This is an optimization exercise on Yosys and OpenROAD, whose aim is a short achievable clock period and few clock cycles per item, not a production implementation. Where RTL was checked, it was by simulation tests only, not by an equivalence proof against the original. Some runs may be left out. An edit can pass the tests and still lose a function that they never use. The RTL of run 9 was laid out without a check of its function. No driver is modelled on the clock port, so clocking that relies on it looks cheaper here than on a real chip. No activity file was given, so power comes from the tool's default toggle rates.

==> flow/flow/repair.tcl <==
# One more round of design and timing repair on the clock-tree stage's
# layout (orfs/results/.../4_cts.odb), written back in place before
# global routing. Timing uses the design's SDC; repair aims for
# SETUP_MARGIN ns of setup slack at the 10 ns clock.
set plat $::env(FLOW_HOME)/platforms/sky130hd
set res $::env(RESULTS)
read_lef $plat/lef/sky130_fd_sc_hd.tlef
read_lef $plat/lef/sky130_fd_sc_hd_merged.lef
read_liberty $plat/lib/sky130_fd_sc_hd__tt_025C_1v80.lib
read_db $res/4_cts.odb
read_sdc $res/4_cts.sdc
source $plat/setRC.tcl
set_propagated_clock [all_clocks]
set_dont_use [get_lib_cells {sky130_fd_sc_hd__probe_p_8 sky130_fd_sc_hd__probec_p_8 sky130_fd_sc_hd__lpflow_*}]
estimate_parasitics -placement
puts "start: setup ws [sta::worst_slack_cmd max], hold ws [sta::worst_slack_cmd min]"
if {$::env(SLEW_M) > 0} {
  repair_design -slew_margin $::env(SLEW_M) -cap_margin $::env(CAP_M) -match_cell_footprint -verbose
  estimate_parasitics -placement
  puts "after repair_design: setup ws [sta::worst_slack_cmd max]"
}
for {set i 0} {$i < 2} {incr i} {
  repair_timing -setup -setup_margin $::env(SETUP_MARGIN) -repair_tns 100 -match_cell_footprint -verbose
  estimate_parasitics -placement
  puts "after repair_timing $i: setup ws [sta::worst_slack_cmd max]"
}
detailed_placement
estimate_parasitics -placement
repair_timing -hold -hold_margin 0.05 -match_cell_footprint -verbose
detailed_placement
check_placement -verbose
estimate_parasitics -placement
puts "end: setup ws [sta::worst_slack_cmd max], hold ws [sta::worst_slack_cmd min]"
write_db $res/4_cts.odb
==> flow/standard.sh <==
#!/bin/bash
# synth_recipe.tcl (not shown) runs the flow's synth.tcl, then flattens the netlist and writes it again
# the make line also repeats each setting of config.mk as NAME=value (left out here)
make -C /OpenROAD-flow-scripts/flow DESIGN_CONFIG=/design/flow/config.mk WORK_HOME=/design/flow/orfs CLKGATE_MAP_FILE= SYNTH_SCRIPT=/design/flow/synth_recipe.tcl "${@:-finish}"
==> flow/constraint.sdc <==
create_clock -name core_clock -period 10.0 [get_ports {clk}]
set_input_delay 2.0000 -clock core_clock [delete_from_list [all_inputs] [get_ports {clk}]]
set_output_delay 2.0000 -clock core_clock [all_outputs]
set_load 0.01 [all_outputs]
==> flow/flow/run.sh <==
#!/bin/bash
# Layout: the standard flow (standard.sh) run in steps, with
#  - timing repair aimed well below the 10 ns clock (repair_timing's setup
#    margin on make's command line),
#  - one more round of timing repair after clock tree synthesis
#    (flow/repair.tcl),
#  - antenna diodes with a ratio margin after global routing
#    (flow/antenna.tcl), so detailed routing normally runs once.
# The SDC is the design's, unchanged. Each step logs to its own file here.
set -euo pipefail
M=6.7
R=orfs/results/sky130hd/processor/base
bash standard.sh SETUP_SLACK_MARGIN=$M cts > make_cts.log 2>&1
RESULTS=$R SETUP_MARGIN=$M SLEW_M=0 CAP_M=0 openroad -exit flow/repair.tcl > repair.log 2>&1
bash standard.sh SETUP_SLACK_MARGIN=$M grt > make_grt.log 2>&1
RESULTS=$R openroad -exit flow/antenna.tcl > antenna.log 2>&1
bash standard.sh SETUP_SLACK_MARGIN=$M finish > make_finish.log 2>&1
==> flow/flow/antenna.tcl <==
# Diodes for antenna rules on the global routes, with a 40% ratio margin, so
# that the detailed routes rarely break the rules and no second detailed
# routing pass is needed. Written back to orfs/results/.../5_1_grt.odb.
set plat $::env(FLOW_HOME)/platforms/sky130hd
set res $::env(RESULTS)
read_lef $plat/lef/sky130_fd_sc_hd.tlef
read_lef $plat/lef/sky130_fd_sc_hd_merged.lef
read_liberty $plat/lib/sky130_fd_sc_hd__tt_025C_1v80.lib
read_db $res/5_1_grt.odb
read_sdc $res/5_1_grt.sdc
source $plat/setRC.tcl
set_global_routing_layer_adjustment met1-met5 0.2
set_routing_layers -clock met3-met5
set_routing_layers -signal met1-met5
puts "global routes: [grt::have_routes]"
repair_antennas -ratio_margin 40 -iterations 5 -allow_congestion
check_antennas
check_placement -verbose
write_db $res/5_1_grt.odb
==> flow/config.mk <==
export PLATFORM = sky130hd
export DESIGN_NAME = processor
export DESIGN_NICKNAME = processor
export VERILOG_FILES = /design/flow/design.v
export SDC_FILE = /design/flow/constraint.sdc
export NUM_CORES = 8
export LEC_CHECK = 0
export CAP_MARGIN = 40
export CORE_MARGIN = 2
export CORE_UTILIZATION = 45
export GPL_ROUTABILITY_DRIVEN = 1
export GPL_TIMING_DRIVEN = 1
export SETUP_SLACK_MARGIN = 5
export SLEW_MARGIN = 60
export SYNTH_HIERARCHICAL = 1
export TNS_END_PERCENT = 100
==> flow/design.v <==
`timescale 1ns / 1ps
module processor (
    input clk, reset,
    output [7:0] pc,
    input [31:0] instruction,
    output [31:0] Result,
    output result_valid
    );
    reg         d_v;
    reg  [4:0]  d_rd;
    reg  [31:0] d_rd_oh;
    reg  [31:0] d_rs1_oh, d_rs2_oh;
    reg  [31:0] d_rs1_ohn;     
    reg  [31:0] d_imm;         
    reg         d_isr;         
    reg         d_we;          
    reg         d_ld, d_st;    
    reg         d_sum, d_slt, d_and, d_or, d_nor, d_inv;
    reg         d_m1a, d_m1b;  
    reg         d_m2a, d_m2b;  
    reg         e_v;
    reg  [4:0]  e_rd;
    reg  [31:0] e_rd_oh;
    reg         e_we, e_ld, e_st;
    reg  [31:0] e_a, e_b, e_s;
    reg  [7:0]  e_sello;       
    reg  [31:0] e_selhi;       
    reg  [8:0]  e_off;         
    reg         e_cin;
    reg         e_sum, e_slt, e_and, e_or, e_nor;
    reg         e_sumw;        
    reg  [31:0] w_val;         
    reg  [31:0] w_valn;        
    reg  [31:0] w_wen;         
    reg  [31:0] res_q;
    wire [7:0]  n_sello;
    wire [31:0] n_selhi;
    wire [31:0] w_next;
    reg         res_v;
    reg  [7:0]  pc_q;
    reg         rst_q;         
    wire stall;
    always @(posedge clk) begin
        if (reset) pc_q <= 8'd0;
        else       pc_q <= pc_q + {5'd0, ~stall, 2'd0};
        rst_q <= reset;
    end
    assign pc = pc_q;
    wire [31:0] ins = instruction;
    wire [6:0] f_opc = ins[6:0];
    wire [4:0] f_rd  = ins[11:7];
    wire [2:0] f_f3  = ins[14:12];
    wire [4:0] f_rs1 = ins[19:15];
    wire [4:0] f_rs2 = ins[24:20];
    wire f_isr = (f_opc == 7'b0110011);
    wire f_isi = (f_opc == 7'b0010011);
    wire f_isl = (f_opc == 7'b0000011);
    wire f_iss = (f_opc == 7'b0100011);
    wire f_alu = f_isr | f_isi;
    wire f_wr  = f_isr | f_isi | f_isl;
    wire f_sub = f_isr & (f_f3 == 3'b000) & ins[30];
    wire f_slt = f_alu & (f_f3 == 3'b010);
    wire f_and = f_alu & (f_f3 == 3'b111);
    wire f_or  = f_alu & (f_f3 == 3'b110);
    wire f_nor = f_alu & (f_f3 == 3'b100);
    wire f_inv = f_sub | f_slt;
    wire f_sum = ~(f_slt | f_and | f_or | f_nor);
    wire [31:0] f_immv = f_iss ? {{20{ins[31]}}, ins[31:25], ins[11:7]}
                               : {{20{ins[31]}}, ins[31:20]};
    wire f_m1a = d_we & (d_rd == f_rs1);
    wire f_m1b = d_we & (d_rd == f_rs2);
    wire f_m2a = e_we & (e_rd == f_rs1);
    wire f_m2b = e_we & (e_rd == f_rs2);
    assign stall = f_isl & d_ld & f_m1a;
    integer k;
    reg [31:0] f_rd_oh, f_rs1_oh, f_rs2_oh;
    always @(*) begin
        for (k = 0; k < 32; k = k + 1) begin
            f_rd_oh[k]  = (f_rd  == k[4:0]);
            f_rs1_oh[k] = (f_rs1 == k[4:0]);
            f_rs2_oh[k] = (f_rs2 == k[4:0]);
        end
    end
    always @(posedge clk) begin
        if (reset || stall) begin
            d_v  <= 1'b0;
            d_we <= 1'b0;
            d_ld <= 1'b0;
            d_st <= 1'b0;
        end else begin
            d_v  <= 1'b1;
            d_we <= f_wr;
            d_ld <= f_isl;
            d_st <= f_iss;
        end
        d_rd     <= f_rd;
        d_rd_oh  <= f_rd_oh;
        d_rs1_oh <= f_rs1_oh & {32{~f_m2a}};    
        d_rs1_ohn <= ~(f_rs1_oh & {32{~f_m2a}});
        d_rs2_oh <= f_rs2_oh & {32{~f_m2b}};
        d_imm    <= f_immv;
        d_isr    <= f_isr;
        d_sum    <= f_sum;
        d_slt    <= f_slt;
        d_and    <= f_and;
        d_or     <= f_or;
        d_nor    <= f_nor;
        d_inv    <= f_inv;
        d_m1a    <= f_m1a;
        d_m1b    <= f_m1b;
        d_m2a    <= f_m2a;
        d_m2b    <= f_m2b;
    end
    wire [31:0] rf_a, rf_b;
    RegFile rf (
        .clk (clk),
        .reset (rst_q),
        .wen (w_wen),
        .wdata_n (w_valn),
        .sel1 (d_rs1_oh),
        .sel2 (d_rs2_oh),
        .rd1 (rf_a),
        .rd2 (rf_b));
    wire [31:0] d_a = ({32{d_m2a}} & w_val) | rf_a;
    wire [31:0] d_b = ({32{d_m2b}} & w_val) | rf_b;
    wire [7:0]  d_sello;
    wire [31:0] d_selhi;
    wire [8:0] rfl_an;
    RegFileLow rfl (
        .clk (clk),
        .reset (rst_q),
        .wen (w_wen),
        .wdata_n (w_valn[8:0]),
        .sel_n (d_rs1_ohn),
        .rd_n (rfl_an));
    wire [8:0] d_a_low = ~(({9{d_m2a}} & w_valn[8:0]) | rfl_an);
    WordSelPart dsel (.a (d_a_low), .b (d_imm[8:0]), .lo (d_sello), .hi (d_selhi));
    always @(posedge clk) begin
        if (reset) begin
            e_v  <= 1'b0;
            e_we <= 1'b0;
            e_ld <= 1'b0;
            e_st <= 1'b0;
        end else begin
            e_v  <= d_v;
            e_we <= d_we;
            e_ld <= d_ld;
            e_st <= d_st;
        end
        e_rd    <= d_rd;
        e_rd_oh <= d_rd_oh;
        e_a     <= d_m1a ? w_next : d_a;
        e_b     <= ~d_isr ? d_imm
                 : d_m1b  ? w_next
                 :          d_b;
        e_s     <= d_m1b ? w_next : d_b;
        e_sello <= {8{d_ld}} & (d_m1a ? n_sello : d_sello);
        e_selhi <= d_m1a ? n_selhi : d_selhi;
        e_off   <= d_imm[8:0];
        e_cin   <= d_inv;
        e_sum   <= d_sum;
        e_sumw  <= d_sum & ~d_ld;
        e_slt   <= d_slt;
        e_and   <= d_and;
        e_or    <= d_or;
        e_nor   <= d_nor;
    end
    wire [31:0] a = e_a;
    wire [31:0] b = e_b ^ {32{e_cin}};    
    wire [31:0] s = e_s;
    wire [32:0] sum_c = {a, 1'b1} + {b, e_cin};
    wire [31:0] sum = sum_c[32:1];
    wire lt = (a[31] == b[31]) ? a[31] : sum[31];
    wire [31:0] alu = ({32{e_sum}} & sum)
                    | ({32{e_and}} & (a & b))
                    | ({32{e_or}}  & (a | b))
                    | ({32{e_nor}} & ~(a | b))
                    | {31'd0, e_slt & lt};
    wire [8:0] ni = d_imm[8:0];
    wire [8:0] cs_s = a[8:0] ^ b[8:0] ^ ni;
    wire [8:0] cs_c = (a[8:0] & b[8:0]) | (a[8:0] & ni) | (b[8:0] & ni);
    wire [7:0]  sum_lo;
    wire [31:0] sum_hi;
    WordSelPart nsum (.a (cs_s), .b ({cs_c[7:0], e_cin}), .lo (sum_lo), .hi (sum_hi));
    wire [8:0] lg = ({9{e_and}} & (a[8:0] & b[8:0]))
                  | ({9{e_or}}  & (a[8:0] | b[8:0]))
                  | ({9{e_nor}} & ~(a[8:0] | b[8:0]));
    wire [7:0]  lg_lo;
    wire [31:0] lg_hi;
    WordSelPart nlg (.a (lg), .b (ni), .lo (lg_lo), .hi (lg_hi));
    wire [7:0]  s0_lo, s1_lo;
    wire [31:0] s0_hi, s1_hi;
    WordSelPart ns0 (.a (9'd0), .b (ni), .lo (s0_lo), .hi (s0_hi));
    WordSelPart ns1 (.a (9'd1), .b (ni), .lo (s1_lo), .hi (s1_hi));
    wire [7:0]  slt_lo = lt ? s1_lo : s0_lo;
    wire [31:0] slt_hi = lt ? s1_hi : s0_hi;
    assign n_sello = e_sum ? sum_lo : e_slt ? slt_lo : lg_lo;
    assign n_selhi = e_sum ? sum_hi : e_slt ? slt_hi : lg_hi;
    wire [127:0] ssel;
    WordSel nst (.a (a[8:0]), .b (e_off), .sel (ssel));
    wire [127:0] wsel = {128{e_st}} & ssel;
    wire [127:0] e_sel;
    WordSelJoin ejoin (.lo (e_sello), .hi (e_selhi), .sel (e_sel));
    wire [31:0] mdata;
    DataMem dm (
        .clk (clk),
        .reset (rst_q),
        .wsel (wsel),
        .wdata (s),
        .rsel (e_sel),
        .rdata (mdata));
    wire [31:0] alu_w = ({32{e_sumw}} & sum)
                      | ({32{e_and}} & (a & b))
                      | ({32{e_or}}  & (a | b))
                      | ({32{e_nor}} & ~(a | b))
                      | {31'd0, e_slt & lt};
    assign w_next = alu_w | mdata;
    always @(posedge clk) begin
        w_val  <= w_next;
        w_valn <= ~w_next;
        w_wen  <= e_rd_oh & {32{e_we}};
        res_q  <= alu;
        if (reset) res_v <= 1'b0;
        else       res_v <= e_v;
    end
    assign Result = res_q;
    assign result_valid = res_v;
endmodule
`timescale 1ns / 1ps
`timescale 1ns / 1ps
`timescale 1ns / 1ps
module WordSel(
    input  [8:0] a,
    input  [8:0] b,
    output [127:0] sel
    );
    wire [7:0]  lo;
    wire [31:0] hi;
    WordSelPart part (.a (a), .b (b), .lo (lo), .hi (hi));
    WordSelJoin join_ (.lo (lo), .hi (hi), .sel (sel));
endmodule
module WordSelPart(
    input  [8:0] a,
    input  [8:0] b,
    output [7:0]  lo,
    output [31:0] hi
    );
    wire [8:0] p = a ^ b;
    wire [8:0] g = a & b;
    wire [8:0] o = a | b;
    wire c2 = g[1] | (p[1] & g[0]);      
    wire [35:0] hit;
    genvar j, k;
    generate
        for (j = 2; j <= 8; j = j + 1) begin : bits
            if (j == 2) begin : first
                assign hit[4*j+0] = ~(p[j] ^ c2);
                assign hit[4*j+1] = ~(p[j] ^ c2);
                assign hit[4*j+2] =  (p[j] ^ c2);
                assign hit[4*j+3] =  (p[j] ^ c2);
            end else begin : rest
                assign hit[4*j+0] = ~(p[j] ^ o[j-1]);
                assign hit[4*j+1] = ~(p[j] ^ g[j-1]);
                assign hit[4*j+2] =  (p[j] ^ o[j-1]);
                assign hit[4*j+3] =  (p[j] ^ g[j-1]);
            end
        end
        for (k = 0; k < 8; k = k + 1) begin : los
            localparam [3:0] K = {k[2:0], 1'b0};    
            assign lo[k] = hit[4*2 + 2*K[1] + K[0]] & hit[4*3 + 2*K[2] + K[1]]
                         & hit[4*4 + 2*K[3] + K[2]];
        end
        for (k = 0; k < 32; k = k + 1) begin : his
            localparam [4:0] K = k[4:0];              
            assign hi[k] = hit[4*5 + 2*K[1] + K[0]] & hit[4*6 + 2*K[2] + K[1]]
                         & hit[4*7 + 2*K[3] + K[2]] & hit[4*8 + 2*K[4] + K[3]];
        end
    endgenerate
endmodule
module WordSelJoin(
    input  [7:0]  lo,
    input  [31:0] hi,
    output [127:0] sel
    );
    genvar k;
    generate
        for (k = 0; k < 128; k = k + 1) begin : words
            assign sel[k] = lo[k % 8] & hi[k / 4];
        end
    endgenerate
endmodule
`timescale 1ns / 1ps
module RegFile(
    input clk, reset,
    input  [31:0] wen,
    input  [31:0] wdata_n,
    input  [31:0] sel1,
    input  [31:0] sel2,
    output reg [31:0] rd1,
    output reg [31:0] rd2
    );
    reg [1023:0] rg_file;
    integer i;
    always @(*) begin
        rd1 = 32'd0;
        rd2 = 32'd0;
        for (i = 0; i < 32; i = i + 1) begin
            rd1 = rd1 | (rg_file[i*32 +: 32] & {32{sel1[i]}});
            rd2 = rd2 | (rg_file[i*32 +: 32] & {32{sel2[i]}});
        end
    end
    wire [31:0] wd = ~wdata_n & {32{~reset}};
    always @(posedge clk) begin
        for (i = 0; i < 32; i = i + 1) begin
            if (reset || wen[i]) rg_file[i*32 +: 32] <= wd;
        end
    end
endmodule
module RegFileLow(
    input clk, reset,
    input  [31:0] wen,
    input  [8:0]  wdata_n,
    input  [31:0] sel_n,
    output reg [8:0] rd_n
    );
    reg [287:0] rg_low_n;
    integer i;
    always @(*) begin
        rd_n = 9'd0;
        for (i = 0; i < 32; i = i + 1)
            rd_n = rd_n | (rg_low_n[i*9 +: 9] & {9{~sel_n[i]}});
    end
    wire [8:0] wd = wdata_n | {9{reset}};
    always @(posedge clk) begin
        for (i = 0; i < 32; i = i + 1) begin
            if (reset || wen[i]) rg_low_n[i*9 +: 9] <= wd;
        end
    end
endmodule
`timescale 1ns / 1ps
module DataMem(
    input clk, reset,
    input  [127:0] wsel,
    input  [31:0]  wdata,
    input  [127:0] rsel,
    output reg [31:0] rdata
    );
    reg [4095:0] mem;
    integer i;
    always @(*) begin
        rdata = 32'd0;
        for (i = 0; i < 128; i = i + 1)
            rdata = rdata | (mem[i*32 +: 32] & {32{rsel[i]}});
    end
    wire [31:0] wd1 = wdata | {32{reset}};    
    wire [31:0] wd0 = wdata & {32{~reset}};   
    always @(posedge clk) begin
        for (i = 0; i < 128; i = i + 1) begin
            if (reset || wsel[i])
                mem[i*32 +: 32] <= (wd1 & i) | (wd0 & ~i);
        end
    end
endmodule
`timescale 1ns / 1ps
`timescale 1ns / 1ps
`timescale 1ns / 1ps
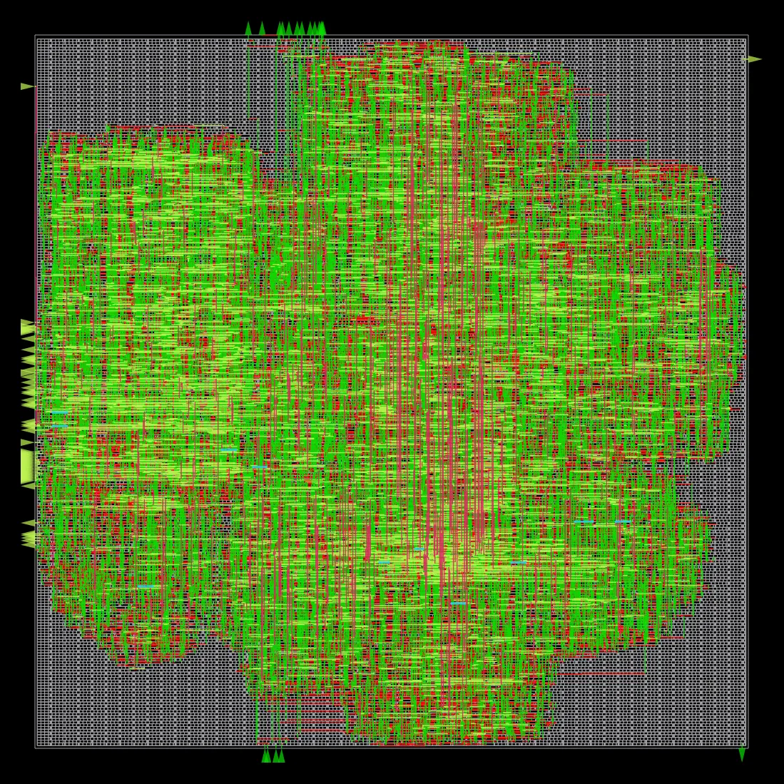
*Wires after detailed routing, run 1*
Post-Route M1 WL: 283 mm
Routed WL per cell: 33.1 um
met3 WL post-DR: 74.3 mm
GRT Total Usage: 27.4%

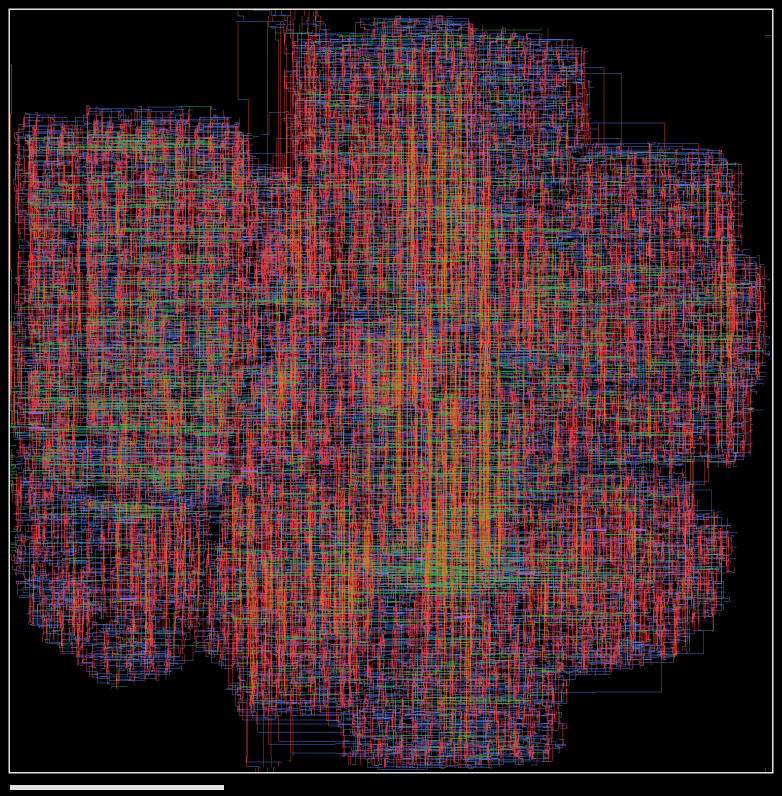
*Metal layers overlaid, run 1*
Scale bar: 200 um.
orange -> metal 4  # wire length 30.4 mm
blue -> metal 1  # wire length 283 mm
red -> metal 2  # wire length 332 mm
purple -> metal 5  # wire length 143 um
green -> metal 3  # wire length 74.3 mm

==> impl_metrics.py, run 1 <==
metrics = {
    "outcome": {
        "status": "timing/DRC/antenna clean",
    },
    "setup_path": {
        "rr_startpoint": "e_sello[0]",
        "worstSetupStartpointType": "register",
        "critPathCapture": "e_b[31]",
        "worst_r2r_endpoint": "e_b[31]",
        "critPathTopFamily": "simple AND/OR/NAND/NOR gates",
        "critPathMaxStageDelay_ns": 0.82,
        "crit_fanout": 5,
        "critPathKind": "register to register",
        "critPathLaunch": "e_sello[0]",
        "r2r_slack_ns": 6.15,
        "critical_path_buf_inv_count": 4,
        "critPathRequiredTime_ns": 10.98,
    },
    "clock_tree": {
        "cts_buffer_depth": 4,
        "ctsHoldBuffers": 0,
        "clk_pin_slew_worst_paths_ns": 0.06,
        "cts_max_level": 6,
        "post_cts_buffers": 153,
    },
    "die": {
        "fp.dieH_um": 711,
        "dieArea_um2": 506000,
        "die-width_um": 711,
        "boundaryPins": 75,
    },
    "sta": {
        "slew_viol_final": 0,
        "maxClockFrequency_mhz": 260,
        "worst_clock_skew_ns": 0.0664,
        "worst_pin_slew_ns": 0.730,
        "setup_viol": 0,
        "fin_crit_ns": 3.85,
        "period_share_pct": 38.5,
    },
    "pwr": {
        "pwr-share-comb_pct": 11.7,
        "power.total_w": 0.0615,
        "p_seq_share_pct": 53.0,
        "peakVddDrop_mv": 0.202,
        "powerDensity_nw_per_um2": 227,
        "p_seq_w": 0.0326,
        "intPower_w": 0.0455,
        "power_leakage_nw": 95.8,
        "pg_comb_w": 0.00716,
    },
    "placed_design": {
        "dpl.cell_count": 20200,
        "port_buffers": 72,
        "gp_congestion": 0.973,
        "dpl-instance-area_um2": 239000,
        "dp_hpwl_mm": 443,
    },
    "drt": {
        "drc": 0,
        "vias": 138000,
        "routed-wl-met2_mm": 332,
        "drt_iter0_markers": 20700,
        "top_layer": "met5",
        "ant_nets": 0,
        "vias_per_cell": 6.34,
    },
    "synth": {
        "yosysSeqAreaShare_pct": 76.5,
        "avgSynthCellArea_um2": 16.5,
        "synth.distinct_cells": 82,
        "synth.largest_area_cell": "edfxtp_1",
        "synth-seq-cells": 5896,
        "async_reset_ff_share_pct": 0,
        "synthFlopType": "edfxtp_1",
        "synth_edf_count": 5408,
        "synth_top_area_share_pct": 72.1,
    },
    "global_routing": {
        "antenna_found_initial": 46,
        "grt.met2_usage_pct": 42.8,
        "grt-busiest-layer": "met2",
        "grtUsageMet3_pct": 5.17,
    },
    "flow_run": {
        "drv_cap": 0,
    },
    "final_layout": {
        "area_growth_pct": 20.0,
        "final_util_pct": 54.3,
        "final_cell_area_um2": 270000,
        "drive_above_1_share_pct": 21.3,
        "mostFrequentLayoutCells": "edfxtp_1, a22oi_1, a22o_1",
    },
    "hold_path": {
        "hold_path_depth": 0,
        "hp-start": "d_rd_oh[27]",
    },
}
Testbench counts for the RTL of run 1, summed over its fixed seeds: cycles 130,094, instrs 128,000.
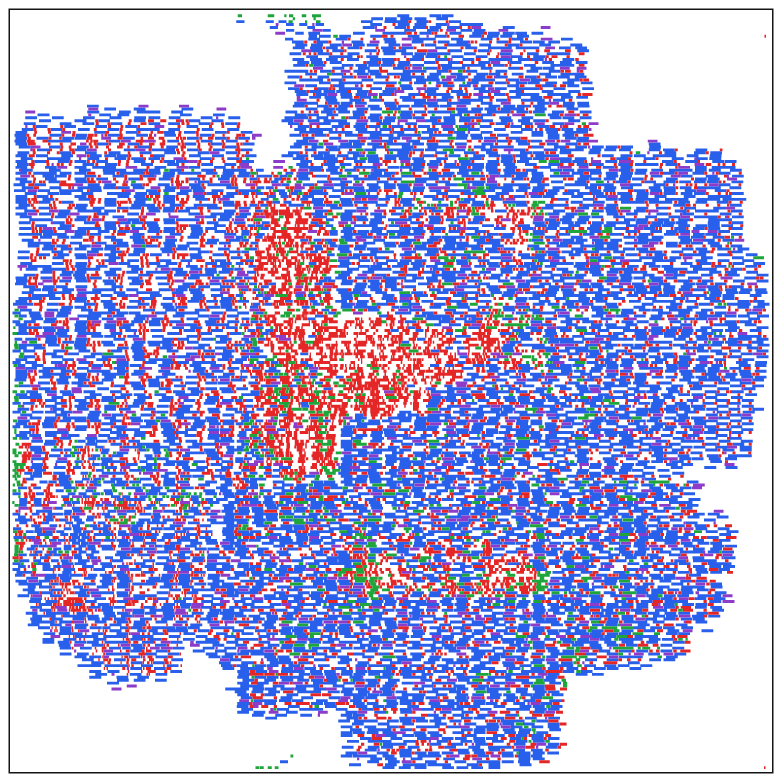
*Placement by cell class, run 1*
green -> other buffers and delay cells  # cells 1038, share of their area 5.0%
red -> combinational and other logic  # cells 6997, share of their area 22%
purple -> clock drivers and dummy loads  # cells 1082, share of their area 7.2%
blue -> flops  # cells 5896, share of their area 66%

run 1: kinds of logic after synthesis:
| group | count (synthesis) | synth area share, % |
|---|---|---|
| multiplexers | 48 | 0.222 |
| buffers and inverters | 1298 | 2.53 |
| flip-flops | 5896 | 76.5 |
| XOR/XNOR | 243 | 1.11 |
| AND/OR/NAND/NOR | 2251 | 5.62 |
| other | 2 | 0.00334 |
| adder cells (fa/ha/maj) | 152 | 0.872 |
| AO/OA/AOI/OAI | 3740 | 13.2 |
run 1: layout make-up:
type	count	share of cell area [%]
inverter	520	0.726
antenna	100	0.0926
timing repair buffer	1038	4.88
clock inverter	286	0.999
multi-input combinational	6477	20.4
tap	6655	3.08
sequential	5896	63.8
clock buffer	796	5.98
run 1: worst register-to-register path, stage by stage (launching register included):
cell      delay (ns)
dfxtp_4         0.39
buf_8           0.16
and2_4          0.17
buf_12          0.14
buf_16          0.13
buf_6           0.11
a22o_1          0.21
a221oi_2        0.19
nand4_1         0.44
nor4_4          0.83
nand3_4         0.27
nor2_4          0.19
a21oi_2         0.07
a31o_2          0.24
a21o_1          0.17
--- run 2 (diff from run 1) ---
--- a/flow/design.v
+++ b/flow/design.v
@@ -29,6 +29,7 @@
     reg         e_cin;
     reg         e_sum, e_slt, e_and, e_or, e_nor;
     reg         e_sumw;        
+    reg         e_sadd, e_ssub, e_saddw, e_ssubw;    
     reg  [31:0] w_val;         
     reg  [31:0] w_valn;        
     reg  [31:0] w_wen;         
@@ -36,6 +37,8 @@
     wire [7:0]  n_sello;
     wire [31:0] n_selhi;
     wire [31:0] w_next;
+    wire [31:0] alu_w;         
+    wire [31:0] mdata;         
     reg         res_v;
     reg  [7:0]  pc_q;
     reg         rst_q;         
@@ -135,6 +138,13 @@
         .rd_n (rfl_an));
     wire [8:0] d_a_low = ~(({9{d_m2a}} & w_valn[8:0]) | rfl_an);
     WordSelPart dsel (.a (d_a_low), .b (d_imm[8:0]), .lo (d_sello), .hi (d_selhi));
+    wire [31:0] e_a_early = d_m1a ? alu_w : d_a;
+    wire [31:0] e_b_early = ~d_isr ? d_imm : d_m1b ? alu_w : d_b;
+    wire [31:0] e_s_early = d_m1b ? alu_w : d_b;
+    wire [31:0] e_a_next, e_b_next, e_s_next;
+    LateOr la (.en (d_m1a),         .late (mdata), .early (e_a_early), .nxt (e_a_next));
+    LateOr lb (.en (d_isr & d_m1b), .late (mdata), .early (e_b_early), .nxt (e_b_next));
+    LateOr ls (.en (d_m1b),         .late (mdata), .early (e_s_early), .nxt (e_s_next));
     always @(posedge clk) begin
         if (reset) begin
             e_v  <= 1'b0;
@@ -149,39 +159,48 @@
         end
         e_rd    <= d_rd;
         e_rd_oh <= d_rd_oh;
-        e_a     <= d_m1a ? w_next : d_a;
-        e_b     <= ~d_isr ? d_imm
-                 : d_m1b  ? w_next
-                 :          d_b;
-        e_s     <= d_m1b ? w_next : d_b;
+        e_a     <= e_a_next;
+        e_b     <= e_b_next;
+        e_s     <= e_s_next;
         e_sello <= {8{d_ld}} & (d_m1a ? n_sello : d_sello);
         e_selhi <= d_m1a ? n_selhi : d_selhi;
         e_off   <= d_imm[8:0];
         e_cin   <= d_inv;
         e_sum   <= d_sum;
         e_sumw  <= d_sum & ~d_ld;
+        e_sadd  <= d_sum & ~d_inv;
+        e_ssub  <= d_sum & d_inv;
+        e_saddw <= d_sum & ~d_ld & ~d_inv;
+        e_ssubw <= d_sum & ~d_ld & d_inv;
         e_slt   <= d_slt;
         e_and   <= d_and;
         e_or    <= d_or;
         e_nor   <= d_nor;
     end
     wire [31:0] a = e_a;
-    wire [31:0] b = e_b ^ {32{e_cin}};    
+    wire [31:0] b = e_b;
     wire [31:0] s = e_s;
-    wire [32:0] sum_c = {a, 1'b1} + {b, e_cin};
-    wire [31:0] sum = sum_c[32:1];
-    wire lt = (a[31] == b[31]) ? a[31] : sum[31];
-    wire [31:0] alu = ({32{e_sum}} & sum)
+    wire [31:0] sum_add = a + b;
+    wire [31:0] sum_sub = a - b;
+    wire lt = (a[31] != b[31]) ? a[31] : sum_sub[31];
+    wire [31:0] alu = ({32{e_sadd}} & sum_add)
+                    | ({32{e_ssub}} & sum_sub)
                     | ({32{e_and}} & (a & b))
                     | ({32{e_or}}  & (a | b))
                     | ({32{e_nor}} & ~(a | b))
                     | {31'd0, e_slt & lt};
     wire [8:0] ni = d_imm[8:0];
-    wire [8:0] cs_s = a[8:0] ^ b[8:0] ^ ni;
-    wire [8:0] cs_c = (a[8:0] & b[8:0]) | (a[8:0] & ni) | (b[8:0] & ni);
-    wire [7:0]  sum_lo;
-    wire [31:0] sum_hi;
-    WordSelPart nsum (.a (cs_s), .b ({cs_c[7:0], e_cin}), .lo (sum_lo), .hi (sum_hi));
+    wire [8:0] nb = ~b[8:0];
+    wire [8:0] ca_s = a[8:0] ^ b[8:0] ^ ni;
+    wire [8:0] ca_c = (a[8:0] & b[8:0]) | (a[8:0] & ni) | (b[8:0] & ni);
+    wire [8:0] cb_s = a[8:0] ^ nb ^ ni;
+    wire [8:0] cb_c = (a[8:0] & nb) | (a[8:0] & ni) | (nb & ni);
+    wire [7:0]  add_lo, sub_lo;
+    wire [31:0] add_hi, sub_hi;
+    WordSelPart nadd (.a (ca_s), .b ({ca_c[7:0], 1'b0}), .lo (add_lo), .hi (add_hi));
+    WordSelPart nsub (.a (cb_s), .b ({cb_c[7:0], 1'b1}), .lo (sub_lo), .hi (sub_hi));
+    wire [7:0]  sum_lo = e_cin ? sub_lo : add_lo;
+    wire [31:0] sum_hi = e_cin ? sub_hi : add_hi;
     wire [8:0] lg = ({9{e_and}} & (a[8:0] & b[8:0]))
                   | ({9{e_or}}  & (a[8:0] | b[8:0]))
                   | ({9{e_nor}} & ~(a[8:0] | b[8:0]));
@@ -201,7 +220,6 @@
     wire [127:0] wsel = {128{e_st}} & ssel;
     wire [127:0] e_sel;
     WordSelJoin ejoin (.lo (e_sello), .hi (e_selhi), .sel (e_sel));
-    wire [31:0] mdata;
     DataMem dm (
         .clk (clk),
         .reset (rst_q),
@@ -209,7 +227,8 @@
         .wdata (s),
         .rsel (e_sel),
         .rdata (mdata));
-    wire [31:0] alu_w = ({32{e_sumw}} & sum)
+    assign alu_w = ({32{e_saddw}} & sum_add)
+                 | ({32{e_ssubw}} & sum_sub)
                       | ({32{e_and}} & (a & b))
                       | ({32{e_or}}  & (a | b))
                       | ({32{e_nor}} & ~(a | b))
@@ -228,6 +247,13 @@
 endmodule
 `timescale 1ns / 1ps
 `timescale 1ns / 1ps
+module LateOr(
+    input         en,
+    input  [31:0] late, early,
+    output [31:0] nxt
+    );
+    assign nxt = ({32{en}} & late) | early;
+endmodule
 `timescale 1ns / 1ps
 module WordSel(
     input  [8:0] a,
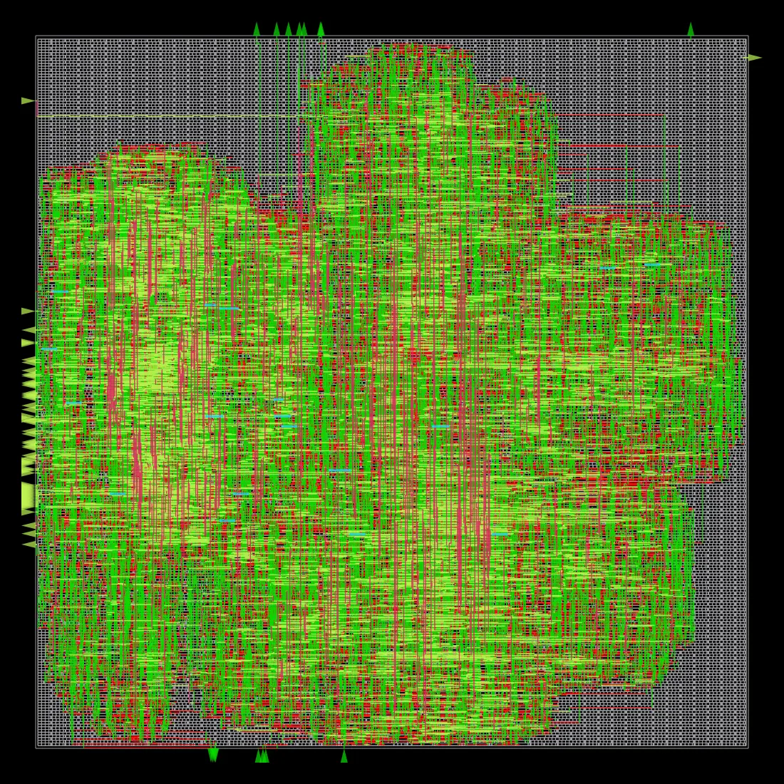
*Wires after detailed routing, run 2*
total detailed-routing wirelength: 765 mm
met3 WL post-DR: 89.7 mm
Post-Route M1 WL: 293 mm
via count: 145000
DR top layer: met5

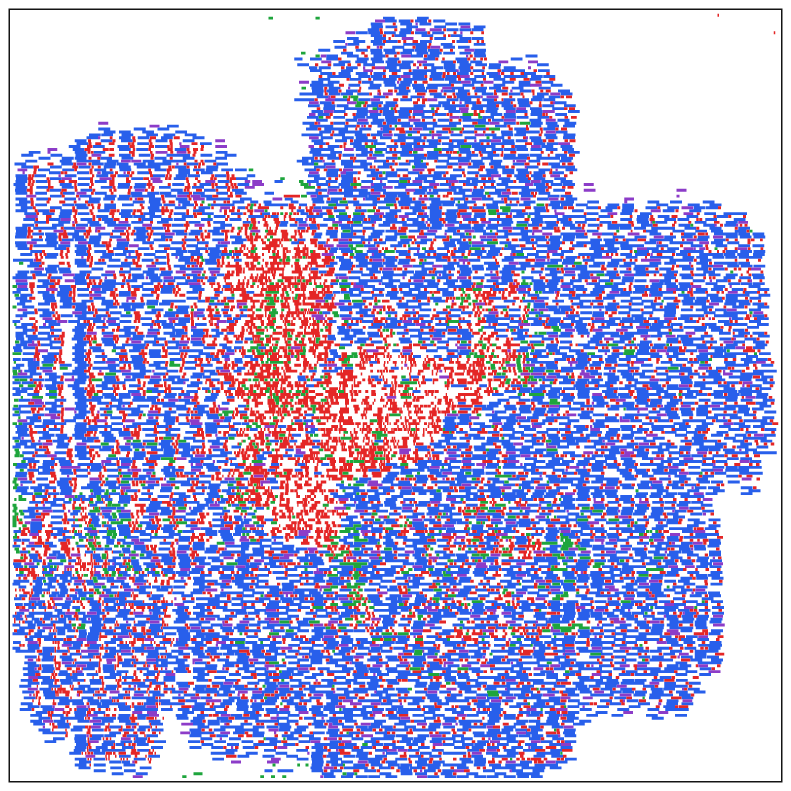
*Placement by cell class, run 2*
purple -> clock drivers and dummy loads  # cells 1094, share of their area 7.3%
blue -> flops  # cells 5899, share of their area 66%
green -> other buffers and delay cells  # cells 1004, share of their area 4.6%
red -> combinational and other logic  # cells 7671, share of their area 22%

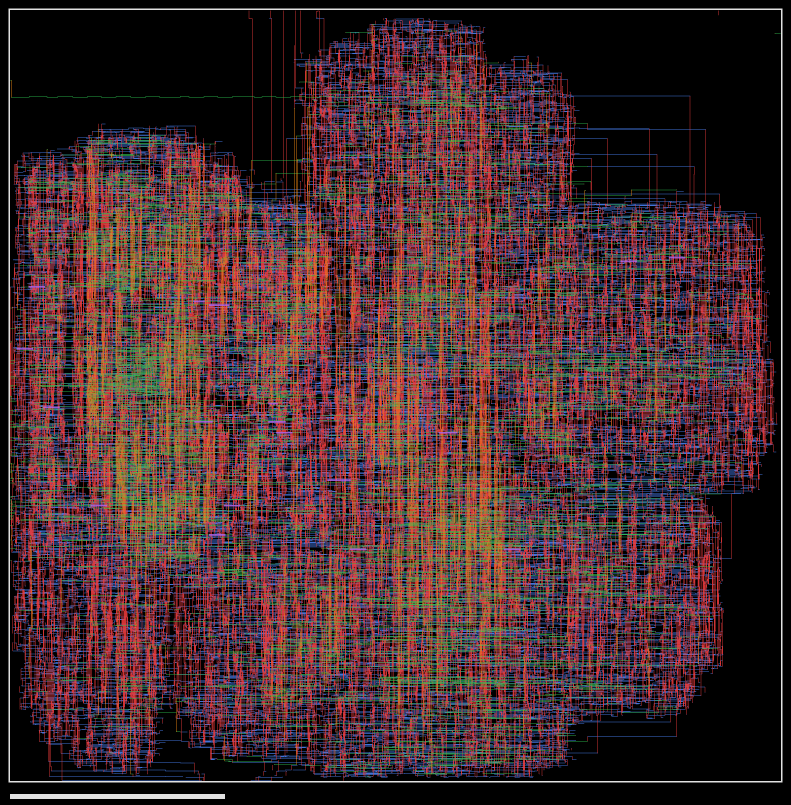
*Metal layers overlaid, run 2*
Scale bar: 200 um.
purple -> metal 5  # wire length 252 um
blue -> metal 1  # wire length 293 mm
red -> metal 2  # wire length 344 mm
orange -> metal 4  # wire length 37.1 mm
green -> metal 3  # wire length 89.7 mm

==> run 2 against run 1 <==
Net effect:
- area after synthesis grew 2.2%
- clock-buffer cell count down 13
- first-iteration DRC count up 8.6%
- final cell count rose by 3.3%
- critical path depth fell by 13
- die area up 2.2%
- synthesized cell count grew 5.4%
- combinational power is 13% higher
- power rose by 1.9%
- critical endpoint is now pc[6]
==> impl_metrics.py, run 2 <==
metrics = {
    "synth": {
        "synth-seq-cells": 5899,
        "synthFlopType": "edfxtp_1",
        "avgSynthCellArea_um2": 16.0,
        "synth.largest_area_cell": "edfxtp_1",
        "synth_edf_count": 5408,
        "synth_cells": 14400,
        "post_synth_fa_ha_maj_area_fraction_pct": 1.19,
        "synth_mux_area_share_pct": 0.524,
        "yosysSeqAreaShare_pct": 74.9,
        "synth_top_area_share_pct": 70.6,
        "synth.distinct_cells": 98,
        "synth_top_family_by_area": "compound AO/OA/AOI/OAI gates",
        "synth_commonest_cells": "edfxtp_1, a22oi_1, a22o_1, a221oi_1, inv_1",
        "async_reset_ff_share_pct": 0,
        "synth_simple_gate_area_share_pct": 6.11,
        "synth-compound-area-share_pct": 13.5,
        "synth_warnings": 10,
        "synth_xor_area_share_pct": 1.09,
    },
    "setup_path": {
        "critical_path_buf_inv_count": 1,
        "critPathCapture": "pc[6]",
        "cp_slowest_cell": "dfxtp_4",
        "crit_fanout": 2,
        "worst_r2r_endpoint": "e_sello[0]",
        "crit_chain": "buf_6",
        "critPathRequiredTime_ns": 8.00,
        "critPathMaxStageDelay_ns": 0.43,
        "worstSetupStartpointType": "register",
        "critPathLaunch": "pc_q[6]",
        "rr_startpoint": "e_a[12]",
        "critPathKind": "register to output port",
        "critPathTopFamily": "flip-flops",
        "r2r_slack_ns": 6.35,
        "crit_cells": 1,
    },
    "drt": {
        "dr.pass1.iters": 8,
        "vias_per_cell": 6.46,
        "drc": 0,
        "wire_per_inst_um": 34.0,
        "drt_iter0_markers": 22500,
        "ant_nets": 0,
    },
    "final_layout": {
        "buf_share_pct": 4.45,
        "multi_input_cells": 7099,
        "nFlopsAndLatches": 5899,
        "antenna_cells": 83,
        "final_cell_area_um2": 272000,
        "drive_above_1_share_pct": 18.8,
        "seq_area_share_pct": 63.5,
        "multi_input_area_share_pct": 20.9,
        "mostFrequentLayoutCells": "edfxtp_1, a22oi_1, a22o_1",
        "largest_reg_flops": 4096,
        "nNonClkBuffers": 1004,
        "clkbuf_count": 783,
        "final_util_pct": 53.3,
        "largestClassByArea": "flip-flops and latches",
        "clockNetworkAreaShare_pct": 7.09,
        "n_all_inverters": 572,
        "area_growth_pct": 18.1,
    },
    "clock_tree": {
        "cts_buffer_depth": 4,
        "cts_max_level": 6,
        "clock_latency_ns": 1.15,
        "post_cts_buffers": 93,
        "ctsHoldBuffers": 0,
        "clk_pin_slew_worst_paths_ns": 0.06,
    },
    "die": {
        "fp.dieH_um": 719,
        "dieArea_um2": 517000,
        "boundaryPins": 75,
        "taps": 6732,
        "die-width_um": 719,
    },
    "placed_design": {
        "dpl-instance-area_um2": 245000,
        "gp_congestion": 0.951,
        "port_buffers": 72,
        "dp_hpwl_mm": 466,
    },
    "global_routing": {
        "grt_max_degree": 83,
        "antenna_found_initial": 67,
        "track_usage_pct": 28.4,
        "grt_overflow": 0,
    },
    "pwr": {
        "peakVddDrop_mv": 0.215,
        "power_leakage_nw": 96.9,
        "power.total_w": 0.0626,
        "powerDensity_nw_per_um2": 231,
    },
    "sta": {
        "slew_viol_final": 0,
        "slew_headroom_pct": 52.2,
        "setup_viol": 0,
        "fin_crit_ns": 3.69,
        "worst_clock_skew_ns": 0.0970,
        "period_share_pct": 36.9,
        "worst_pin_slew_ns": 0.717,
        "maxClockFrequency_mhz": 271,
    },
    "hold_path": {
        "hold_path_depth": 0,
        "hp-start": "d_rd_oh[3]",
        "hold_path.class": "register to register",
    },
    "flow_run": {
        "drv_cap": 0,
    },
    "outcome": {
        "status": "timing/DRC/antenna clean",
    },
}
Testbench counts for the RTL of run 2, summed over its fixed seeds: cycles 130,094, instrs 128,000.
==> run 2: per-module statistics from Yosys, one instance, submodules excluded, excerpt <==
module	area [um^2]	flops+latches	copies in the design	cells inside
WordSelJoin	891	0	2	136
RegFileLow	11400	288	1	842
RegFile	41800	1024	1	2631
LateOr	277	0	3	35
WordSelPart	746	0	7	109
DataMem	146000	4096	1	7193
processor	22900	491	1	2555
==> run 2: stage by stage <==
step / cells / hold slack, ns
CTS: 22200 / 0.322
global route: 22400 / 0.328
detailed placement: 21000 / 0.312
floorplan: 14400 / 0.310
global placement: 20800 / 0.311
finish: 22500 / 0.321
==> run 2: layer usage <==
layer  up-vias  GRT usage (%)  part of all wire [%]
li1      60000              -                     -
met1     73900           38.8                    38
met2      9566           43.3                    45
met3      1740           7.13                    12
met4        36           12.0                   4.9
met5         -              0                 0.033
==> run 2: report_power, final <==
group | total [W] | switching, W | leakage, nW | internal (W)
combinational | 0.00811 | 0.00556 | 29.0 | 0.00255
sequential | 0.0325 | 0.00132 | 58.6 | 0.0311
clock | 0.0220 | 0.00971 | 9.36 | 0.0123
total | 0.0626 | 0.0166 | 96.9 | 0.0460
--- run 3 (diff from run 2) ---
--- a/flow/design.v
+++ b/flow/design.v
@@ -74,7 +74,7 @@
     wire f_m1b = d_we & (d_rd == f_rs2);
     wire f_m2a = e_we & (e_rd == f_rs1);
     wire f_m2b = e_we & (e_rd == f_rs2);
-    assign stall = f_isl & d_ld & f_m1a;
+    assign stall = f_isl & (d_ld | d_slt) & f_m1a;
     integer k;
     reg [31:0] f_rd_oh, f_rs1_oh, f_rs2_oh;
     always @(*) begin
@@ -207,14 +207,8 @@
     wire [7:0]  lg_lo;
     wire [31:0] lg_hi;
     WordSelPart nlg (.a (lg), .b (ni), .lo (lg_lo), .hi (lg_hi));
-    wire [7:0]  s0_lo, s1_lo;
-    wire [31:0] s0_hi, s1_hi;
-    WordSelPart ns0 (.a (9'd0), .b (ni), .lo (s0_lo), .hi (s0_hi));
-    WordSelPart ns1 (.a (9'd1), .b (ni), .lo (s1_lo), .hi (s1_hi));
-    wire [7:0]  slt_lo = lt ? s1_lo : s0_lo;
-    wire [31:0] slt_hi = lt ? s1_hi : s0_hi;
-    assign n_sello = e_sum ? sum_lo : e_slt ? slt_lo : lg_lo;
-    assign n_selhi = e_sum ? sum_hi : e_slt ? slt_hi : lg_hi;
+    assign n_sello = e_sum ? sum_lo : lg_lo;
+    assign n_selhi = e_sum ? sum_hi : lg_hi;
     wire [127:0] ssel;
     WordSel nst (.a (a[8:0]), .b (e_off), .sel (ssel));
     wire [127:0] wsel = {128{e_st}} & ssel;
--- a/flow/flow/run.sh
+++ b/flow/flow/run.sh
@@ -5,11 +5,16 @@
 #  - one more round of timing repair after clock tree synthesis
 #    (flow/repair.tcl),
 #  - antenna diodes with a ratio margin after global routing
-#    (flow/antenna.tcl), so detailed routing normally runs once.
+#    (flow/antenna.tcl), so detailed routing normally runs once,
+#  - after placement, each flip-flop that drives an output port's buffer
+#    moved next to that buffer (flow/outflops.tcl). The clock tree is built
+#    afterwards as usual and reaches these flip-flops like all others.
 # The SDC is the design's, unchanged. Each step logs to its own file here.
 set -euo pipefail
 M=6.7
 R=orfs/results/sky130hd/processor/base
+bash standard.sh SETUP_SLACK_MARGIN=$M place > make_place.log 2>&1
+RESULTS=$R openroad -exit flow/outflops.tcl > outflops.log 2>&1
 bash standard.sh SETUP_SLACK_MARGIN=$M cts > make_cts.log 2>&1
 RESULTS=$R SETUP_MARGIN=$M SLEW_M=0 CAP_M=0 openroad -exit flow/repair.tcl > repair.log 2>&1
 bash standard.sh SETUP_SLACK_MARGIN=$M grt > make_grt.log 2>&1
==> flow/flow/outflops.tcl (new file) <==
# Move each flip-flop that drives an output port (through the port's buffer)
# next to that buffer, then legalize. Reads and writes RESULTS/3_place.odb.
set plat $::env(FLOW_HOME)/platforms/sky130hd
set res $::env(RESULTS)
read_lef $plat/lef/sky130_fd_sc_hd.tlef
read_lef $plat/lef/sky130_fd_sc_hd_merged.lef
read_liberty $plat/lib/sky130_fd_sc_hd__tt_025C_1v80.lib
read_db $res/3_place.odb
read_sdc $res/3_place.sdc
source $plat/setRC.tcl
set block [ord::get_db_block]
set moved 0
foreach bt [$block getBTerms] {
  if {[$bt getIoType] ne "OUTPUT"} { continue }
  set net [$bt getNet]
  set drv ""
  foreach it [$net getITerms] { if {[$it isOutputSignal]} { set drv [$it getInst] } }
  if {$drv eq ""} { continue }
  # the port buffer's input net and the cell driving it
  set inet ""
  foreach it [$drv getITerms] { if {[$it isInputSignal] && [$it getNet] ne "NULL"} { set inet [$it getNet] } }
  if {$inet eq ""} { continue }
  set src ""
  foreach it [$inet getITerms] { if {[$it isOutputSignal]} { set src [$it getInst] } }
  if {$src eq ""} { continue }
  if {![string match "*dfxtp*" [[$src getMaster] getName]]} { continue }
  # a flip-flop driving few other cells (the pc register also feeds its
  # incrementer)
  if {[llength [$inet getITerms]] > 6} { continue }
  set loc [$drv getLocation]
  $src setLocation [lindex $loc 0] [lindex $loc 1]
  $src setPlacementStatus PLACED
  incr moved
}
puts "moved $moved output flip-flops"
detailed_placement
check_placement -verbose
estimate_parasitics -placement
write_db $res/3_place.odb
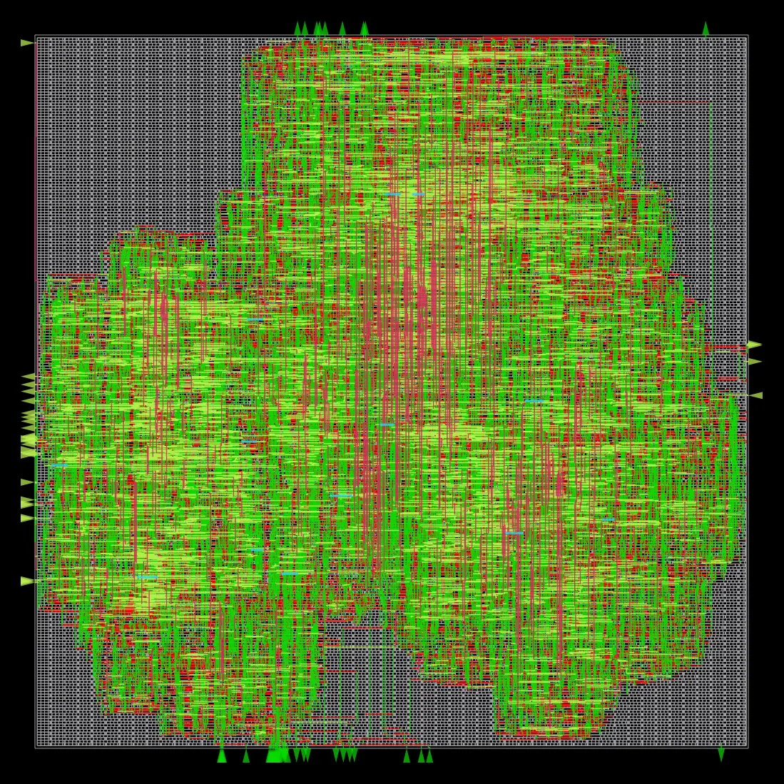
*Wires after detailed routing, run 3*
GRT Total Usage: 28.3%
wire length on met2: 337 mm

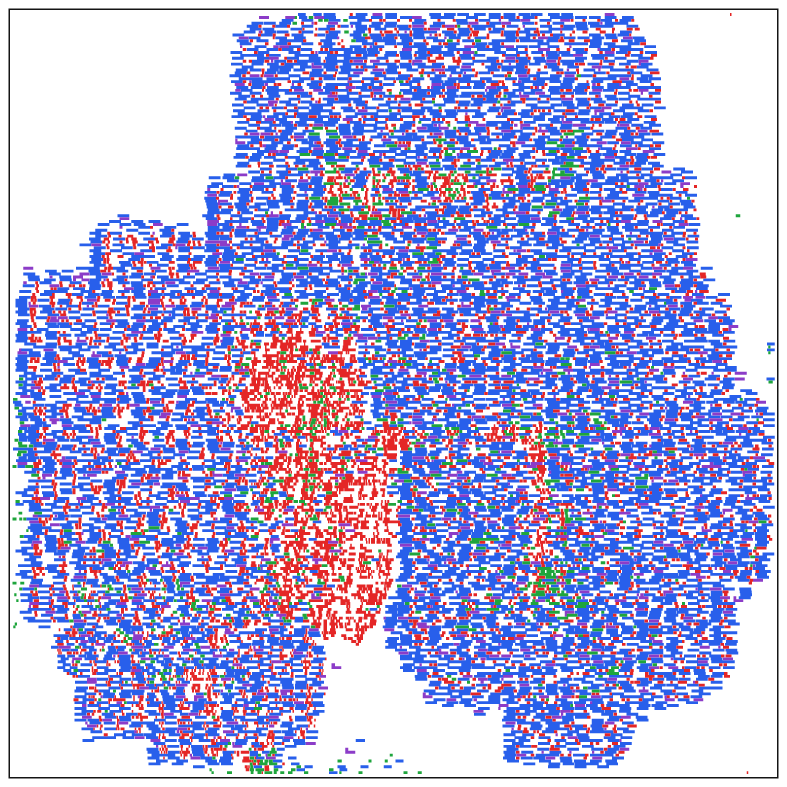
*Placement by cell class, run 3*
green -> other buffers and delay cells  # cells 986, share of their area 4.7%
red -> combinational and other logic  # cells 7264, share of their area 22%
purple -> clock drivers and dummy loads  # cells 1105, share of their area 7.3%
blue -> flops  # cells 5899, share of their area 66%

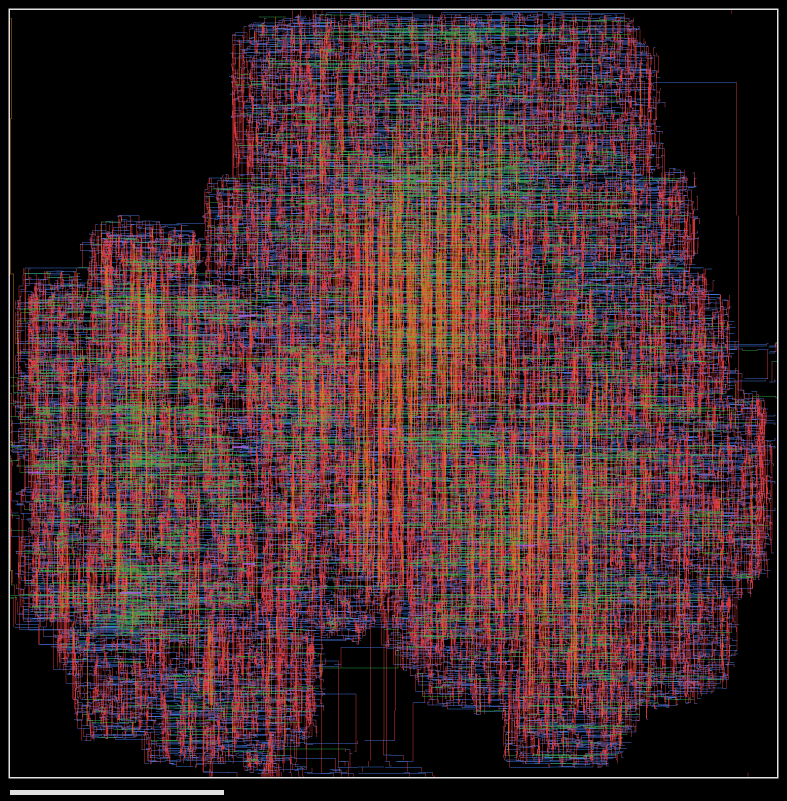
*Metal layers overlaid, run 3*
Scale bar: 200 um.
purple -> metal 5  # wire length 182 um
orange -> metal 4  # wire length 37.0 mm
red -> metal 2  # wire length 337 mm
green -> metal 3  # wire length 86.0 mm
blue -> metal 1  # wire length 290 mm

==> run 3 against run 2 <==
Net effect:
- critical endpoint is now Result[6]
- highest routed layer unchanged
- sequential cell count unchanged
- still clean
- global-route usage about the same
- critical path depth unchanged
- non-clock buffer count shrank 18
- largest cell class unchanged
- utilization about the same
==> impl_metrics.py, run 3 <==
metrics = {
    "sta": {
        "tns_ns": 0,
        "worst_pin_slew_ns": 0.702,
        "fin_crit_ns": 3.53,
        "maxClockFrequency_mhz": 283,
        "slew_headroom_pct": 53.2,
        "period_share_pct": 35.3,
        "worst_clock_skew_ns": 0.0930,
        "setup_viol": 0,
        "hold_violations": 0,
        "whs_ns": 0.299,
        "slew_viol_final": 0,
    },
    "setup_path": {
        "end_kind": "output port",
        "crit_fanout": 1,
        "crit_chain": "buf_6",
        "worst_r2r_endpoint": "e_b[31]",
        "critPathTopFamily": "flip-flops",
        "critPathLaunch": "res_q[6]",
        "crit_cells": 1,
        "critical_path_buf_inv_count": 1,
        "critPathMaxStageDelay_ns": 0.34,
        "r2r_slack_ns": 6.50,
        "critPathCapture": "Result[6]",
        "rr_startpoint": "e_b[8]",
        "worstSetupStartpointType": "register",
        "cp_slowest_cell": "dfxtp_2",
        "critPathRequiredTime_ns": 8.00,
        "critPathKind": "register to output port",
    },
    "pwr": {
        "pwr-share-clk_pct": 35.2,
        "swShare_pct": 26.3,
        "p_switching_w": 0.0163,
        "p_seq_w": 0.0324,
        "powerDensity_nw_per_um2": 230,
        "top_power_group": "registers",
        "pwr-share-comb_pct": 12.6,
        "power.total_w": 0.0620,
        "power_leakage_nw": 95.8,
        "pwr.group.clock_w": 0.0218,
        "peakVddDrop_mv": 0.225,
        "intPower_w": 0.0457,
        "p_seq_share_pct": 52.2,
        "pg_comb_w": 0.00780,
    },
    "clock_tree": {
        "clock_latency_ns": 1.11,
        "cts_buffer_depth": 4,
        "clk_pin_slew_worst_paths_ns": 0.06,
        "cts_max_level": 6,
        "ctsHoldBuffers": 0,
        "post_cts_buffers": 91,
    },
    "hold_path": {
        "hold_path_depth": 0,
        "hold_path.class": "register to register",
        "hp-start": "d_rd_oh[14]",
    },
    "synth": {
        "synth_commonest_cells": "edfxtp_1, a22oi_1, a22o_1, a221oi_1, nand4_1",
        "synth-seq-cells": 5899,
        "synth_warnings": 10,
        "avgSynthCellArea_um2": 16.3,
        "synth_edf_count": 5408,
        "synth_top_area_share_pct": 71.3,
        "yosysSeqAreaShare_pct": 75.6,
        "synth.distinct_cells": 116,
        "synthFlopType": "edfxtp_1",
        "async_reset_ff_share_pct": 0,
        "synth.largest_area_cell": "edfxtp_1",
        "synth_cells": 14000,
        "synth_most_common_cell": "edfxtp_1",
    },
    "final_layout": {
        "final_cell_area_um2": 269000,
        "clockNetworkAreaShare_pct": 7.10,
        "layout_commonest_cell": "edfxtp_1",
        "multi_input_cells": 6741,
        "layoutNonFillerInstCount": 22200,
        "clkbuf_count": 812,
        "area_growth_pct": 18.2,
        "largestClassByArea": "flip-flops and latches",
        "antenna_cells": 219,
        "n_all_inverters": 523,
        "nNonClkBuffers": 986,
        "final_util_pct": 53.3,
        "drive_above_1_share_pct": 19.2,
        "multi_input_area_share_pct": 20.2,
        "largest_reg_flops": 4096,
        "buf_share_pct": 4.55,
        "seq_area_share_pct": 64.1,
        "mostFrequentLayoutCells": "edfxtp_1, a22oi_1, a22o_1",
        "nFlopsAndLatches": 5899,
    },
    "placed_design": {
        "dp_hpwl_mm": 467,
        "dpl.cell_count": 20600,
        "pre_cts_slack_ns": 5.37,
        "dpl-instance-area_um2": 243000,
        "gp_congestion": 0.955,
        "port_buffers": 72,
    },
    "die": {
        "start_util_pct": 45.1,
        "boundaryPins": 75,
        "fp.dieH_um": 716,
        "dieArea_um2": 512000,
        "die-width_um": 716,
        "taps": 6706,
    },
    "drt": {
        "drt_iter0_markers": 22300,
        "dr.pass1.iters": 6,
        "wire_per_inst_um": 33.8,
        "vias": 142000,
        "drc": 0,
        "ant_nets": 0,
        "vias_per_cell": 6.41,
        "routed_wl_mm": 750,
    },
    "global_routing": {
        "grt_overflow": 0,
        "antenna_found_initial": 60,
        "grt_max_degree": 89,
    },
    "flow_run": {
        "drv_cap": 0,
    },
    "outcome": {
        "status": "timing/DRC/antenna clean",
    },
}
Testbench counts for the RTL of run 3, summed over its fixed seeds: cycles 130,468, instrs 128,000.
[run 3: cell types whose count changed after synthesis, moves of 13 or more]
cell / delta
nor3_1: -18
xor2_1: -24
nand2_1: -64
mux2i_1: -40
inv_1: -53
nor2_1: -71
clkbuf_1: -19
xnor2_1: -20
o211ai_1: -31
a21oi_1: -13
ha_1: -26
mux2_2: +31
o21ai_0: -30
[run 3: layer usage]
layer  GRT usage (%)  wire [um]  vias up
met3            6.42      86000     1363
met5               0        181        -
met2            43.0     337000     8875
met4            12.2      37000       26
li1                -          -    58900
met1            39.3     290000    72900
[run 3: cells by family after synthesis]
group           Yosys count  synth area share [%]
mux                     108                 0.502
flops                  5899                  75.6
simple gates           2380                  5.87
other cells               2               0.00330
fa+ha+maj               181                  1.06
xor+xnor                185                 0.843
compound gates         3882                  13.5
buf+inv                1329                  2.61
[run 3: modules after synthesis (local to each module, per instance), a selection]
module | cells | flip-flops and latches
RegFile | 2631 | 1024
DataMem | 7193 | 4096
RegFileLow | 842 | 288
LateOr | 35 | 0
processor | 2378 | 491
WordSelJoin | 136 | 0
WordSelPart | 109 | 0
--- run 4 (diff from run 3) ---
--- a/flow/flow/run.sh
+++ b/flow/flow/run.sh
@@ -9,10 +9,14 @@
 #  - after placement, each flip-flop that drives an output port's buffer
 #    moved next to that buffer (flow/outflops.tcl). The clock tree is built
 #    afterwards as usual and reaches these flip-flops like all others.
+#  - synthesis without the platform's adder mapping (ADDER_MAP_FILE empty:
+#    adders are left to abc as plain gates instead of full/half adder
+#    cells). Otherwise it is standard.sh's synthesis: the same registers.
 # The SDC is the design's, unchanged. Each step logs to its own file here.
 set -euo pipefail
 M=6.7
 R=orfs/results/sky130hd/processor/base
+bash standard.sh SETUP_SLACK_MARGIN=$M ADDER_MAP_FILE= synth > make_synth.log 2>&1
 bash standard.sh SETUP_SLACK_MARGIN=$M place > make_place.log 2>&1
 RESULTS=$R openroad -exit flow/outflops.tcl > outflops.log 2>&1
 bash standard.sh SETUP_SLACK_MARGIN=$M cts > make_cts.log 2>&1
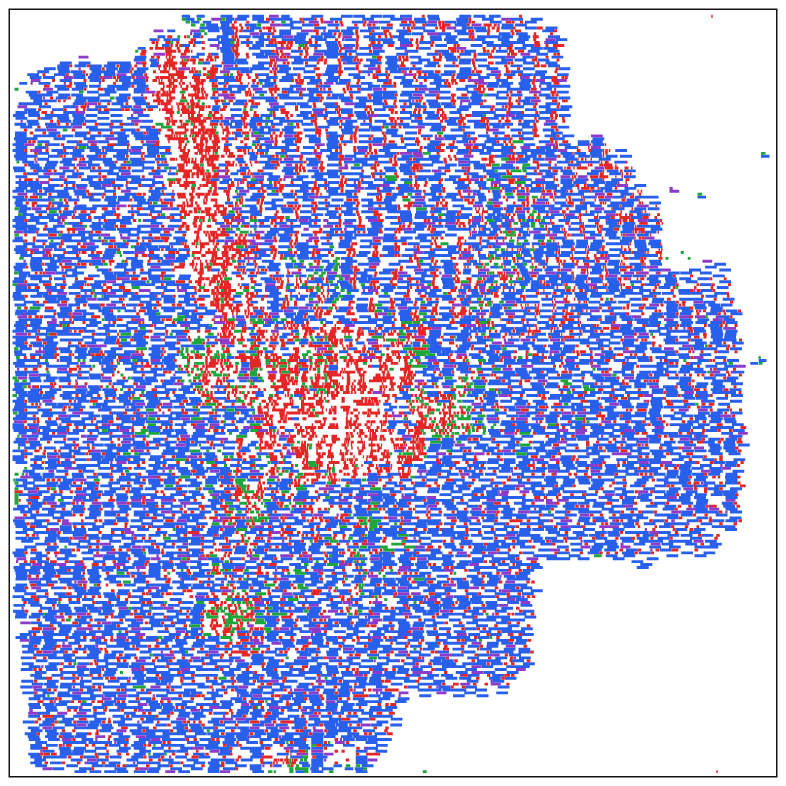
*Placement by cell class, run 4*
purple -> clock drivers and dummy loads  # cells 1066, share of their area 7.3%
green -> other buffers and delay cells  # cells 907, share of their area 4.2%
red -> combinational and other logic  # cells 7336, share of their area 22%
blue -> flops  # cells 5899, share of their area 67%

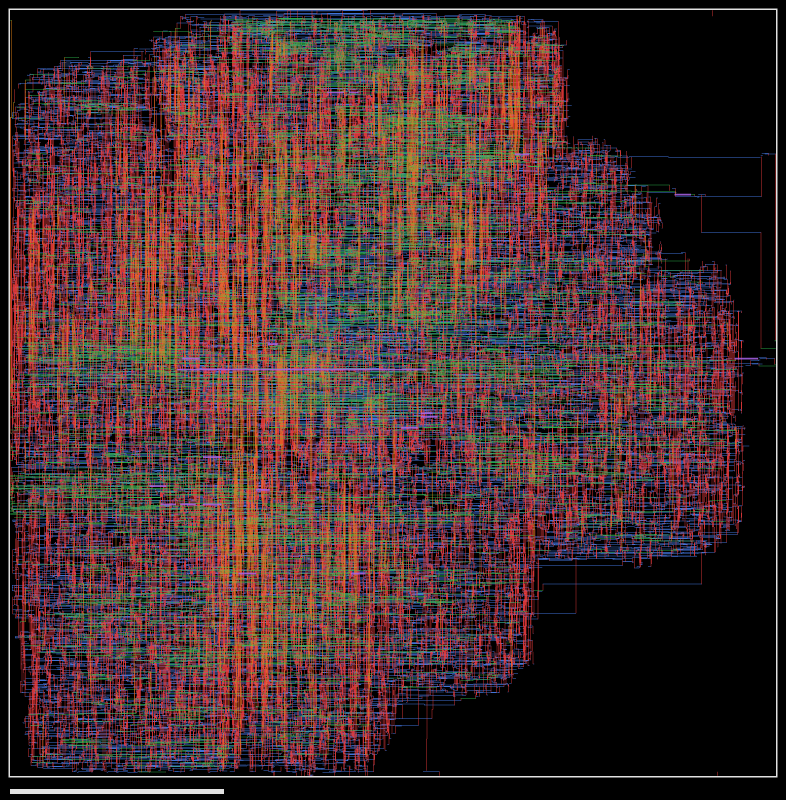
*Metal layers overlaid, run 4*
Scale bar: 200 um.
blue -> metal 1  # wire length 298 mm
red -> metal 2  # wire length 346 mm
orange -> metal 4  # wire length 41.6 mm
purple -> metal 5  # wire length 466 um
green -> metal 3  # wire length 108 mm

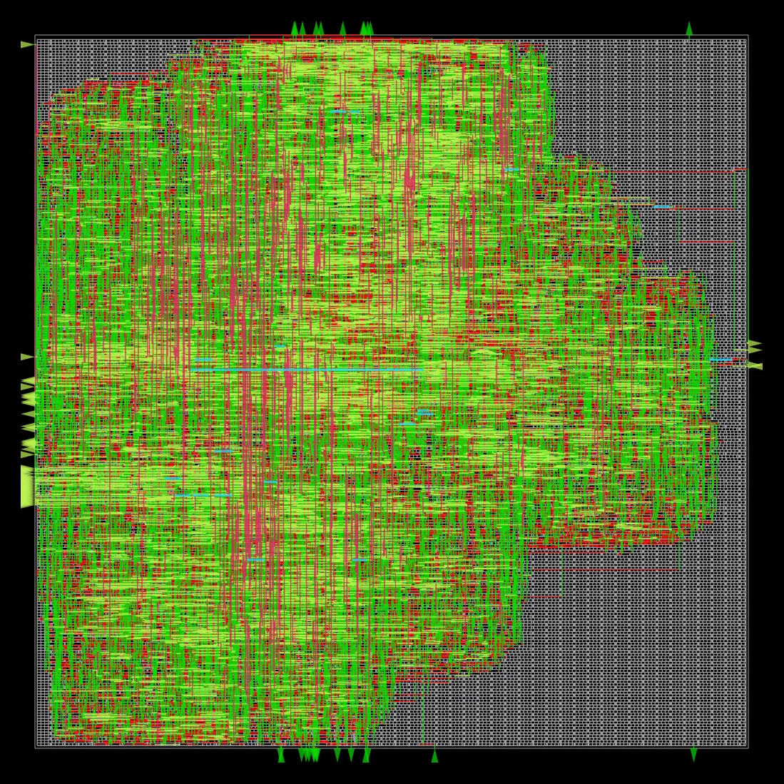
*Wires after detailed routing, run 4*
GRT Total Usage: 30.1%
total detailed-routing wirelength: 794 mm
Post-Route M1 WL: 298 mm
met3 WL post-DR: 108 mm
Routed WL per cell: 36.0 um

==> run 4 against run 3 <==
Net effect:
- still clean on timing, DRC and antenna
- non-clock buffer count shrank 79
- utilization shrank 0.23 points
- worst hold slack better by 0.023 ns
- sequential share of layout area up 0.72 points
- final cell count down 0.53%
- cell area fell by 1.0%
- global-route usage grew 1.7 points
- wire length is 5.9% higher
- die area decreased by 0.29%
- first-iteration DRC count up 11%
- synthesized cell count grew 0.72%
- critical endpoint is now pc[3]
==> impl_metrics.py, run 4 <==
metrics = {
    "outcome": {
        "status": "timing/DRC/antenna clean",
    },
    "pwr": {
        "top_power_group": "registers",
        "powerDensity_nw_per_um2": 232,
        "peakVddDrop_mv": 0.235,
        "swShare_pct": 26.4,
        "intPower_w": 0.0454,
        "power.total_w": 0.0617,
        "pwr-share-comb_pct": 12.0,
        "p_seq_share_pct": 52.7,
        "p_seq_w": 0.0325,
        "pwr.group.clock_w": 0.0218,
        "power_leakage_nw": 93.5,
    },
    "clock_tree": {
        "cts_max_level": 6,
        "ctsHoldBuffers": 0,
        "post_cts_buffers": 57,
    },
    "die": {
        "dieArea_um2": 510000,
        "taps": 6681,
    },
    "drt": {
        "routed-wl-met2_mm": 346,
        "ant_nets": 0,
        "top_layer": "met5",
        "drt_iter0_markers": 24800,
    },
    "synth": {
        "async_reset_ff_share_pct": 0,
        "synth_most_common_cell": "edfxtp_1",
        "synth-seq-cells": 5899,
        "synth.distinct_cells": 108,
        "synth_cells": 14100,
        "synth_commonest_cells": "edfxtp_1, a22oi_1, a22o_1, a221oi_1, nand4_1",
        "post_synth_fa_ha_maj_area_fraction_pct": 0.258,
        "synth_mux_area_share_pct": 0.418,
        "synth_xor_area_share_pct": 1.01,
    },
    "final_layout": {
        "n_all_inverters": 413,
        "final_cell_area_um2": 266000,
        "clockNetworkAreaShare_pct": 7.08,
        "antenna_cells": 173,
        "largestClassByArea": "flip-flops and latches",
        "layoutNonFillerInstCount": 22100,
        "buf_share_pct": 4.04,
        "final_util_pct": 53.1,
    },
    "sta": {
        "maxClockFrequency_mhz": 276,
        "tns_ns": 0,
        "whs_ns": 0.323,
        "period_share_pct": 36.2,
        "hold_violations": 0,
        "worst_clock_skew_ns": 0.0957,
    },
    "placed_design": {
        "dpl-instance-area_um2": 243000,
        "dpl.cell_count": 20700,
        "pre_cts_slack_ns": 5.63,
    },
    "global_routing": {
        "grtUsageMet3_pct": 8.76,
        "grt_overflow": 0,
        "antenna_found_initial": 79,
        "grt_max_degree": 82,
    },
    "setup_path": {
        "critPathTopFamily": "flip-flops",
        "critPathKind": "register to output port",
        "critPathMaxStageDelay_ns": 0.37,
        "worstSetupStartpointType": "register",
    },
    "hold_path": {
        "hold_path.class": "register to register",
    },
}
==> run 4: changes by cell type after synthesis, moves of 45 or more <==
cell,previous run,this run
o21ai_0,51,113
a31oi_1,22,67
xnor2_1,91,147
maj3_1,0,53
nor2_1,385,452
inv_1,512,406
ha_1,162,0
==> run 4: worst min path at each step <==
| stage | start | endpoint | slack [ns] | cells after the start |
|---|---|---|---|---|
| 2_1_floorplan | d_and | e_and | 0.31 | 0 |
| 3_3_place_gp | d_rd_oh[24] | e_rd_oh[24] | 0.31 | 0 |
| 3_5_place_dp | d_rd_oh[1] | e_rd_oh[1] | 0.31 | 0 |
| 4_1_cts | d_rd_oh[5] | e_rd_oh[5] | 0.32 | 0 |
| 5_1_grt | d_rd_oh[8] | e_rd_oh[8] | 0.33 | 0 |
| 6_report | d_rd_oh[5] | e_rd_oh[5] | 0.32 | 0 |
==> run 4: cells by family (layout without fill, tap and decap cells) <==
family | after synthesis | count (layout)
AO/OA/AOI/OAI | 4010 | 4010
XOR/XNOR | 240 | 240
adder cells (fa/ha/maj) | 58 | 58
buffers and inverters | 1246 | 2386
flip-flops | 5899 | 5899
multiplexers | 91 | 91
other | 2 | 177
AND/OR/NAND/NOR | 2520 | 2520
--- run 5 (diff from run 4) ---
--- a/flow/config.mk
+++ b/flow/config.mk
@@ -8,6 +8,8 @@
 export CAP_MARGIN = 40
 export CORE_MARGIN = 2
 export CORE_UTILIZATION = 45
+export CTS_CLUSTER_DIAMETER = 150
+export CTS_CLUSTER_SIZE = 20
 export GPL_ROUTABILITY_DRIVEN = 1
 export GPL_TIMING_DRIVEN = 1
 export SETUP_SLACK_MARGIN = 5
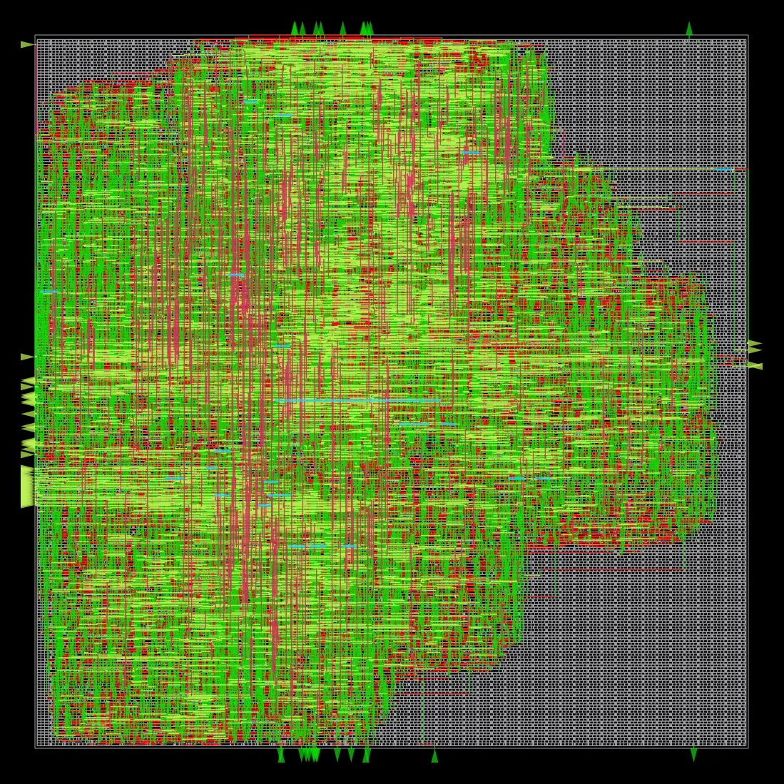
*Wires after detailed routing, run 5*
GRT Total Usage: 29.9%
Post-Route M1 WL: 299 mm
met3 WL post-DR: 104 mm
total detailed-routing wirelength: 790 mm

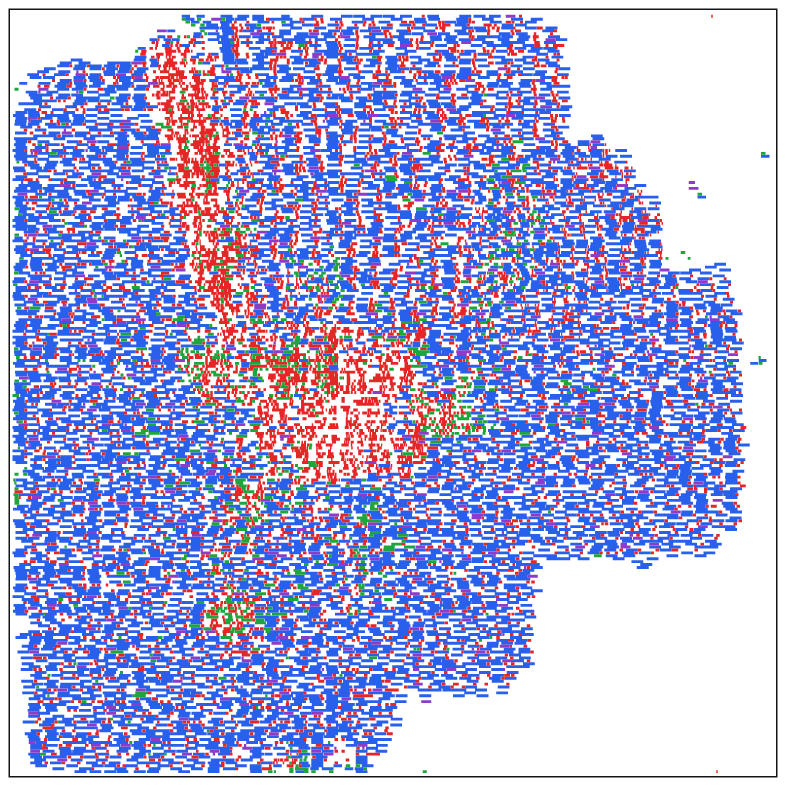
*Placement by cell class, run 5*
blue -> flops  # cells 5899, share of their area 69%
red -> combinational and other logic  # cells 7336, share of their area 22%
purple -> clock drivers and dummy loads  # cells 543, share of their area 3.9%
green -> other buffers and delay cells  # cells 967, share of their area 4.6%

==> run 5 against run 4 <==
Net effect:
- combinational power increased by 0.7%
- clock power decreased by 33%
- sequential cell count is the same
- sequential share of layout area is 2.1 points higher
- maximum frequency rose by 2.8%
- non-clock buffer count increased by 60
- largest power group unchanged
==> impl_metrics.py, run 5 <==
metrics = {
    "synth": {
        "post_synth_fa_ha_maj_area_fraction_pct": 0.258,
        "synth_cells": 14100,
        "synth_xor_area_share_pct": 1.01,
        "synth-seq-cells": 5899,
        "synth_most_common_cell": "edfxtp_1",
        "synth_commonest_cells": "edfxtp_1, a22oi_1, a22o_1, a221oi_1, nand4_1",
    },
    "pwr": {
        "top_power_group": "registers",
        "power_leakage_nw": 89.4,
        "swShare_pct": 27.0,
        "pwr-share-comb_pct": 13.8,
        "p_seq_w": 0.0324,
        "powerDensity_nw_per_um2": 211,
    },
    "hold_path": {
        "hp-start": "d_rd_oh[2]",
        "worst_hold_path.endpoint": "e_rd_oh[2]",
        "hold_path_depth": 0,
        "hold_path.class": "register to register",
    },
    "clock_tree": {
        "cts_max_level": 5,
        "ctsHoldBuffers": 0,
        "post_cts_buffers": 61,
    },
    "global_routing": {
        "antenna_found_initial": 83,
        "grt_overflow": 0,
    },
    "placed_design": {
        "pre_cts_slack_ns": 5.63,
        "dpl.cell_count": 20700,
        "dpl-instance-area_um2": 243000,
    },
    "setup_path": {
        "critPathTopFamily": "flip-flops",
        "critPathKind": "register to output port",
        "worstSetupStartpointType": "register",
    },
    "final_layout": {
        "final_cell_area_um2": 258000,
        "final_util_pct": 51.4,
        "layoutNonFillerInstCount": 21600,
    },
    "sta": {
        "worst_clock_skew_ns": 0.0931,
        "whs_ns": 0.314,
        "tns_ns": 0,
        "period_share_pct": 35.3,
        "maxClockFrequency_mhz": 284,
    },
    "drt": {
        "top_layer": "met5",
        "drt_iter0_markers": 23600,
        "wire_per_inst_um": 36.6,
        "ant_nets": 0,
    },
    "outcome": {
        "status": "timing/DRC/antenna clean",
    },
    "die": {
        "dieArea_um2": 510000,
    },
}
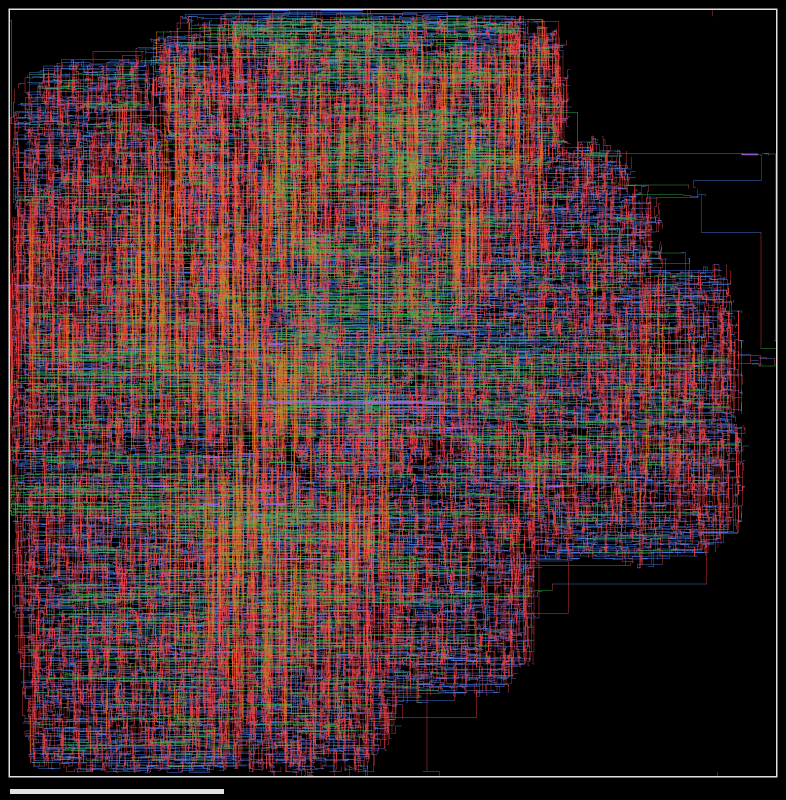
*Metal layers overlaid, run 5*
Scale bar: 200 um.
red -> metal 2  # wire length 346 mm
green -> metal 3  # wire length 104 mm
orange -> metal 4  # wire length 40.1 mm
purple -> metal 5  # wire length 458 um
blue -> metal 1  # wire length 299 mm

run 5: cell counts after synthesis:
No cell type changed its count.
run 5: area by class of cell:
type,count,area [um^2]
Antenna cell,167,418
Clock buffer,514,9140
Clock inverter,29,528
Fill cell,40800,244000
Inverter,413,1560
Multi-Input combinational cell,6923,53900
Sequential cell,5899,173000
Tap cell,6681,8360
Timing Repair Buffer,967,11400
run 5: Yosys stat by module, one instance, submodules excluded, a selection:
module,flip-flops and latches,copies in the design
DataMem,4096,1
RegFile,1024,1
processor,491,1
RegFileLow,288,1
WordSelJoin,0,2
WordSelPart,0,5
LateOr,0,3
run 5: worst max-delay path by stage:
| stage | depth (start not counted) | slack [ns] | startpoint | to |
|---|---|---|---|---|
| final | 1 | 6.47 | pc_q[5] | pc[5] |
| after global routing | 1 | 6.45 | pc_q[3] | pc[3] |
| after CTS | 1 | 6.42 | pc_q[5] | pc[5] |
| after detailed placement | 10 | 5.63 | instruction[6] | pc_q[6] |
| after global placement | 10 | 4.66 | instruction[17] | pc_q[6] |
| after floorplan | 2 | 5.44 | rst_q | dm.mem[1000] |
--- run 6 (diff from run 5) ---
--- a/flow/design.v
+++ b/flow/design.v
@@ -74,7 +74,7 @@
     wire f_m1b = d_we & (d_rd == f_rs2);
     wire f_m2a = e_we & (e_rd == f_rs1);
     wire f_m2b = e_we & (e_rd == f_rs2);
-    assign stall = f_isl & (d_ld | d_slt) & f_m1a;
+    assign stall = f_isl & d_ld & f_m1a;
     integer k;
     reg [31:0] f_rd_oh, f_rs1_oh, f_rs2_oh;
     always @(*) begin
@@ -207,8 +207,14 @@
     wire [7:0]  lg_lo;
     wire [31:0] lg_hi;
     WordSelPart nlg (.a (lg), .b (ni), .lo (lg_lo), .hi (lg_hi));
-    assign n_sello = e_sum ? sum_lo : lg_lo;
-    assign n_selhi = e_sum ? sum_hi : lg_hi;
+    wire [7:0]  s0_lo, s1_lo;
+    wire [31:0] s0_hi, s1_hi;
+    WordSelPart ns0 (.a (9'd0), .b (ni), .lo (s0_lo), .hi (s0_hi));
+    WordSelPart ns1 (.a (9'd1), .b (ni), .lo (s1_lo), .hi (s1_hi));
+    wire [7:0]  slt_lo = lt ? s1_lo : s0_lo;
+    wire [31:0] slt_hi = lt ? s1_hi : s0_hi;
+    assign n_sello = e_sum ? sum_lo : e_slt ? slt_lo : lg_lo;
+    assign n_selhi = e_sum ? sum_hi : e_slt ? slt_hi : lg_hi;
     wire [127:0] ssel;
     WordSel nst (.a (a[8:0]), .b (e_off), .sel (ssel));
     wire [127:0] wsel = {128{e_st}} & ssel;
--- a/flow/config.mk
+++ b/flow/config.mk
@@ -8,8 +8,6 @@
 export CAP_MARGIN = 40
 export CORE_MARGIN = 2
 export CORE_UTILIZATION = 45
-export CTS_CLUSTER_DIAMETER = 150
-export CTS_CLUSTER_SIZE = 20
 export GPL_ROUTABILITY_DRIVEN = 1
 export GPL_TIMING_DRIVEN = 1
 export SETUP_SLACK_MARGIN = 5
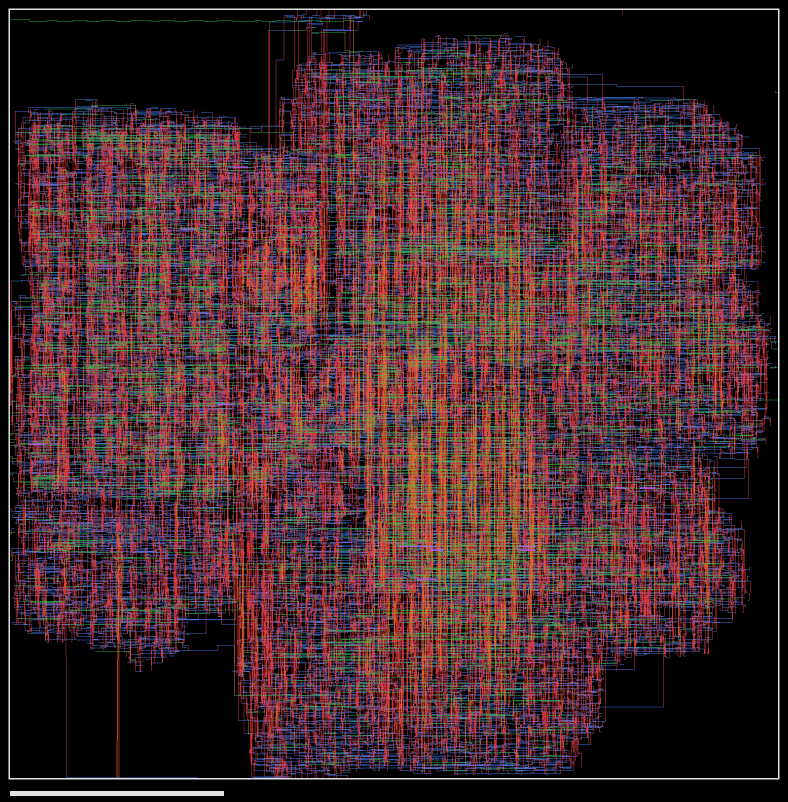
*Metal layers overlaid, run 6*
Scale bar: 200 um.
green -> metal 3  # wire length 74.4 mm
orange -> metal 4  # wire length 31.2 mm
red -> metal 2  # wire length 340 mm
blue -> metal 1  # wire length 285 mm
purple -> metal 5  # wire length 179 um

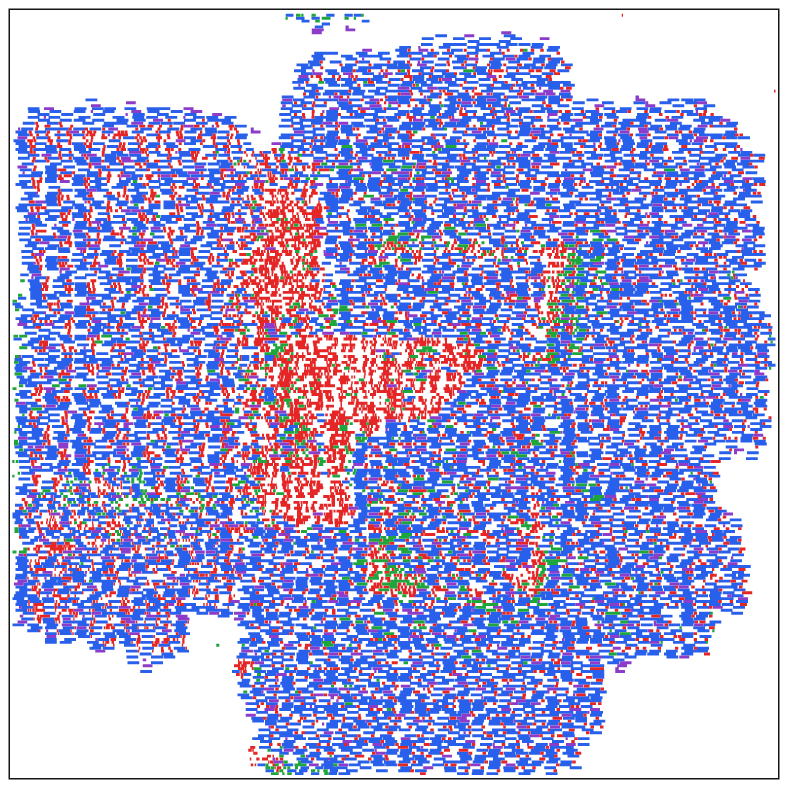
*Placement by cell class, run 6*
green -> other buffers and delay cells  # cells 923, share of their area 4.3%
blue -> flops  # cells 5899, share of their area 66%
purple -> clock drivers and dummy loads  # cells 1092, share of their area 7.3%
red -> combinational and other logic  # cells 7660, share of their area 22%

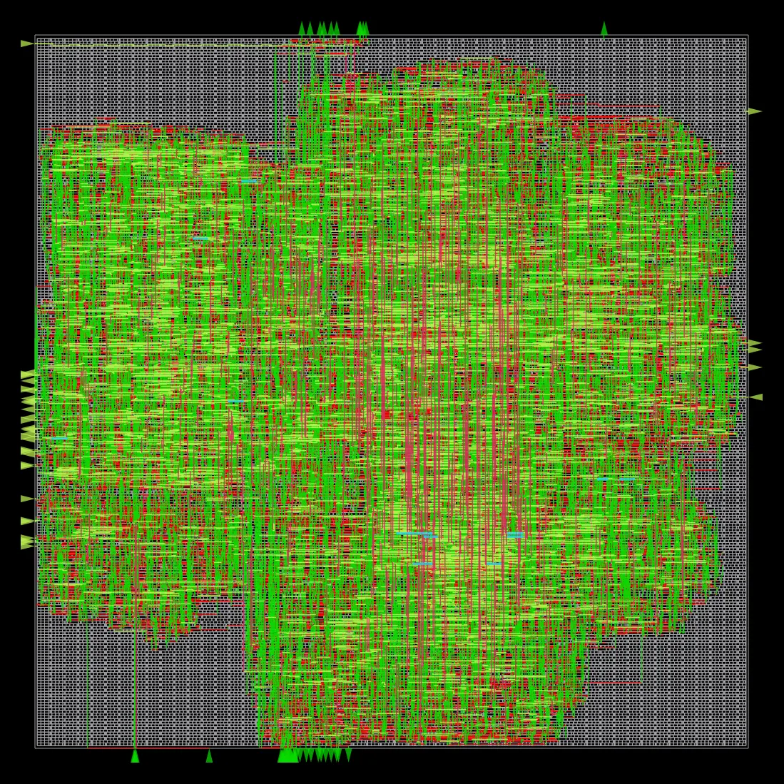
*Wires after detailed routing, run 6*
met3 WL post-DR: 74.4 mm
wire length on met2: 340 mm
via count: 143000

==> run 6 against run 5 <==
Net effect:
- critical endpoint is now Result[9]
- global-route usage down 2.4 points
- die area up 0.50%
- combinational power up 1%
- area after synthesis up 0.50%
- critical path depth unchanged
- wire length down 7.5%
- sequential share of layout area down 2.7 points
- clock-buffer cell count up 315
- sequential power about the same
- cell area up 4.1%
- worst hold slack better by 0.0076 ns
==> impl_metrics.py, run 6 <==
metrics = {
    "sta": {
        "tns_ns": 0,
        "maxClockFrequency_mhz": 281,
        "worst_pin_slew_ns": 0.729,
        "worst_clock_skew_ns": 0.0784,
        "period_share_pct": 35.6,
    },
    "drt": {
        "routed_wl_mm": 731,
        "ant_nets": 0,
        "drt_iter0_markers": 21300,
        "met1_length_mm": 285,
        "top_layer": "met5",
        "wire_per_inst_um": 32.7,
    },
    "setup_path": {
        "critPathTopFamily": "flip-flops",
        "worstSetupStartpointType": "register",
        "crit_cells": 1,
        "critPathLaunch": "res_q[9]",
        "critPathKind": "register to output port",
        "critPathCapture": "Result[9]",
    },
    "global_routing": {
        "antenna_found_initial": 70,
        "grt.met2_usage_pct": 43.5,
        "grtUsageMet3_pct": 5.40,
        "grt_max_degree": 87,
        "track_usage_pct": 27.5,
        "grt_overflow": 0,
    },
    "synth": {
        "synth_most_common_cell": "edfxtp_1",
        "synth_simple_gate_area_share_pct": 6.33,
        "syn-cell-area_um2": 228000,
        "synth_xor_area_share_pct": 1.15,
        "synth_edf_count": 5408,
        "synth_cells": 14300,
        "synth-seq-cells": 5899,
        "post_synth_fa_ha_maj_area_fraction_pct": 0.195,
        "synth_commonest_cells": "edfxtp_1, a22oi_1, a22o_1, a221oi_1, clkbuf_1",
    },
    "clock_tree": {
        "cts_max_level": 6,
        "numClockSinks": 5899,
        "post_cts_buffers": 59,
        "ctsHoldBuffers": 0,
        "cts-resized-gates": 609,
    },
    "hold_path": {
        "hp-start": "d_rd_oh[14]",
        "hold_path_depth": 0,
        "hold_path.class": "register to register",
        "worst_hold_path.endpoint": "e_rd_oh[14]",
    },
    "pwr": {
        "power_leakage_nw": 94.2,
        "powerDensity_nw_per_um2": 230,
        "power.total_w": 0.0618,
    },
    "final_layout": {
        "regArea_um2": 173000,
        "drive_above_1_share_pct": 18.1,
        "layoutNonFillerInstCount": 22400,
        "mostFrequentLayoutCells": "edfxtp_1, a22oi_1, a22o_1",
        "multi_input_area_um2": 55800,
        "fillers": 40100,
    },
    "placed_design": {
        "dpl.cell_count": 21000,
    },
    "die": {
        "dieArea_um2": 513000,
    },
    "outcome": {
        "status": "timing/DRC/antenna clean",
    },
    "flow_run": {
        "drv_cap": 0,
    },
}
Testbench counts for the RTL of run 6, summed over its fixed seeds: cycles 130,094, instrs 128,000.
run 6: where the power goes:
group | total [W] | switching [W] | internal [W]
clock network | 0.0217 | 0.00956 | 0.0121
logic | 0.00760 | 0.00519 | 0.00241
registers | 0.0325 | 0.00133 | 0.0311
run 6: metrics by stage:
step           cell area, um^2  setup slack (ns)  util [%]  hold slack (ns)
3_5_place_dp            243000              5.44      48.2            0.312
4_1_cts                 265000              6.37      52.4            0.328
3_3_place_gp            237000              5.12      47.0            0.311
6_report                269000              6.44      53.2            0.321
2_1_floorplan           229000              5.44         -            0.310
5_1_grt                 268000              6.38      53.1            0.331
run 6: modules after synthesis, one instance, submodules excluded, excerpt:
| module | area [um^2] | flops+latches |
|---|---|---|
| LateOr | 277 | 0 |
| DataMem | 146000 | 4096 |
| WordSelPart | 694 | 0 |
| processor | 21500 | 491 |
| RegFile | 41800 | 1024 |
| RegFileLow | 11400 | 288 |
| WordSelJoin | 891 | 0 |
run 6: layout make-up:
type,count,area share (%)
Timing Repair Buffer,923,4.19
Inverter,412,0.578
Multi-Input combinational cell,7248,20.8
Clock inverter,263,0.930
Antenna cell,70,0.0652
Clock buffer,829,6.11
Tap cell,6706,3.12
Sequential cell,5899,64.2
--- run 7 (diff from run 6) ---
--- a/flow/config.mk
+++ b/flow/config.mk
@@ -8,6 +8,8 @@
 export CAP_MARGIN = 40
 export CORE_MARGIN = 2
 export CORE_UTILIZATION = 45
+export CTS_CLUSTER_DIAMETER = 150
+export CTS_CLUSTER_SIZE = 20
 export GPL_ROUTABILITY_DRIVEN = 1
 export GPL_TIMING_DRIVEN = 1
 export SETUP_SLACK_MARGIN = 5
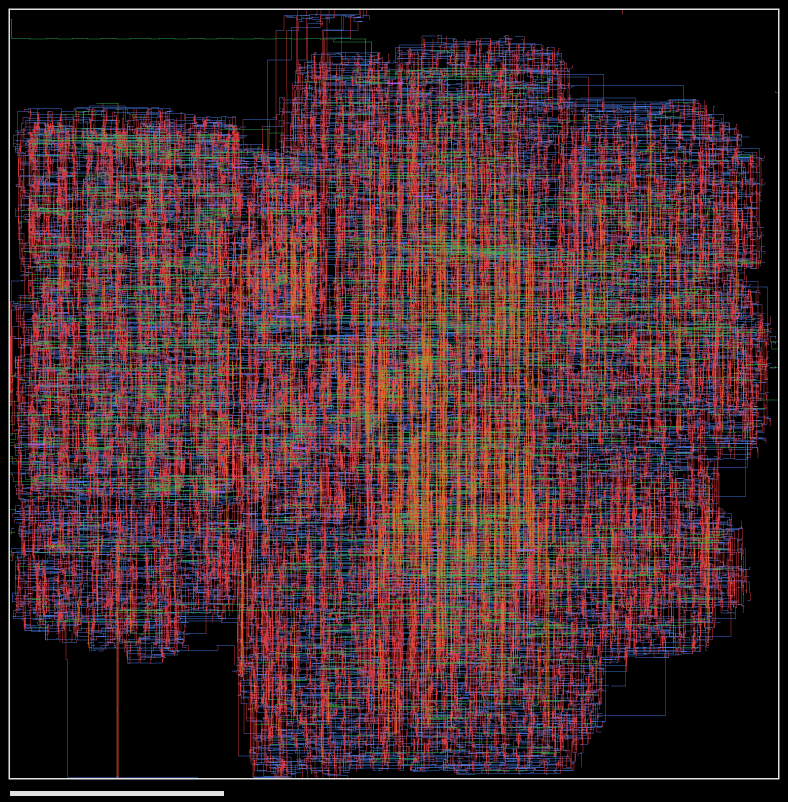
*Metal layers overlaid, run 7*
Scale bar: 200 um.
orange -> metal 4  # wire length 30.9 mm
purple -> metal 5  # wire length 145 um
green -> metal 3  # wire length 70.9 mm
blue -> metal 1  # wire length 286 mm
red -> metal 2  # wire length 336 mm

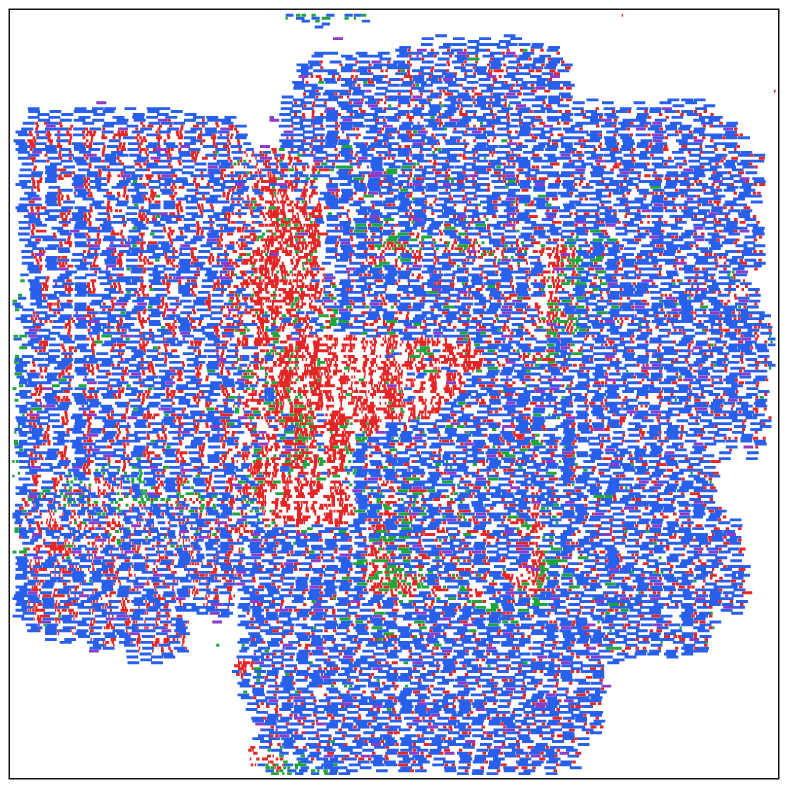
*Placement by cell class, run 7*
purple -> clock drivers and dummy loads  # cells 509, share of their area 3.8%
blue -> flops  # cells 5899, share of their area 69%
red -> combinational and other logic  # cells 7660, share of their area 23%
green -> other buffers and delay cells  # cells 931, share of their area 4.4%

==> run 7 against run 6 <==
Net effect:
- still clean
- worst setup slack gained 0.044 ns
- clock-buffer cell count fell by 346
- clock skew up 0.033 ns
- wire length fell by 1.0%
- critical path type unchanged
- largest cell class unchanged
==> impl_metrics.py, run 7 <==
metrics = {
    "drt": {
        "top_layer": "met5",
        "vias": 140000,
        "met1_length_mm": 286,
        "drc": 0,
        "drt_iter0_markers": 21200,
    },
    "sta": {
        "slew_viol_final": 0,
        "whs_ns": 0.305,
        "maxClockFrequency_mhz": 284,
        "tns_ns": 0,
        "period_share_pct": 35.2,
        "worst_clock_skew_ns": 0.111,
        "timing.final.ws_setup_ns": 6.48,
    },
    "hold_path": {
        "hold_path.class": "register to register",
        "worst_hold_path.endpoint": "e_nor",
        "hp-start": "d_nor",
        "hold_path_depth": 0,
    },
    "flow_run": {
        "drv_cap": 0,
    },
    "setup_path": {
        "critPathRequiredTime_ns": 8.00,
        "worstSetupStartpointType": "register",
        "critPathTopFamily": "flip-flops",
        "crit_cells": 1,
        "critPathLaunch": "res_q[29]",
        "critPathCapture": "Result[29]",
        "critPathKind": "register to output port",
    },
    "placed_design": {
        "pre_cts_slack_ns": 5.44,
        "dpl-instance-area_um2": 243000,
    },
    "pwr": {
        "p_seq_w": 0.0324,
        "swShare_pct": 26.7,
        "powerDensity_nw_per_um2": 210,
        "top_power_group": "registers",
        "pwr-share-clk_pct": 26.3,
        "pg_comb_w": 0.00763,
        "pwr.group.clock_w": 0.0143,
        "p_seq_share_pct": 59.7,
        "power.total_w": 0.0543,
    },
    "clock_tree": {
        "cts_max_level": 5,
        "cts_root_buffer": "clkbuf_16",
        "cts_inserted_buffers": 333,
        "ctsHoldBuffers": 0,
        "numClockSinks": 5899,
    },
    "final_layout": {
        "final_util_pct": 51.3,
        "fillers": 41000,
        "drive_above_1_share_pct": 16.1,
        "layoutNonFillerInstCount": 21800,
        "mostFrequentLayoutCells": "edfxtp_1, a22oi_1, a22o_1",
    },
    "synth": {
        "synth_most_common_cell": "edfxtp_1",
        "synth-seq-cells": 5899,
        "synth_commonest_cells": "edfxtp_1, a22oi_1, a22o_1, a221oi_1, clkbuf_1",
        "synth_cells": 14300,
        "synth_top_area_share_pct": 71.1,
        "syn-cell-area_um2": 228000,
    },
    "die": {
        "die-width_um": 716,
        "dieArea_um2": 513000,
    },
    "global_routing": {
        "grt.met2_usage_pct": 43.1,
        "antenna_found_initial": 67,
        "grt_max_degree": 87,
        "grt_overflow": 0,
        "grtUsageMet3_pct": 4.77,
        "use_met1_pct": 37.8,
    },
    "outcome": {
        "status": "timing/DRC/antenna clean",
    },
}
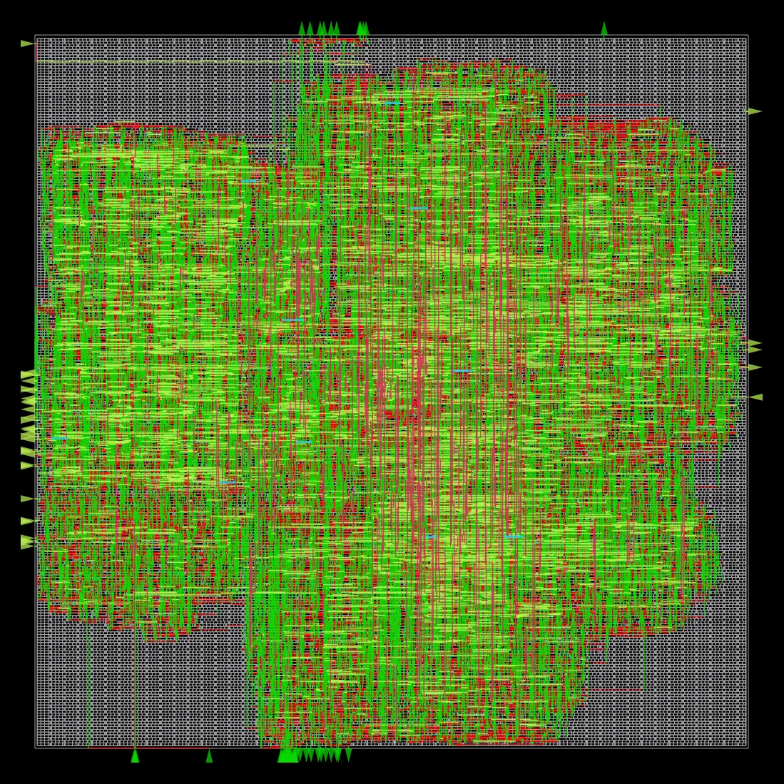
*Wires after detailed routing, run 7*
Routed WL per cell: 33.2 um
total detailed-routing wirelength: 723 mm
wire length on met2: 336 mm
GRT Total Usage: 27.2%
met3 WL post-DR: 70.9 mm

==> run 7: layout make-up <==
type	instances	area (um^2)	area share, %
sequential	5899	173000	66.6
inverter	412	1550	0.599
timing repair buffer	931	11100	4.27
clock buffer	483	8960	3.46
tap	6706	8390	3.24
antenna	53	133	0.0512
multi-input combinational	7248	55900	21.6
clock inverter	26	504	0.195
==> run 7: cells by family (layout without fill, tap and decap cells) <==
group | Yosys count | in the layout | share of synthesized area [%]
flops | 5899 | 5899 | 75.4
buf+inv | 1249 | 1852 | 2.45
other cells | 2 | 117 | 0.00329
fa+ha+maj | 44 | 44 | 0.195
mux | 145 | 145 | 0.679
simple gates | 2657 | 2657 | 6.33
xor+xnor | 283 | 283 | 1.15
compound gates | 4055 | 4055 | 13.7
==> run 7: Yosys stat by module (local to each module, per instance), excerpt <==
module       cells  flops+latches  area, um^2  times used
processor     2451            491       21500           1
RegFile       2631           1024       41800           1
RegFileLow     842            288       11400           1
WordSelJoin    136              0         891           2
LateOr          35              0         277           3
DataMem       7193           4096      146000           1
==> run 7: timing repair <==
item                                    4_1_cts  5_1_grt
resized for setup                           663      309
buffers inserted                             71       71
endpoints found under the setup margin     1886     1522
gates cloned                                  2        5
pin swaps                                   135      133
--- run 8 (diff from run 7) ---
--- a/flow/config.mk
+++ b/flow/config.mk
@@ -7,7 +7,7 @@
 export LEC_CHECK = 0
 export CAP_MARGIN = 40
 export CORE_MARGIN = 2
-export CORE_UTILIZATION = 45
+export CORE_UTILIZATION = 50
 export CTS_CLUSTER_DIAMETER = 150
 export CTS_CLUSTER_SIZE = 20
 export GPL_ROUTABILITY_DRIVEN = 1
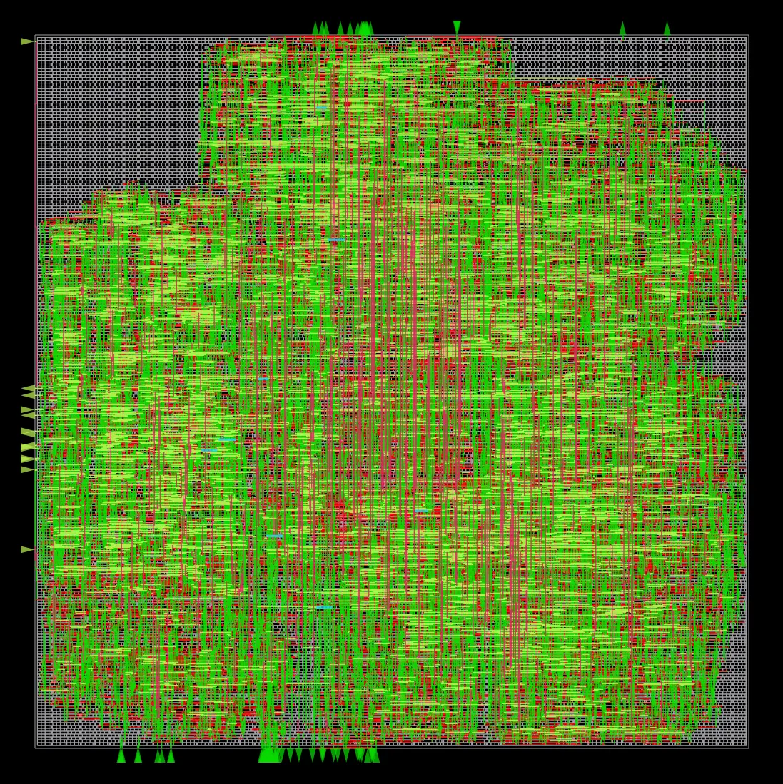
*Wires after detailed routing, run 8*
GRT Total Usage: 31.8%
total detailed-routing wirelength: 760 mm
met3 WL post-DR: 81.1 mm
wire length on met2: 353 mm

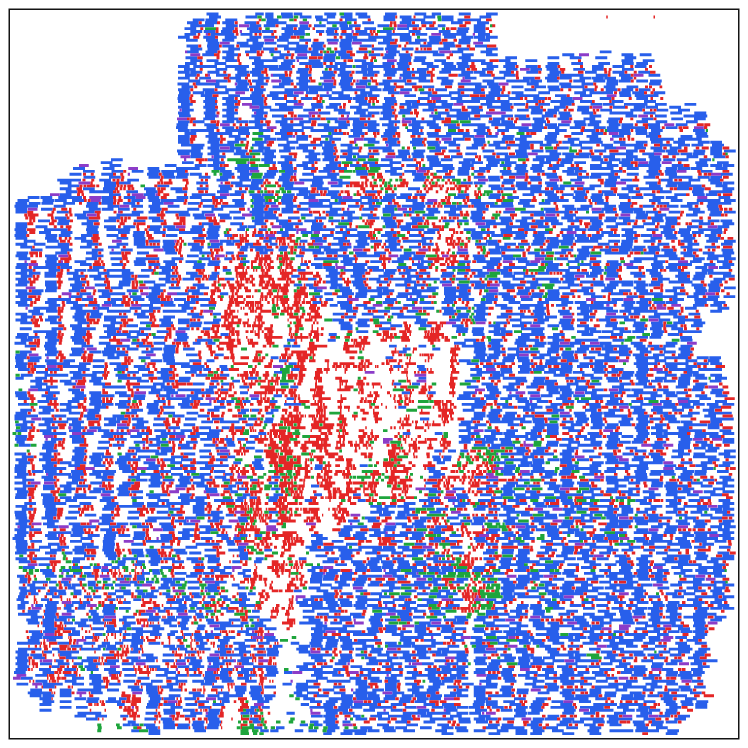
*Placement by cell class, run 8*
blue -> flops  # cells 5899, share of their area 68%
purple -> clock drivers and dummy loads  # cells 520, share of their area 3.8%
green -> other buffers and delay cells  # cells 1029, share of their area 5.0%
red -> combinational and other logic  # cells 7660, share of their area 23%

==> run 8 against run 7 <==
Net effect:
- cell area grew 0.53%
- global-route usage up 4.6 points
- sequential cell count stayed put
- clock-buffer cell count rose by 11
- die area shrank 9.9%
- highest routed layer unchanged
==> impl_metrics.py, run 8 <==
metrics = {
    "synth": {
        "synth_most_common_cell": "edfxtp_1",
        "synth_cells": 14300,
        "synth_edf_count": 5408,
        "synth.area.top_cells": "edfxtp_1, a22oi_1, dfxtp_1",
        "synth-seq-cells": 5899,
        "syn-cell-area_um2": 228000,
        "synth_top_area_share_pct": 71.1,
        "synth_warnings": 10,
        "synth_commonest_cells": "edfxtp_1, a22oi_1, a22o_1, a221oi_1, clkbuf_1",
        "avgSynthCellArea_um2": 15.9,
    },
    "clock_tree": {
        "ctsHoldBuffers": 0,
        "cts_max_level": 5,
        "numClockSinks": 5899,
        "cts_root_buffer": "clkbuf_16",
        "cts_tree": "yes",
        "clk_pin_slew_worst_paths_ns": 0.10,
        "cts_inserted_buffers": 334,
        "clock_latency_ns": 1.05,
    },
    "pwr": {
        "power.total_w": 0.0547,
        "top_power_group": "registers",
        "p_seq_w": 0.0325,
        "swShare_pct": 26.8,
        "pg_comb_w": 0.00785,
        "pwr-share-clk_pct": 26.2,
        "powerDensity_nw_per_um2": 210,
        "intPower_w": 0.0400,
        "pwr-share-comb_pct": 14.4,
        "p_seq_share_pct": 59.4,
        "pwr.group.clock_w": 0.0143,
    },
    "sta": {
        "maxClockFrequency_mhz": 281,
        "slew_viol_final": 0,
        "timing.final.ws_setup_ns": 6.45,
        "worst_clock_skew_ns": 0.0853,
        "tns_ns": 0,
        "period_share_pct": 35.5,
        "whs_ns": 0.307,
    },
    "final_layout": {
        "clkbuf_count": 494,
        "num-nets-final": 15000,
        "antenna_cells": 146,
        "buf_share_pct": 4.84,
        "nFlopsAndLatches": 5899,
        "largestClassByArea": "flip-flops and latches",
        "seq_area_share_pct": 66.2,
        "fillers": 34500,
        "multi_input_area_um2": 56300,
        "multi_input_area_share_pct": 21.6,
        "nNonClkBuffers": 1029,
        "final_util_pct": 57.2,
        "mostFrequentLayoutCells": "edfxtp_1, a22oi_1, a22o_1",
        "layoutNonFillerInstCount": 21300,
        "multi_input_cells": 7248,
        "drive_above_1_share_pct": 17.0,
        "regArea_um2": 173000,
        "clockNetworkAreaShare_pct": 3.68,
        "n_all_inverters": 412,
        "area_growth_pct": 14.1,
    },
    "placed_design": {
        "pre_cts_slack_ns": 5.49,
        "dpl-instance-area_um2": 243000,
        "dp_hpwl_mm": 484,
        "dpl.cell_count": 20300,
    },
    "setup_path": {
        "rr_startpoint": "e_b[0]",
        "critPathMaxStageDelay_ns": 0.42,
        "crit_cells": 16,
        "r2r_slack_ns": 6.45,
        "worstSetupStartpointType": "register",
        "critPathKind": "register to register",
        "arrival_ns": 4.47,
        "critPathTopFamily": "compound AO/OA/AOI/OAI gates",
        "critPathRequiredTime_ns": 10.92,
    },
    "drt": {
        "wire_per_inst_um": 35.8,
        "met1_length_mm": 287,
        "vias": 143000,
        "top_layer": "met5",
        "drc": 0,
        "drt_iter0_markers": 21900,
    },
    "die": {
        "fp.dieH_um": 680,
        "dieArea_um2": 462000,
        "die-width_um": 680,
        "taps": 6000,
        "start_util_pct": 50.1,
    },
    "hold_path": {
        "worst_hold_path.endpoint": "e_or",
        "hold_path.class": "register to register",
        "hp-start": "d_or",
        "hold_path_depth": 0,
    },
    "global_routing": {
        "antenna_found_initial": 53,
        "grt_max_degree": 97,
        "grt_overflow": 0,
    },
    "flow_run": {
        "drv_cap": 0,
    },
    "outcome": {
        "status": "timing/DRC/antenna clean",
    },
}
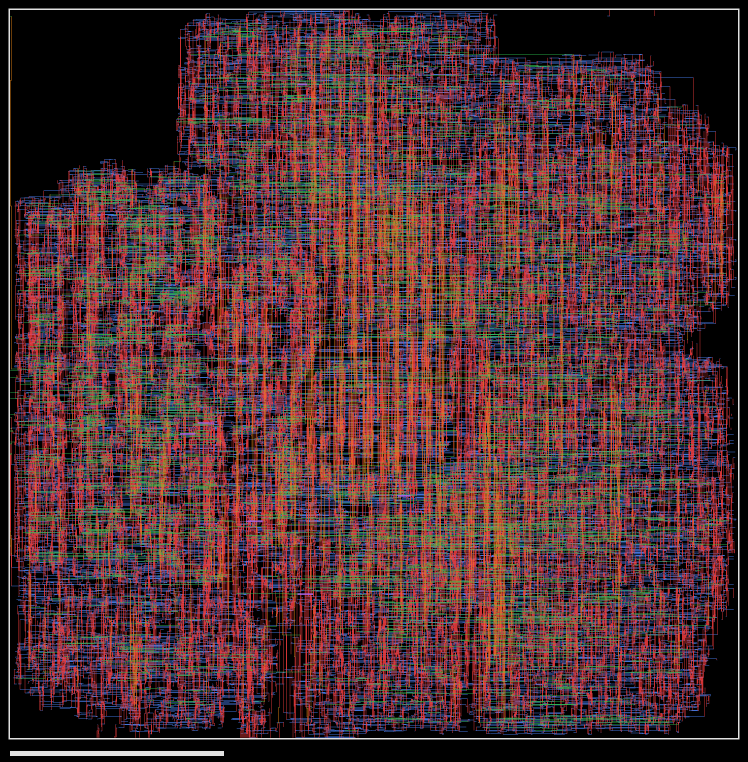
*Metal layers overlaid, run 8*
Scale bar: 200 um.
blue -> metal 1  # wire length 287 mm
green -> metal 3  # wire length 81.1 mm
red -> metal 2  # wire length 353 mm
orange -> metal 4  # wire length 38.5 mm
purple -> metal 5  # wire length 92.0 um

-- run 8: cell counts after synthesis --
No cell type changed its count.
-- run 8: what timing repair did --
| action | 4_1_cts | 5_1_grt |
|---|---|---|
| gates resized for setup | 720 | 343 |
| pin swaps | 138 | 128 |
| setup buffers | 74 | 82 |
| cloned | 6 | 9 |
| endpoints found under the setup margin | 2002 | 1092 |
-- run 8: worst max path at each step --
stage                        end       start
global placement       w_val[25]  e_sello[6]
detailed placement        e_b[0]      e_a[3]
floorplan           dm.mem[1000]       rst_q
finish                   e_b[27]      e_b[0]
CTS                   Result[31]   res_q[31]
global route             e_b[27]     e_b[11]
-- run 8: per-layer routing --
| layer | global-route usage, % | vias up |
|---|---|---|
| met5 | 0 | - |
| met4 | 14.3 | 16 |
| met3 | 5.68 | 1337 |
| met2 | 49.9 | 9031 |
| met1 | 43.5 | 73700 |
| li1 | - | 59400 |
-- run 8: logic make-up after synthesis --
group / share of synthesized area [%]
flops: 75.4
compound gates: 13.7
simple gates: 6.33
buf+inv: 2.45
xor+xnor: 1.15
mux: 0.679
fa+ha+maj: 0.195
other cells: 0.00329
## Run 9: large edit since run 8, in outline
flow/design.v: 392 -> 188 lines; modules unchanged: 0
  processor: edited, 246 -> 137 lines
  RegFile: edited, 26 -> 23 lines
  DataMem: edited, 23 -> 19 lines
  removed: LateOr, WordSel, WordSelPart, WordSelJoin, RegFileLow
==> module DataMem as of run 9 <==
module DataMem(clk, reset, MemRead, MemWrite, addr, write_data, read_data);
input wire clk, reset;
input wire [8:0] addr;
input wire [31:0] write_data;
input wire MemWrite, MemRead;
output wire [31:0] read_data;
reg [31:0] mem [0:127];
integer i;
always @(posedge clk) begin
    if (reset) begin
        for (i = 0; i < 128; i = i + 1) begin
            mem[i[6:0]] <= i;
        end
    end else if (MemWrite == 1'b1) begin
        mem[addr[8:2]] <= write_data;
    end
end
assign read_data = mem[addr[8:2]];
endmodule
==> module RegFile as of run 9 <==
module RegFile(
    input clk, reset, rg_wrt_en,
    input [4:0] rg_wrt_addr, 
    input [4:0] rg_rd_addr1,
    input [4:0] rg_rd_addr2, 
    input [31:0] rg_wrt_data,
    output wire [31:0] rg_rd_data1,
    output wire [31:0] rg_rd_data2
    );
    reg [31:0] rg_file [0:31];
    assign rg_rd_data1 = rg_file[rg_rd_addr1];
    assign rg_rd_data2 = rg_file[rg_rd_addr2];
    integer i;
    always @(posedge clk) begin
        if (reset) begin
            for (i = 0; i < 32; i = i + 1) begin
                rg_file[i[4:0]] <= 0;
            end
        end else begin
            if (rg_wrt_en) rg_file[rg_wrt_addr] <= rg_wrt_data;
        end
    end
endmodule
==> flow/run.sh (new file) <==
#!/bin/bash
# synth_recipe.tcl (not shown) runs the flow's synth.tcl, then flattens the netlist and writes it again
# the make line also repeats each setting of config.mk as NAME=value (left out here)
make -C /OpenROAD-flow-scripts/flow DESIGN_CONFIG=/design/flow/config.mk WORK_HOME=/design/flow/orfs CLKGATE_MAP_FILE= SYNTH_SCRIPT=/design/flow/synth_recipe.tcl finish
==> flow/config.mk (replaced) <==
export PLATFORM = sky130hd
export DESIGN_NAME = processor
export DESIGN_NICKNAME = processor
export VERILOG_FILES = /design/flow/design.v
export SDC_FILE = /design/flow/constraint.sdc
export NUM_CORES = 8
export LEC_CHECK = 0
export CAP_MARGIN = 20
export CORE_MARGIN = 2
export CORE_UTILIZATION = 40
export SETUP_SLACK_MARGIN = 2.0
export SLEW_MARGIN = 20
removed: flow/flow/run.sh
removed: flow/flow/antenna.tcl
removed: flow/flow/outflops.tcl
removed: flow/flow/repair.tcl
removed: flow/standard.sh
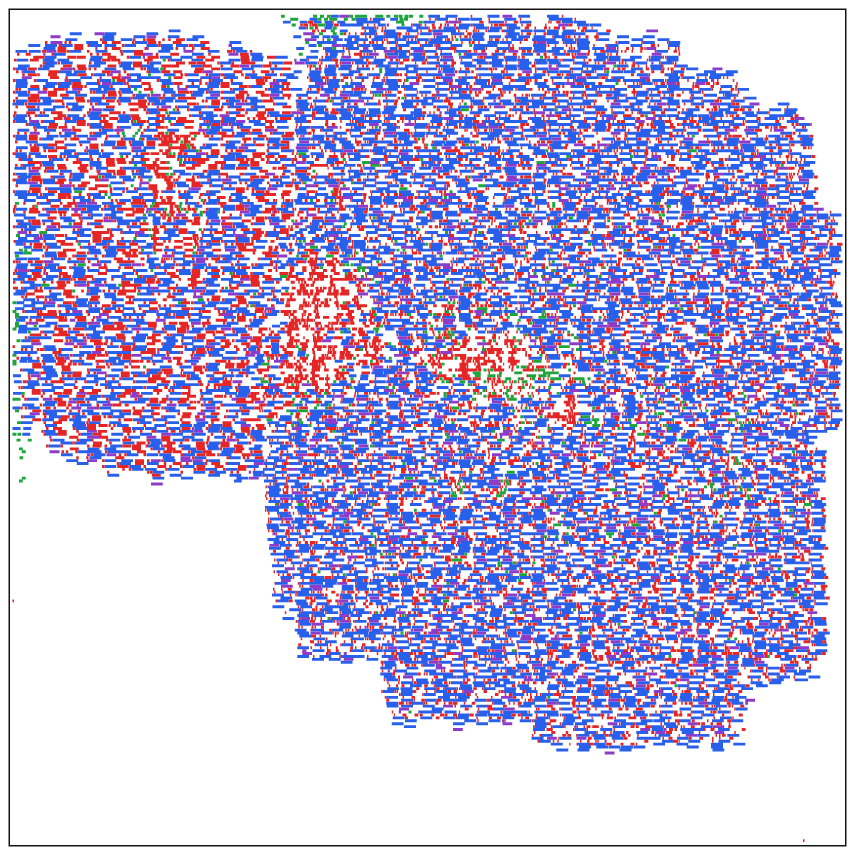
*Placement by cell class, run 9*
blue -> flops  # cells 5378, share of their area 62%
green -> other buffers and delay cells  # cells 687, share of their area 2.4%
purple -> clock drivers and dummy loads  # cells 1019, share of their area 6.9%
red -> combinational and other logic  # cells 11085, share of their area 29%

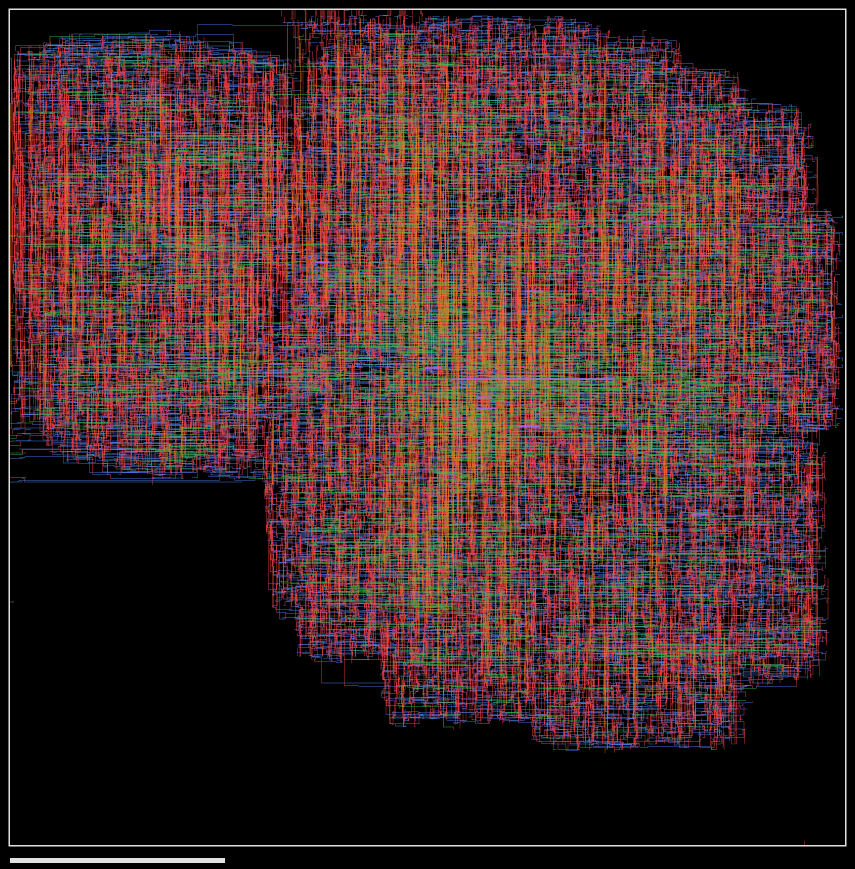
*Metal layers overlaid, run 9*
Scale bar: 200 um.
blue -> metal 1  # wire length 316 mm
red -> metal 2  # wire length 388 mm
green -> metal 3  # wire length 109 mm
orange -> metal 4  # wire length 51.3 mm
purple -> metal 5  # wire length 305 um

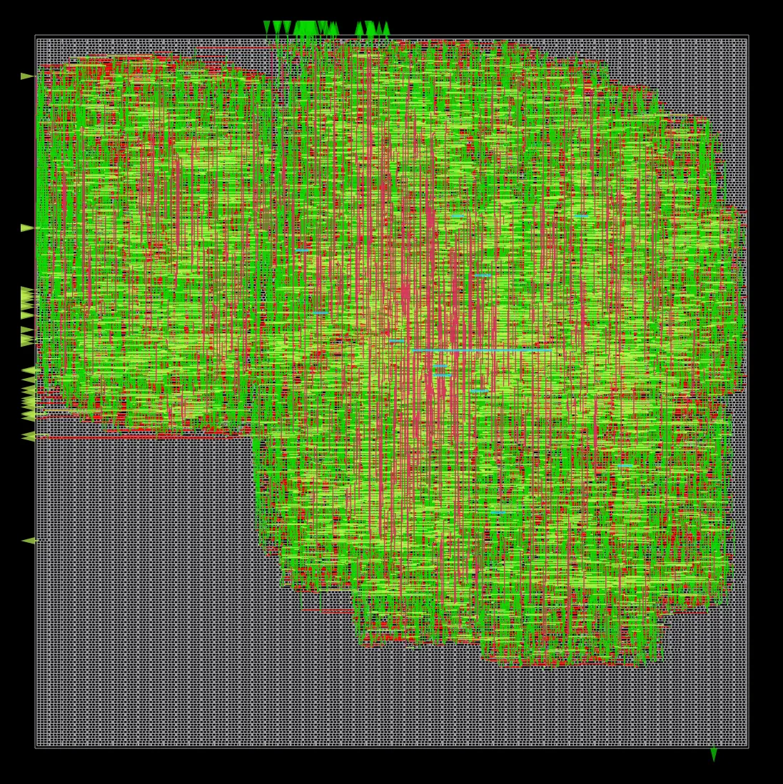
*Wires after detailed routing, run 9*
Post-Route M1 WL: 316 mm
met3 WL post-DR: 109 mm
wire length on met2: 388 mm
total detailed-routing wirelength: 864 mm

==> run 9 against run 8 <==
Net effect:
- worst hold slack gained 0.10 ns
- power grew 8.7%
- maximum frequency shrank 54%
- first-iteration DRC count grew 19%
- sequential cell count shrank 521
- register-to-register slack lost 4.1 ns
- clock power grew 44%
- clock-buffer cell count grew 264
- sequential power shrank about 20%
- worst setup slack lost 4.1 ns
- clock skew grew 0.0088 ns
- critical path type unchanged
- critical endpoint is now w_val[31]
- highest routed layer unchanged
==> impl_metrics.py, run 9 <==
metrics = {
    "pwr": {
        "powerDensity_nw_per_um2": 222,
        "power.total_w": 0.0594,
    },
    "clock_tree": {
        "cts-resized-gates": 0,
        "cts_max_level": 6,
        "cts_tree": "yes",
        "clk_pin_slew_worst_paths_ns": 0.06,
        "numClockSinks": 5378,
        "post_cts_buffers": 0,
        "cts_inserted_buffers": 566,
        "clock_latency_ns": 1.12,
    },
    "final_layout": {
        "largestClassByArea": "flip-flops and latches",
        "drive_above_1_share_pct": 13.7,
        "num-nets-final": 17800,
        "n_all_inverters": 97,
        "final_util_pct": 44.9,
        "nFlopsAndLatches": 5378,
        "mostFrequentLayoutCells": "edfxtp_1, nor2_1, nand2_1",
        "clkbuf_count": 758,
        "seq_area_share_pct": 59.5,
        "buf_share_pct": 2.27,
        "multi_input_area_um2": 74000,
        "nNonClkBuffers": 687,
        "antenna_cells": 60,
    },
    "setup_path": {
        "critPathKind": "register to register",
        "critPathRequiredTime_ns": 10.93,
        "critPathCapture": "w_val[31]",
        "rr_startpoint": "e_fa",
        "critPathLaunch": "e_fa",
        "worstSetupStartpointType": "register",
        "crit_cells": 15,
        "critPathTopFamily": "compound AO/OA/AOI/OAI gates",
        "r2r_slack_ns": 2.34,
        "critPathMaxStageDelay_ns": 1.11,
        "arrival_ns": 8.59,
    },
    "global_routing": {
        "antenna_found_initial": 60,
        "grt_max_degree": 131,
        "grt_overflow": 0,
        "track_usage_pct": 27.7,
    },
    "sta": {
        "whs_ns": 0.408,
        "maxClockFrequency_mhz": 131,
        "tns_ns": 0,
        "worst_clock_skew_ns": 0.0941,
        "period_share_pct": 76.6,
        "slew_viol_final": 0,
    },
    "placed_design": {
        "pre_cts_slack_ns": 2.84,
        "dp_hpwl_mm": 515,
        "dpl.cell_count": 25000,
    },
    "synth": {
        "avgSynthCellArea_um2": 13.0,
        "synth_cells": 18300,
        "synth_edf_count": 5120,
        "synth_commonest_cells": "edfxtp_1, nor2_1, nand2_1, clkbuf_1, and2_1",
        "synth_top_area_share_pct": 64.3,
        "synth.area.top_cells": "edfxtp_1, nor2_1, mux4_2",
        "syn-cell-area_um2": 239000,
    },
    "hold_path": {
        "hold_path.class": "register to register",
        "hp-start": "e_rd[1]",
    },
    "drt": {
        "wire_per_inst_um": 33.2,
        "drc": 0,
        "vias": 162000,
    },
    "die": {
        "die-width_um": 777,
        "fp.dieH_um": 777,
    },
    "outcome": {
        "status": "timing/DRC/antenna clean",
    },
    "flow_run": {
        "drv_cap": 0,
    },
}
## run 9: cell types whose count changed after synthesis, moves of 321 or more
cell,delta
a21oi_1,+441
a221oi_1,-576
a222oi_1,+321
a22o_1,-675
a22oi_1,-1355
and2_1,+605
clkbuf_1,+760
mux2i_1,+698
mux4_2,+640
nand2_1,+1188
nand4_1,-545
nor2_1,+3392
## run 9: power by group
group	switching, W	internal [W]
clock	0.00914	0.0115
sequential	0.000510	0.0255
combinational	0.00964	0.00315
total	0.0193	0.0401
## run 9: layer usage
metal	part of all wire [%]	vias to the layer above	track usage, %
met4	5.9	24	13.9
met5	0.035	-	0.174
li1	-	66200	-
met3	13	1951	7.01
met2	45	11200	42.3
met1	37	82300	36.9
## run 9: cells by family (layout without fill, tap and decap cells)
kind of cell    count (synthesis)  in the layout  synth area share (%)
xor+xnor                       85             85                 0.312
mux                          1623           1623                  10.3
simple gates                 6637           6637                  11.8
buf+inv                      1963           1803                  3.28
compound gates               2566           2566                  7.48
fa+ha+maj                      75             75                 0.398
flops                        5378           5378                  66.5
other cells                     1             62               0.00157

-- what the ideal ports hide --
How much do the figures lean on ideal ports? The routed layouts below were timed once more, with nothing changed but the port constraints.
Step 1 assumes that a clkbuf_16 drives the clock port and a buf_2 every other input.
Step 2, shift: input delay + t, output delay - t, t = (earliest + latest rising clock arrival at the registers) / 2. This alone moves slack from input paths to output paths.
Slacks: ideal / step 1 / step 2; pairs: ideal / step 1.
| run | t, ns | setup WS [ns] | worst data-port slew with drivers (ns) |
|---|---|---|---|
| run 1 | 1.214 | 6.153 / 6.153 / 5.673 | 0.10 |
| run 2 | 1.223 | 6.310 / 6.189 / 5.715 | 0.20 |
| run 3 | 1.187 | 6.468 / 6.344 / 5.728 | 0.09 |
| run 4 | 1.233 | 6.376 / 6.242 / 5.560 | 0.31 |
| run 5 | 1.152 | 6.473 / 6.337 / 5.577 | 0.31 |
| run 6 | 1.205 | 6.441 / 6.313 / 5.555 | 0.21 |
| run 7 | 1.141 | 6.485 / 6.365 / 5.604 | 0.21 |
| run 8 | 1.102 | 6.446 / 6.365 / 5.706 | 0.18 |
| run 9 | 1.204 | 2.339 / 2.339 / 2.339 | 0.09 |
After both steps setup and hold are still met in every run listed. The setup slack of run 5, which loses most, moves by -0.136 ns with the drivers and by -0.896 ns with both steps.
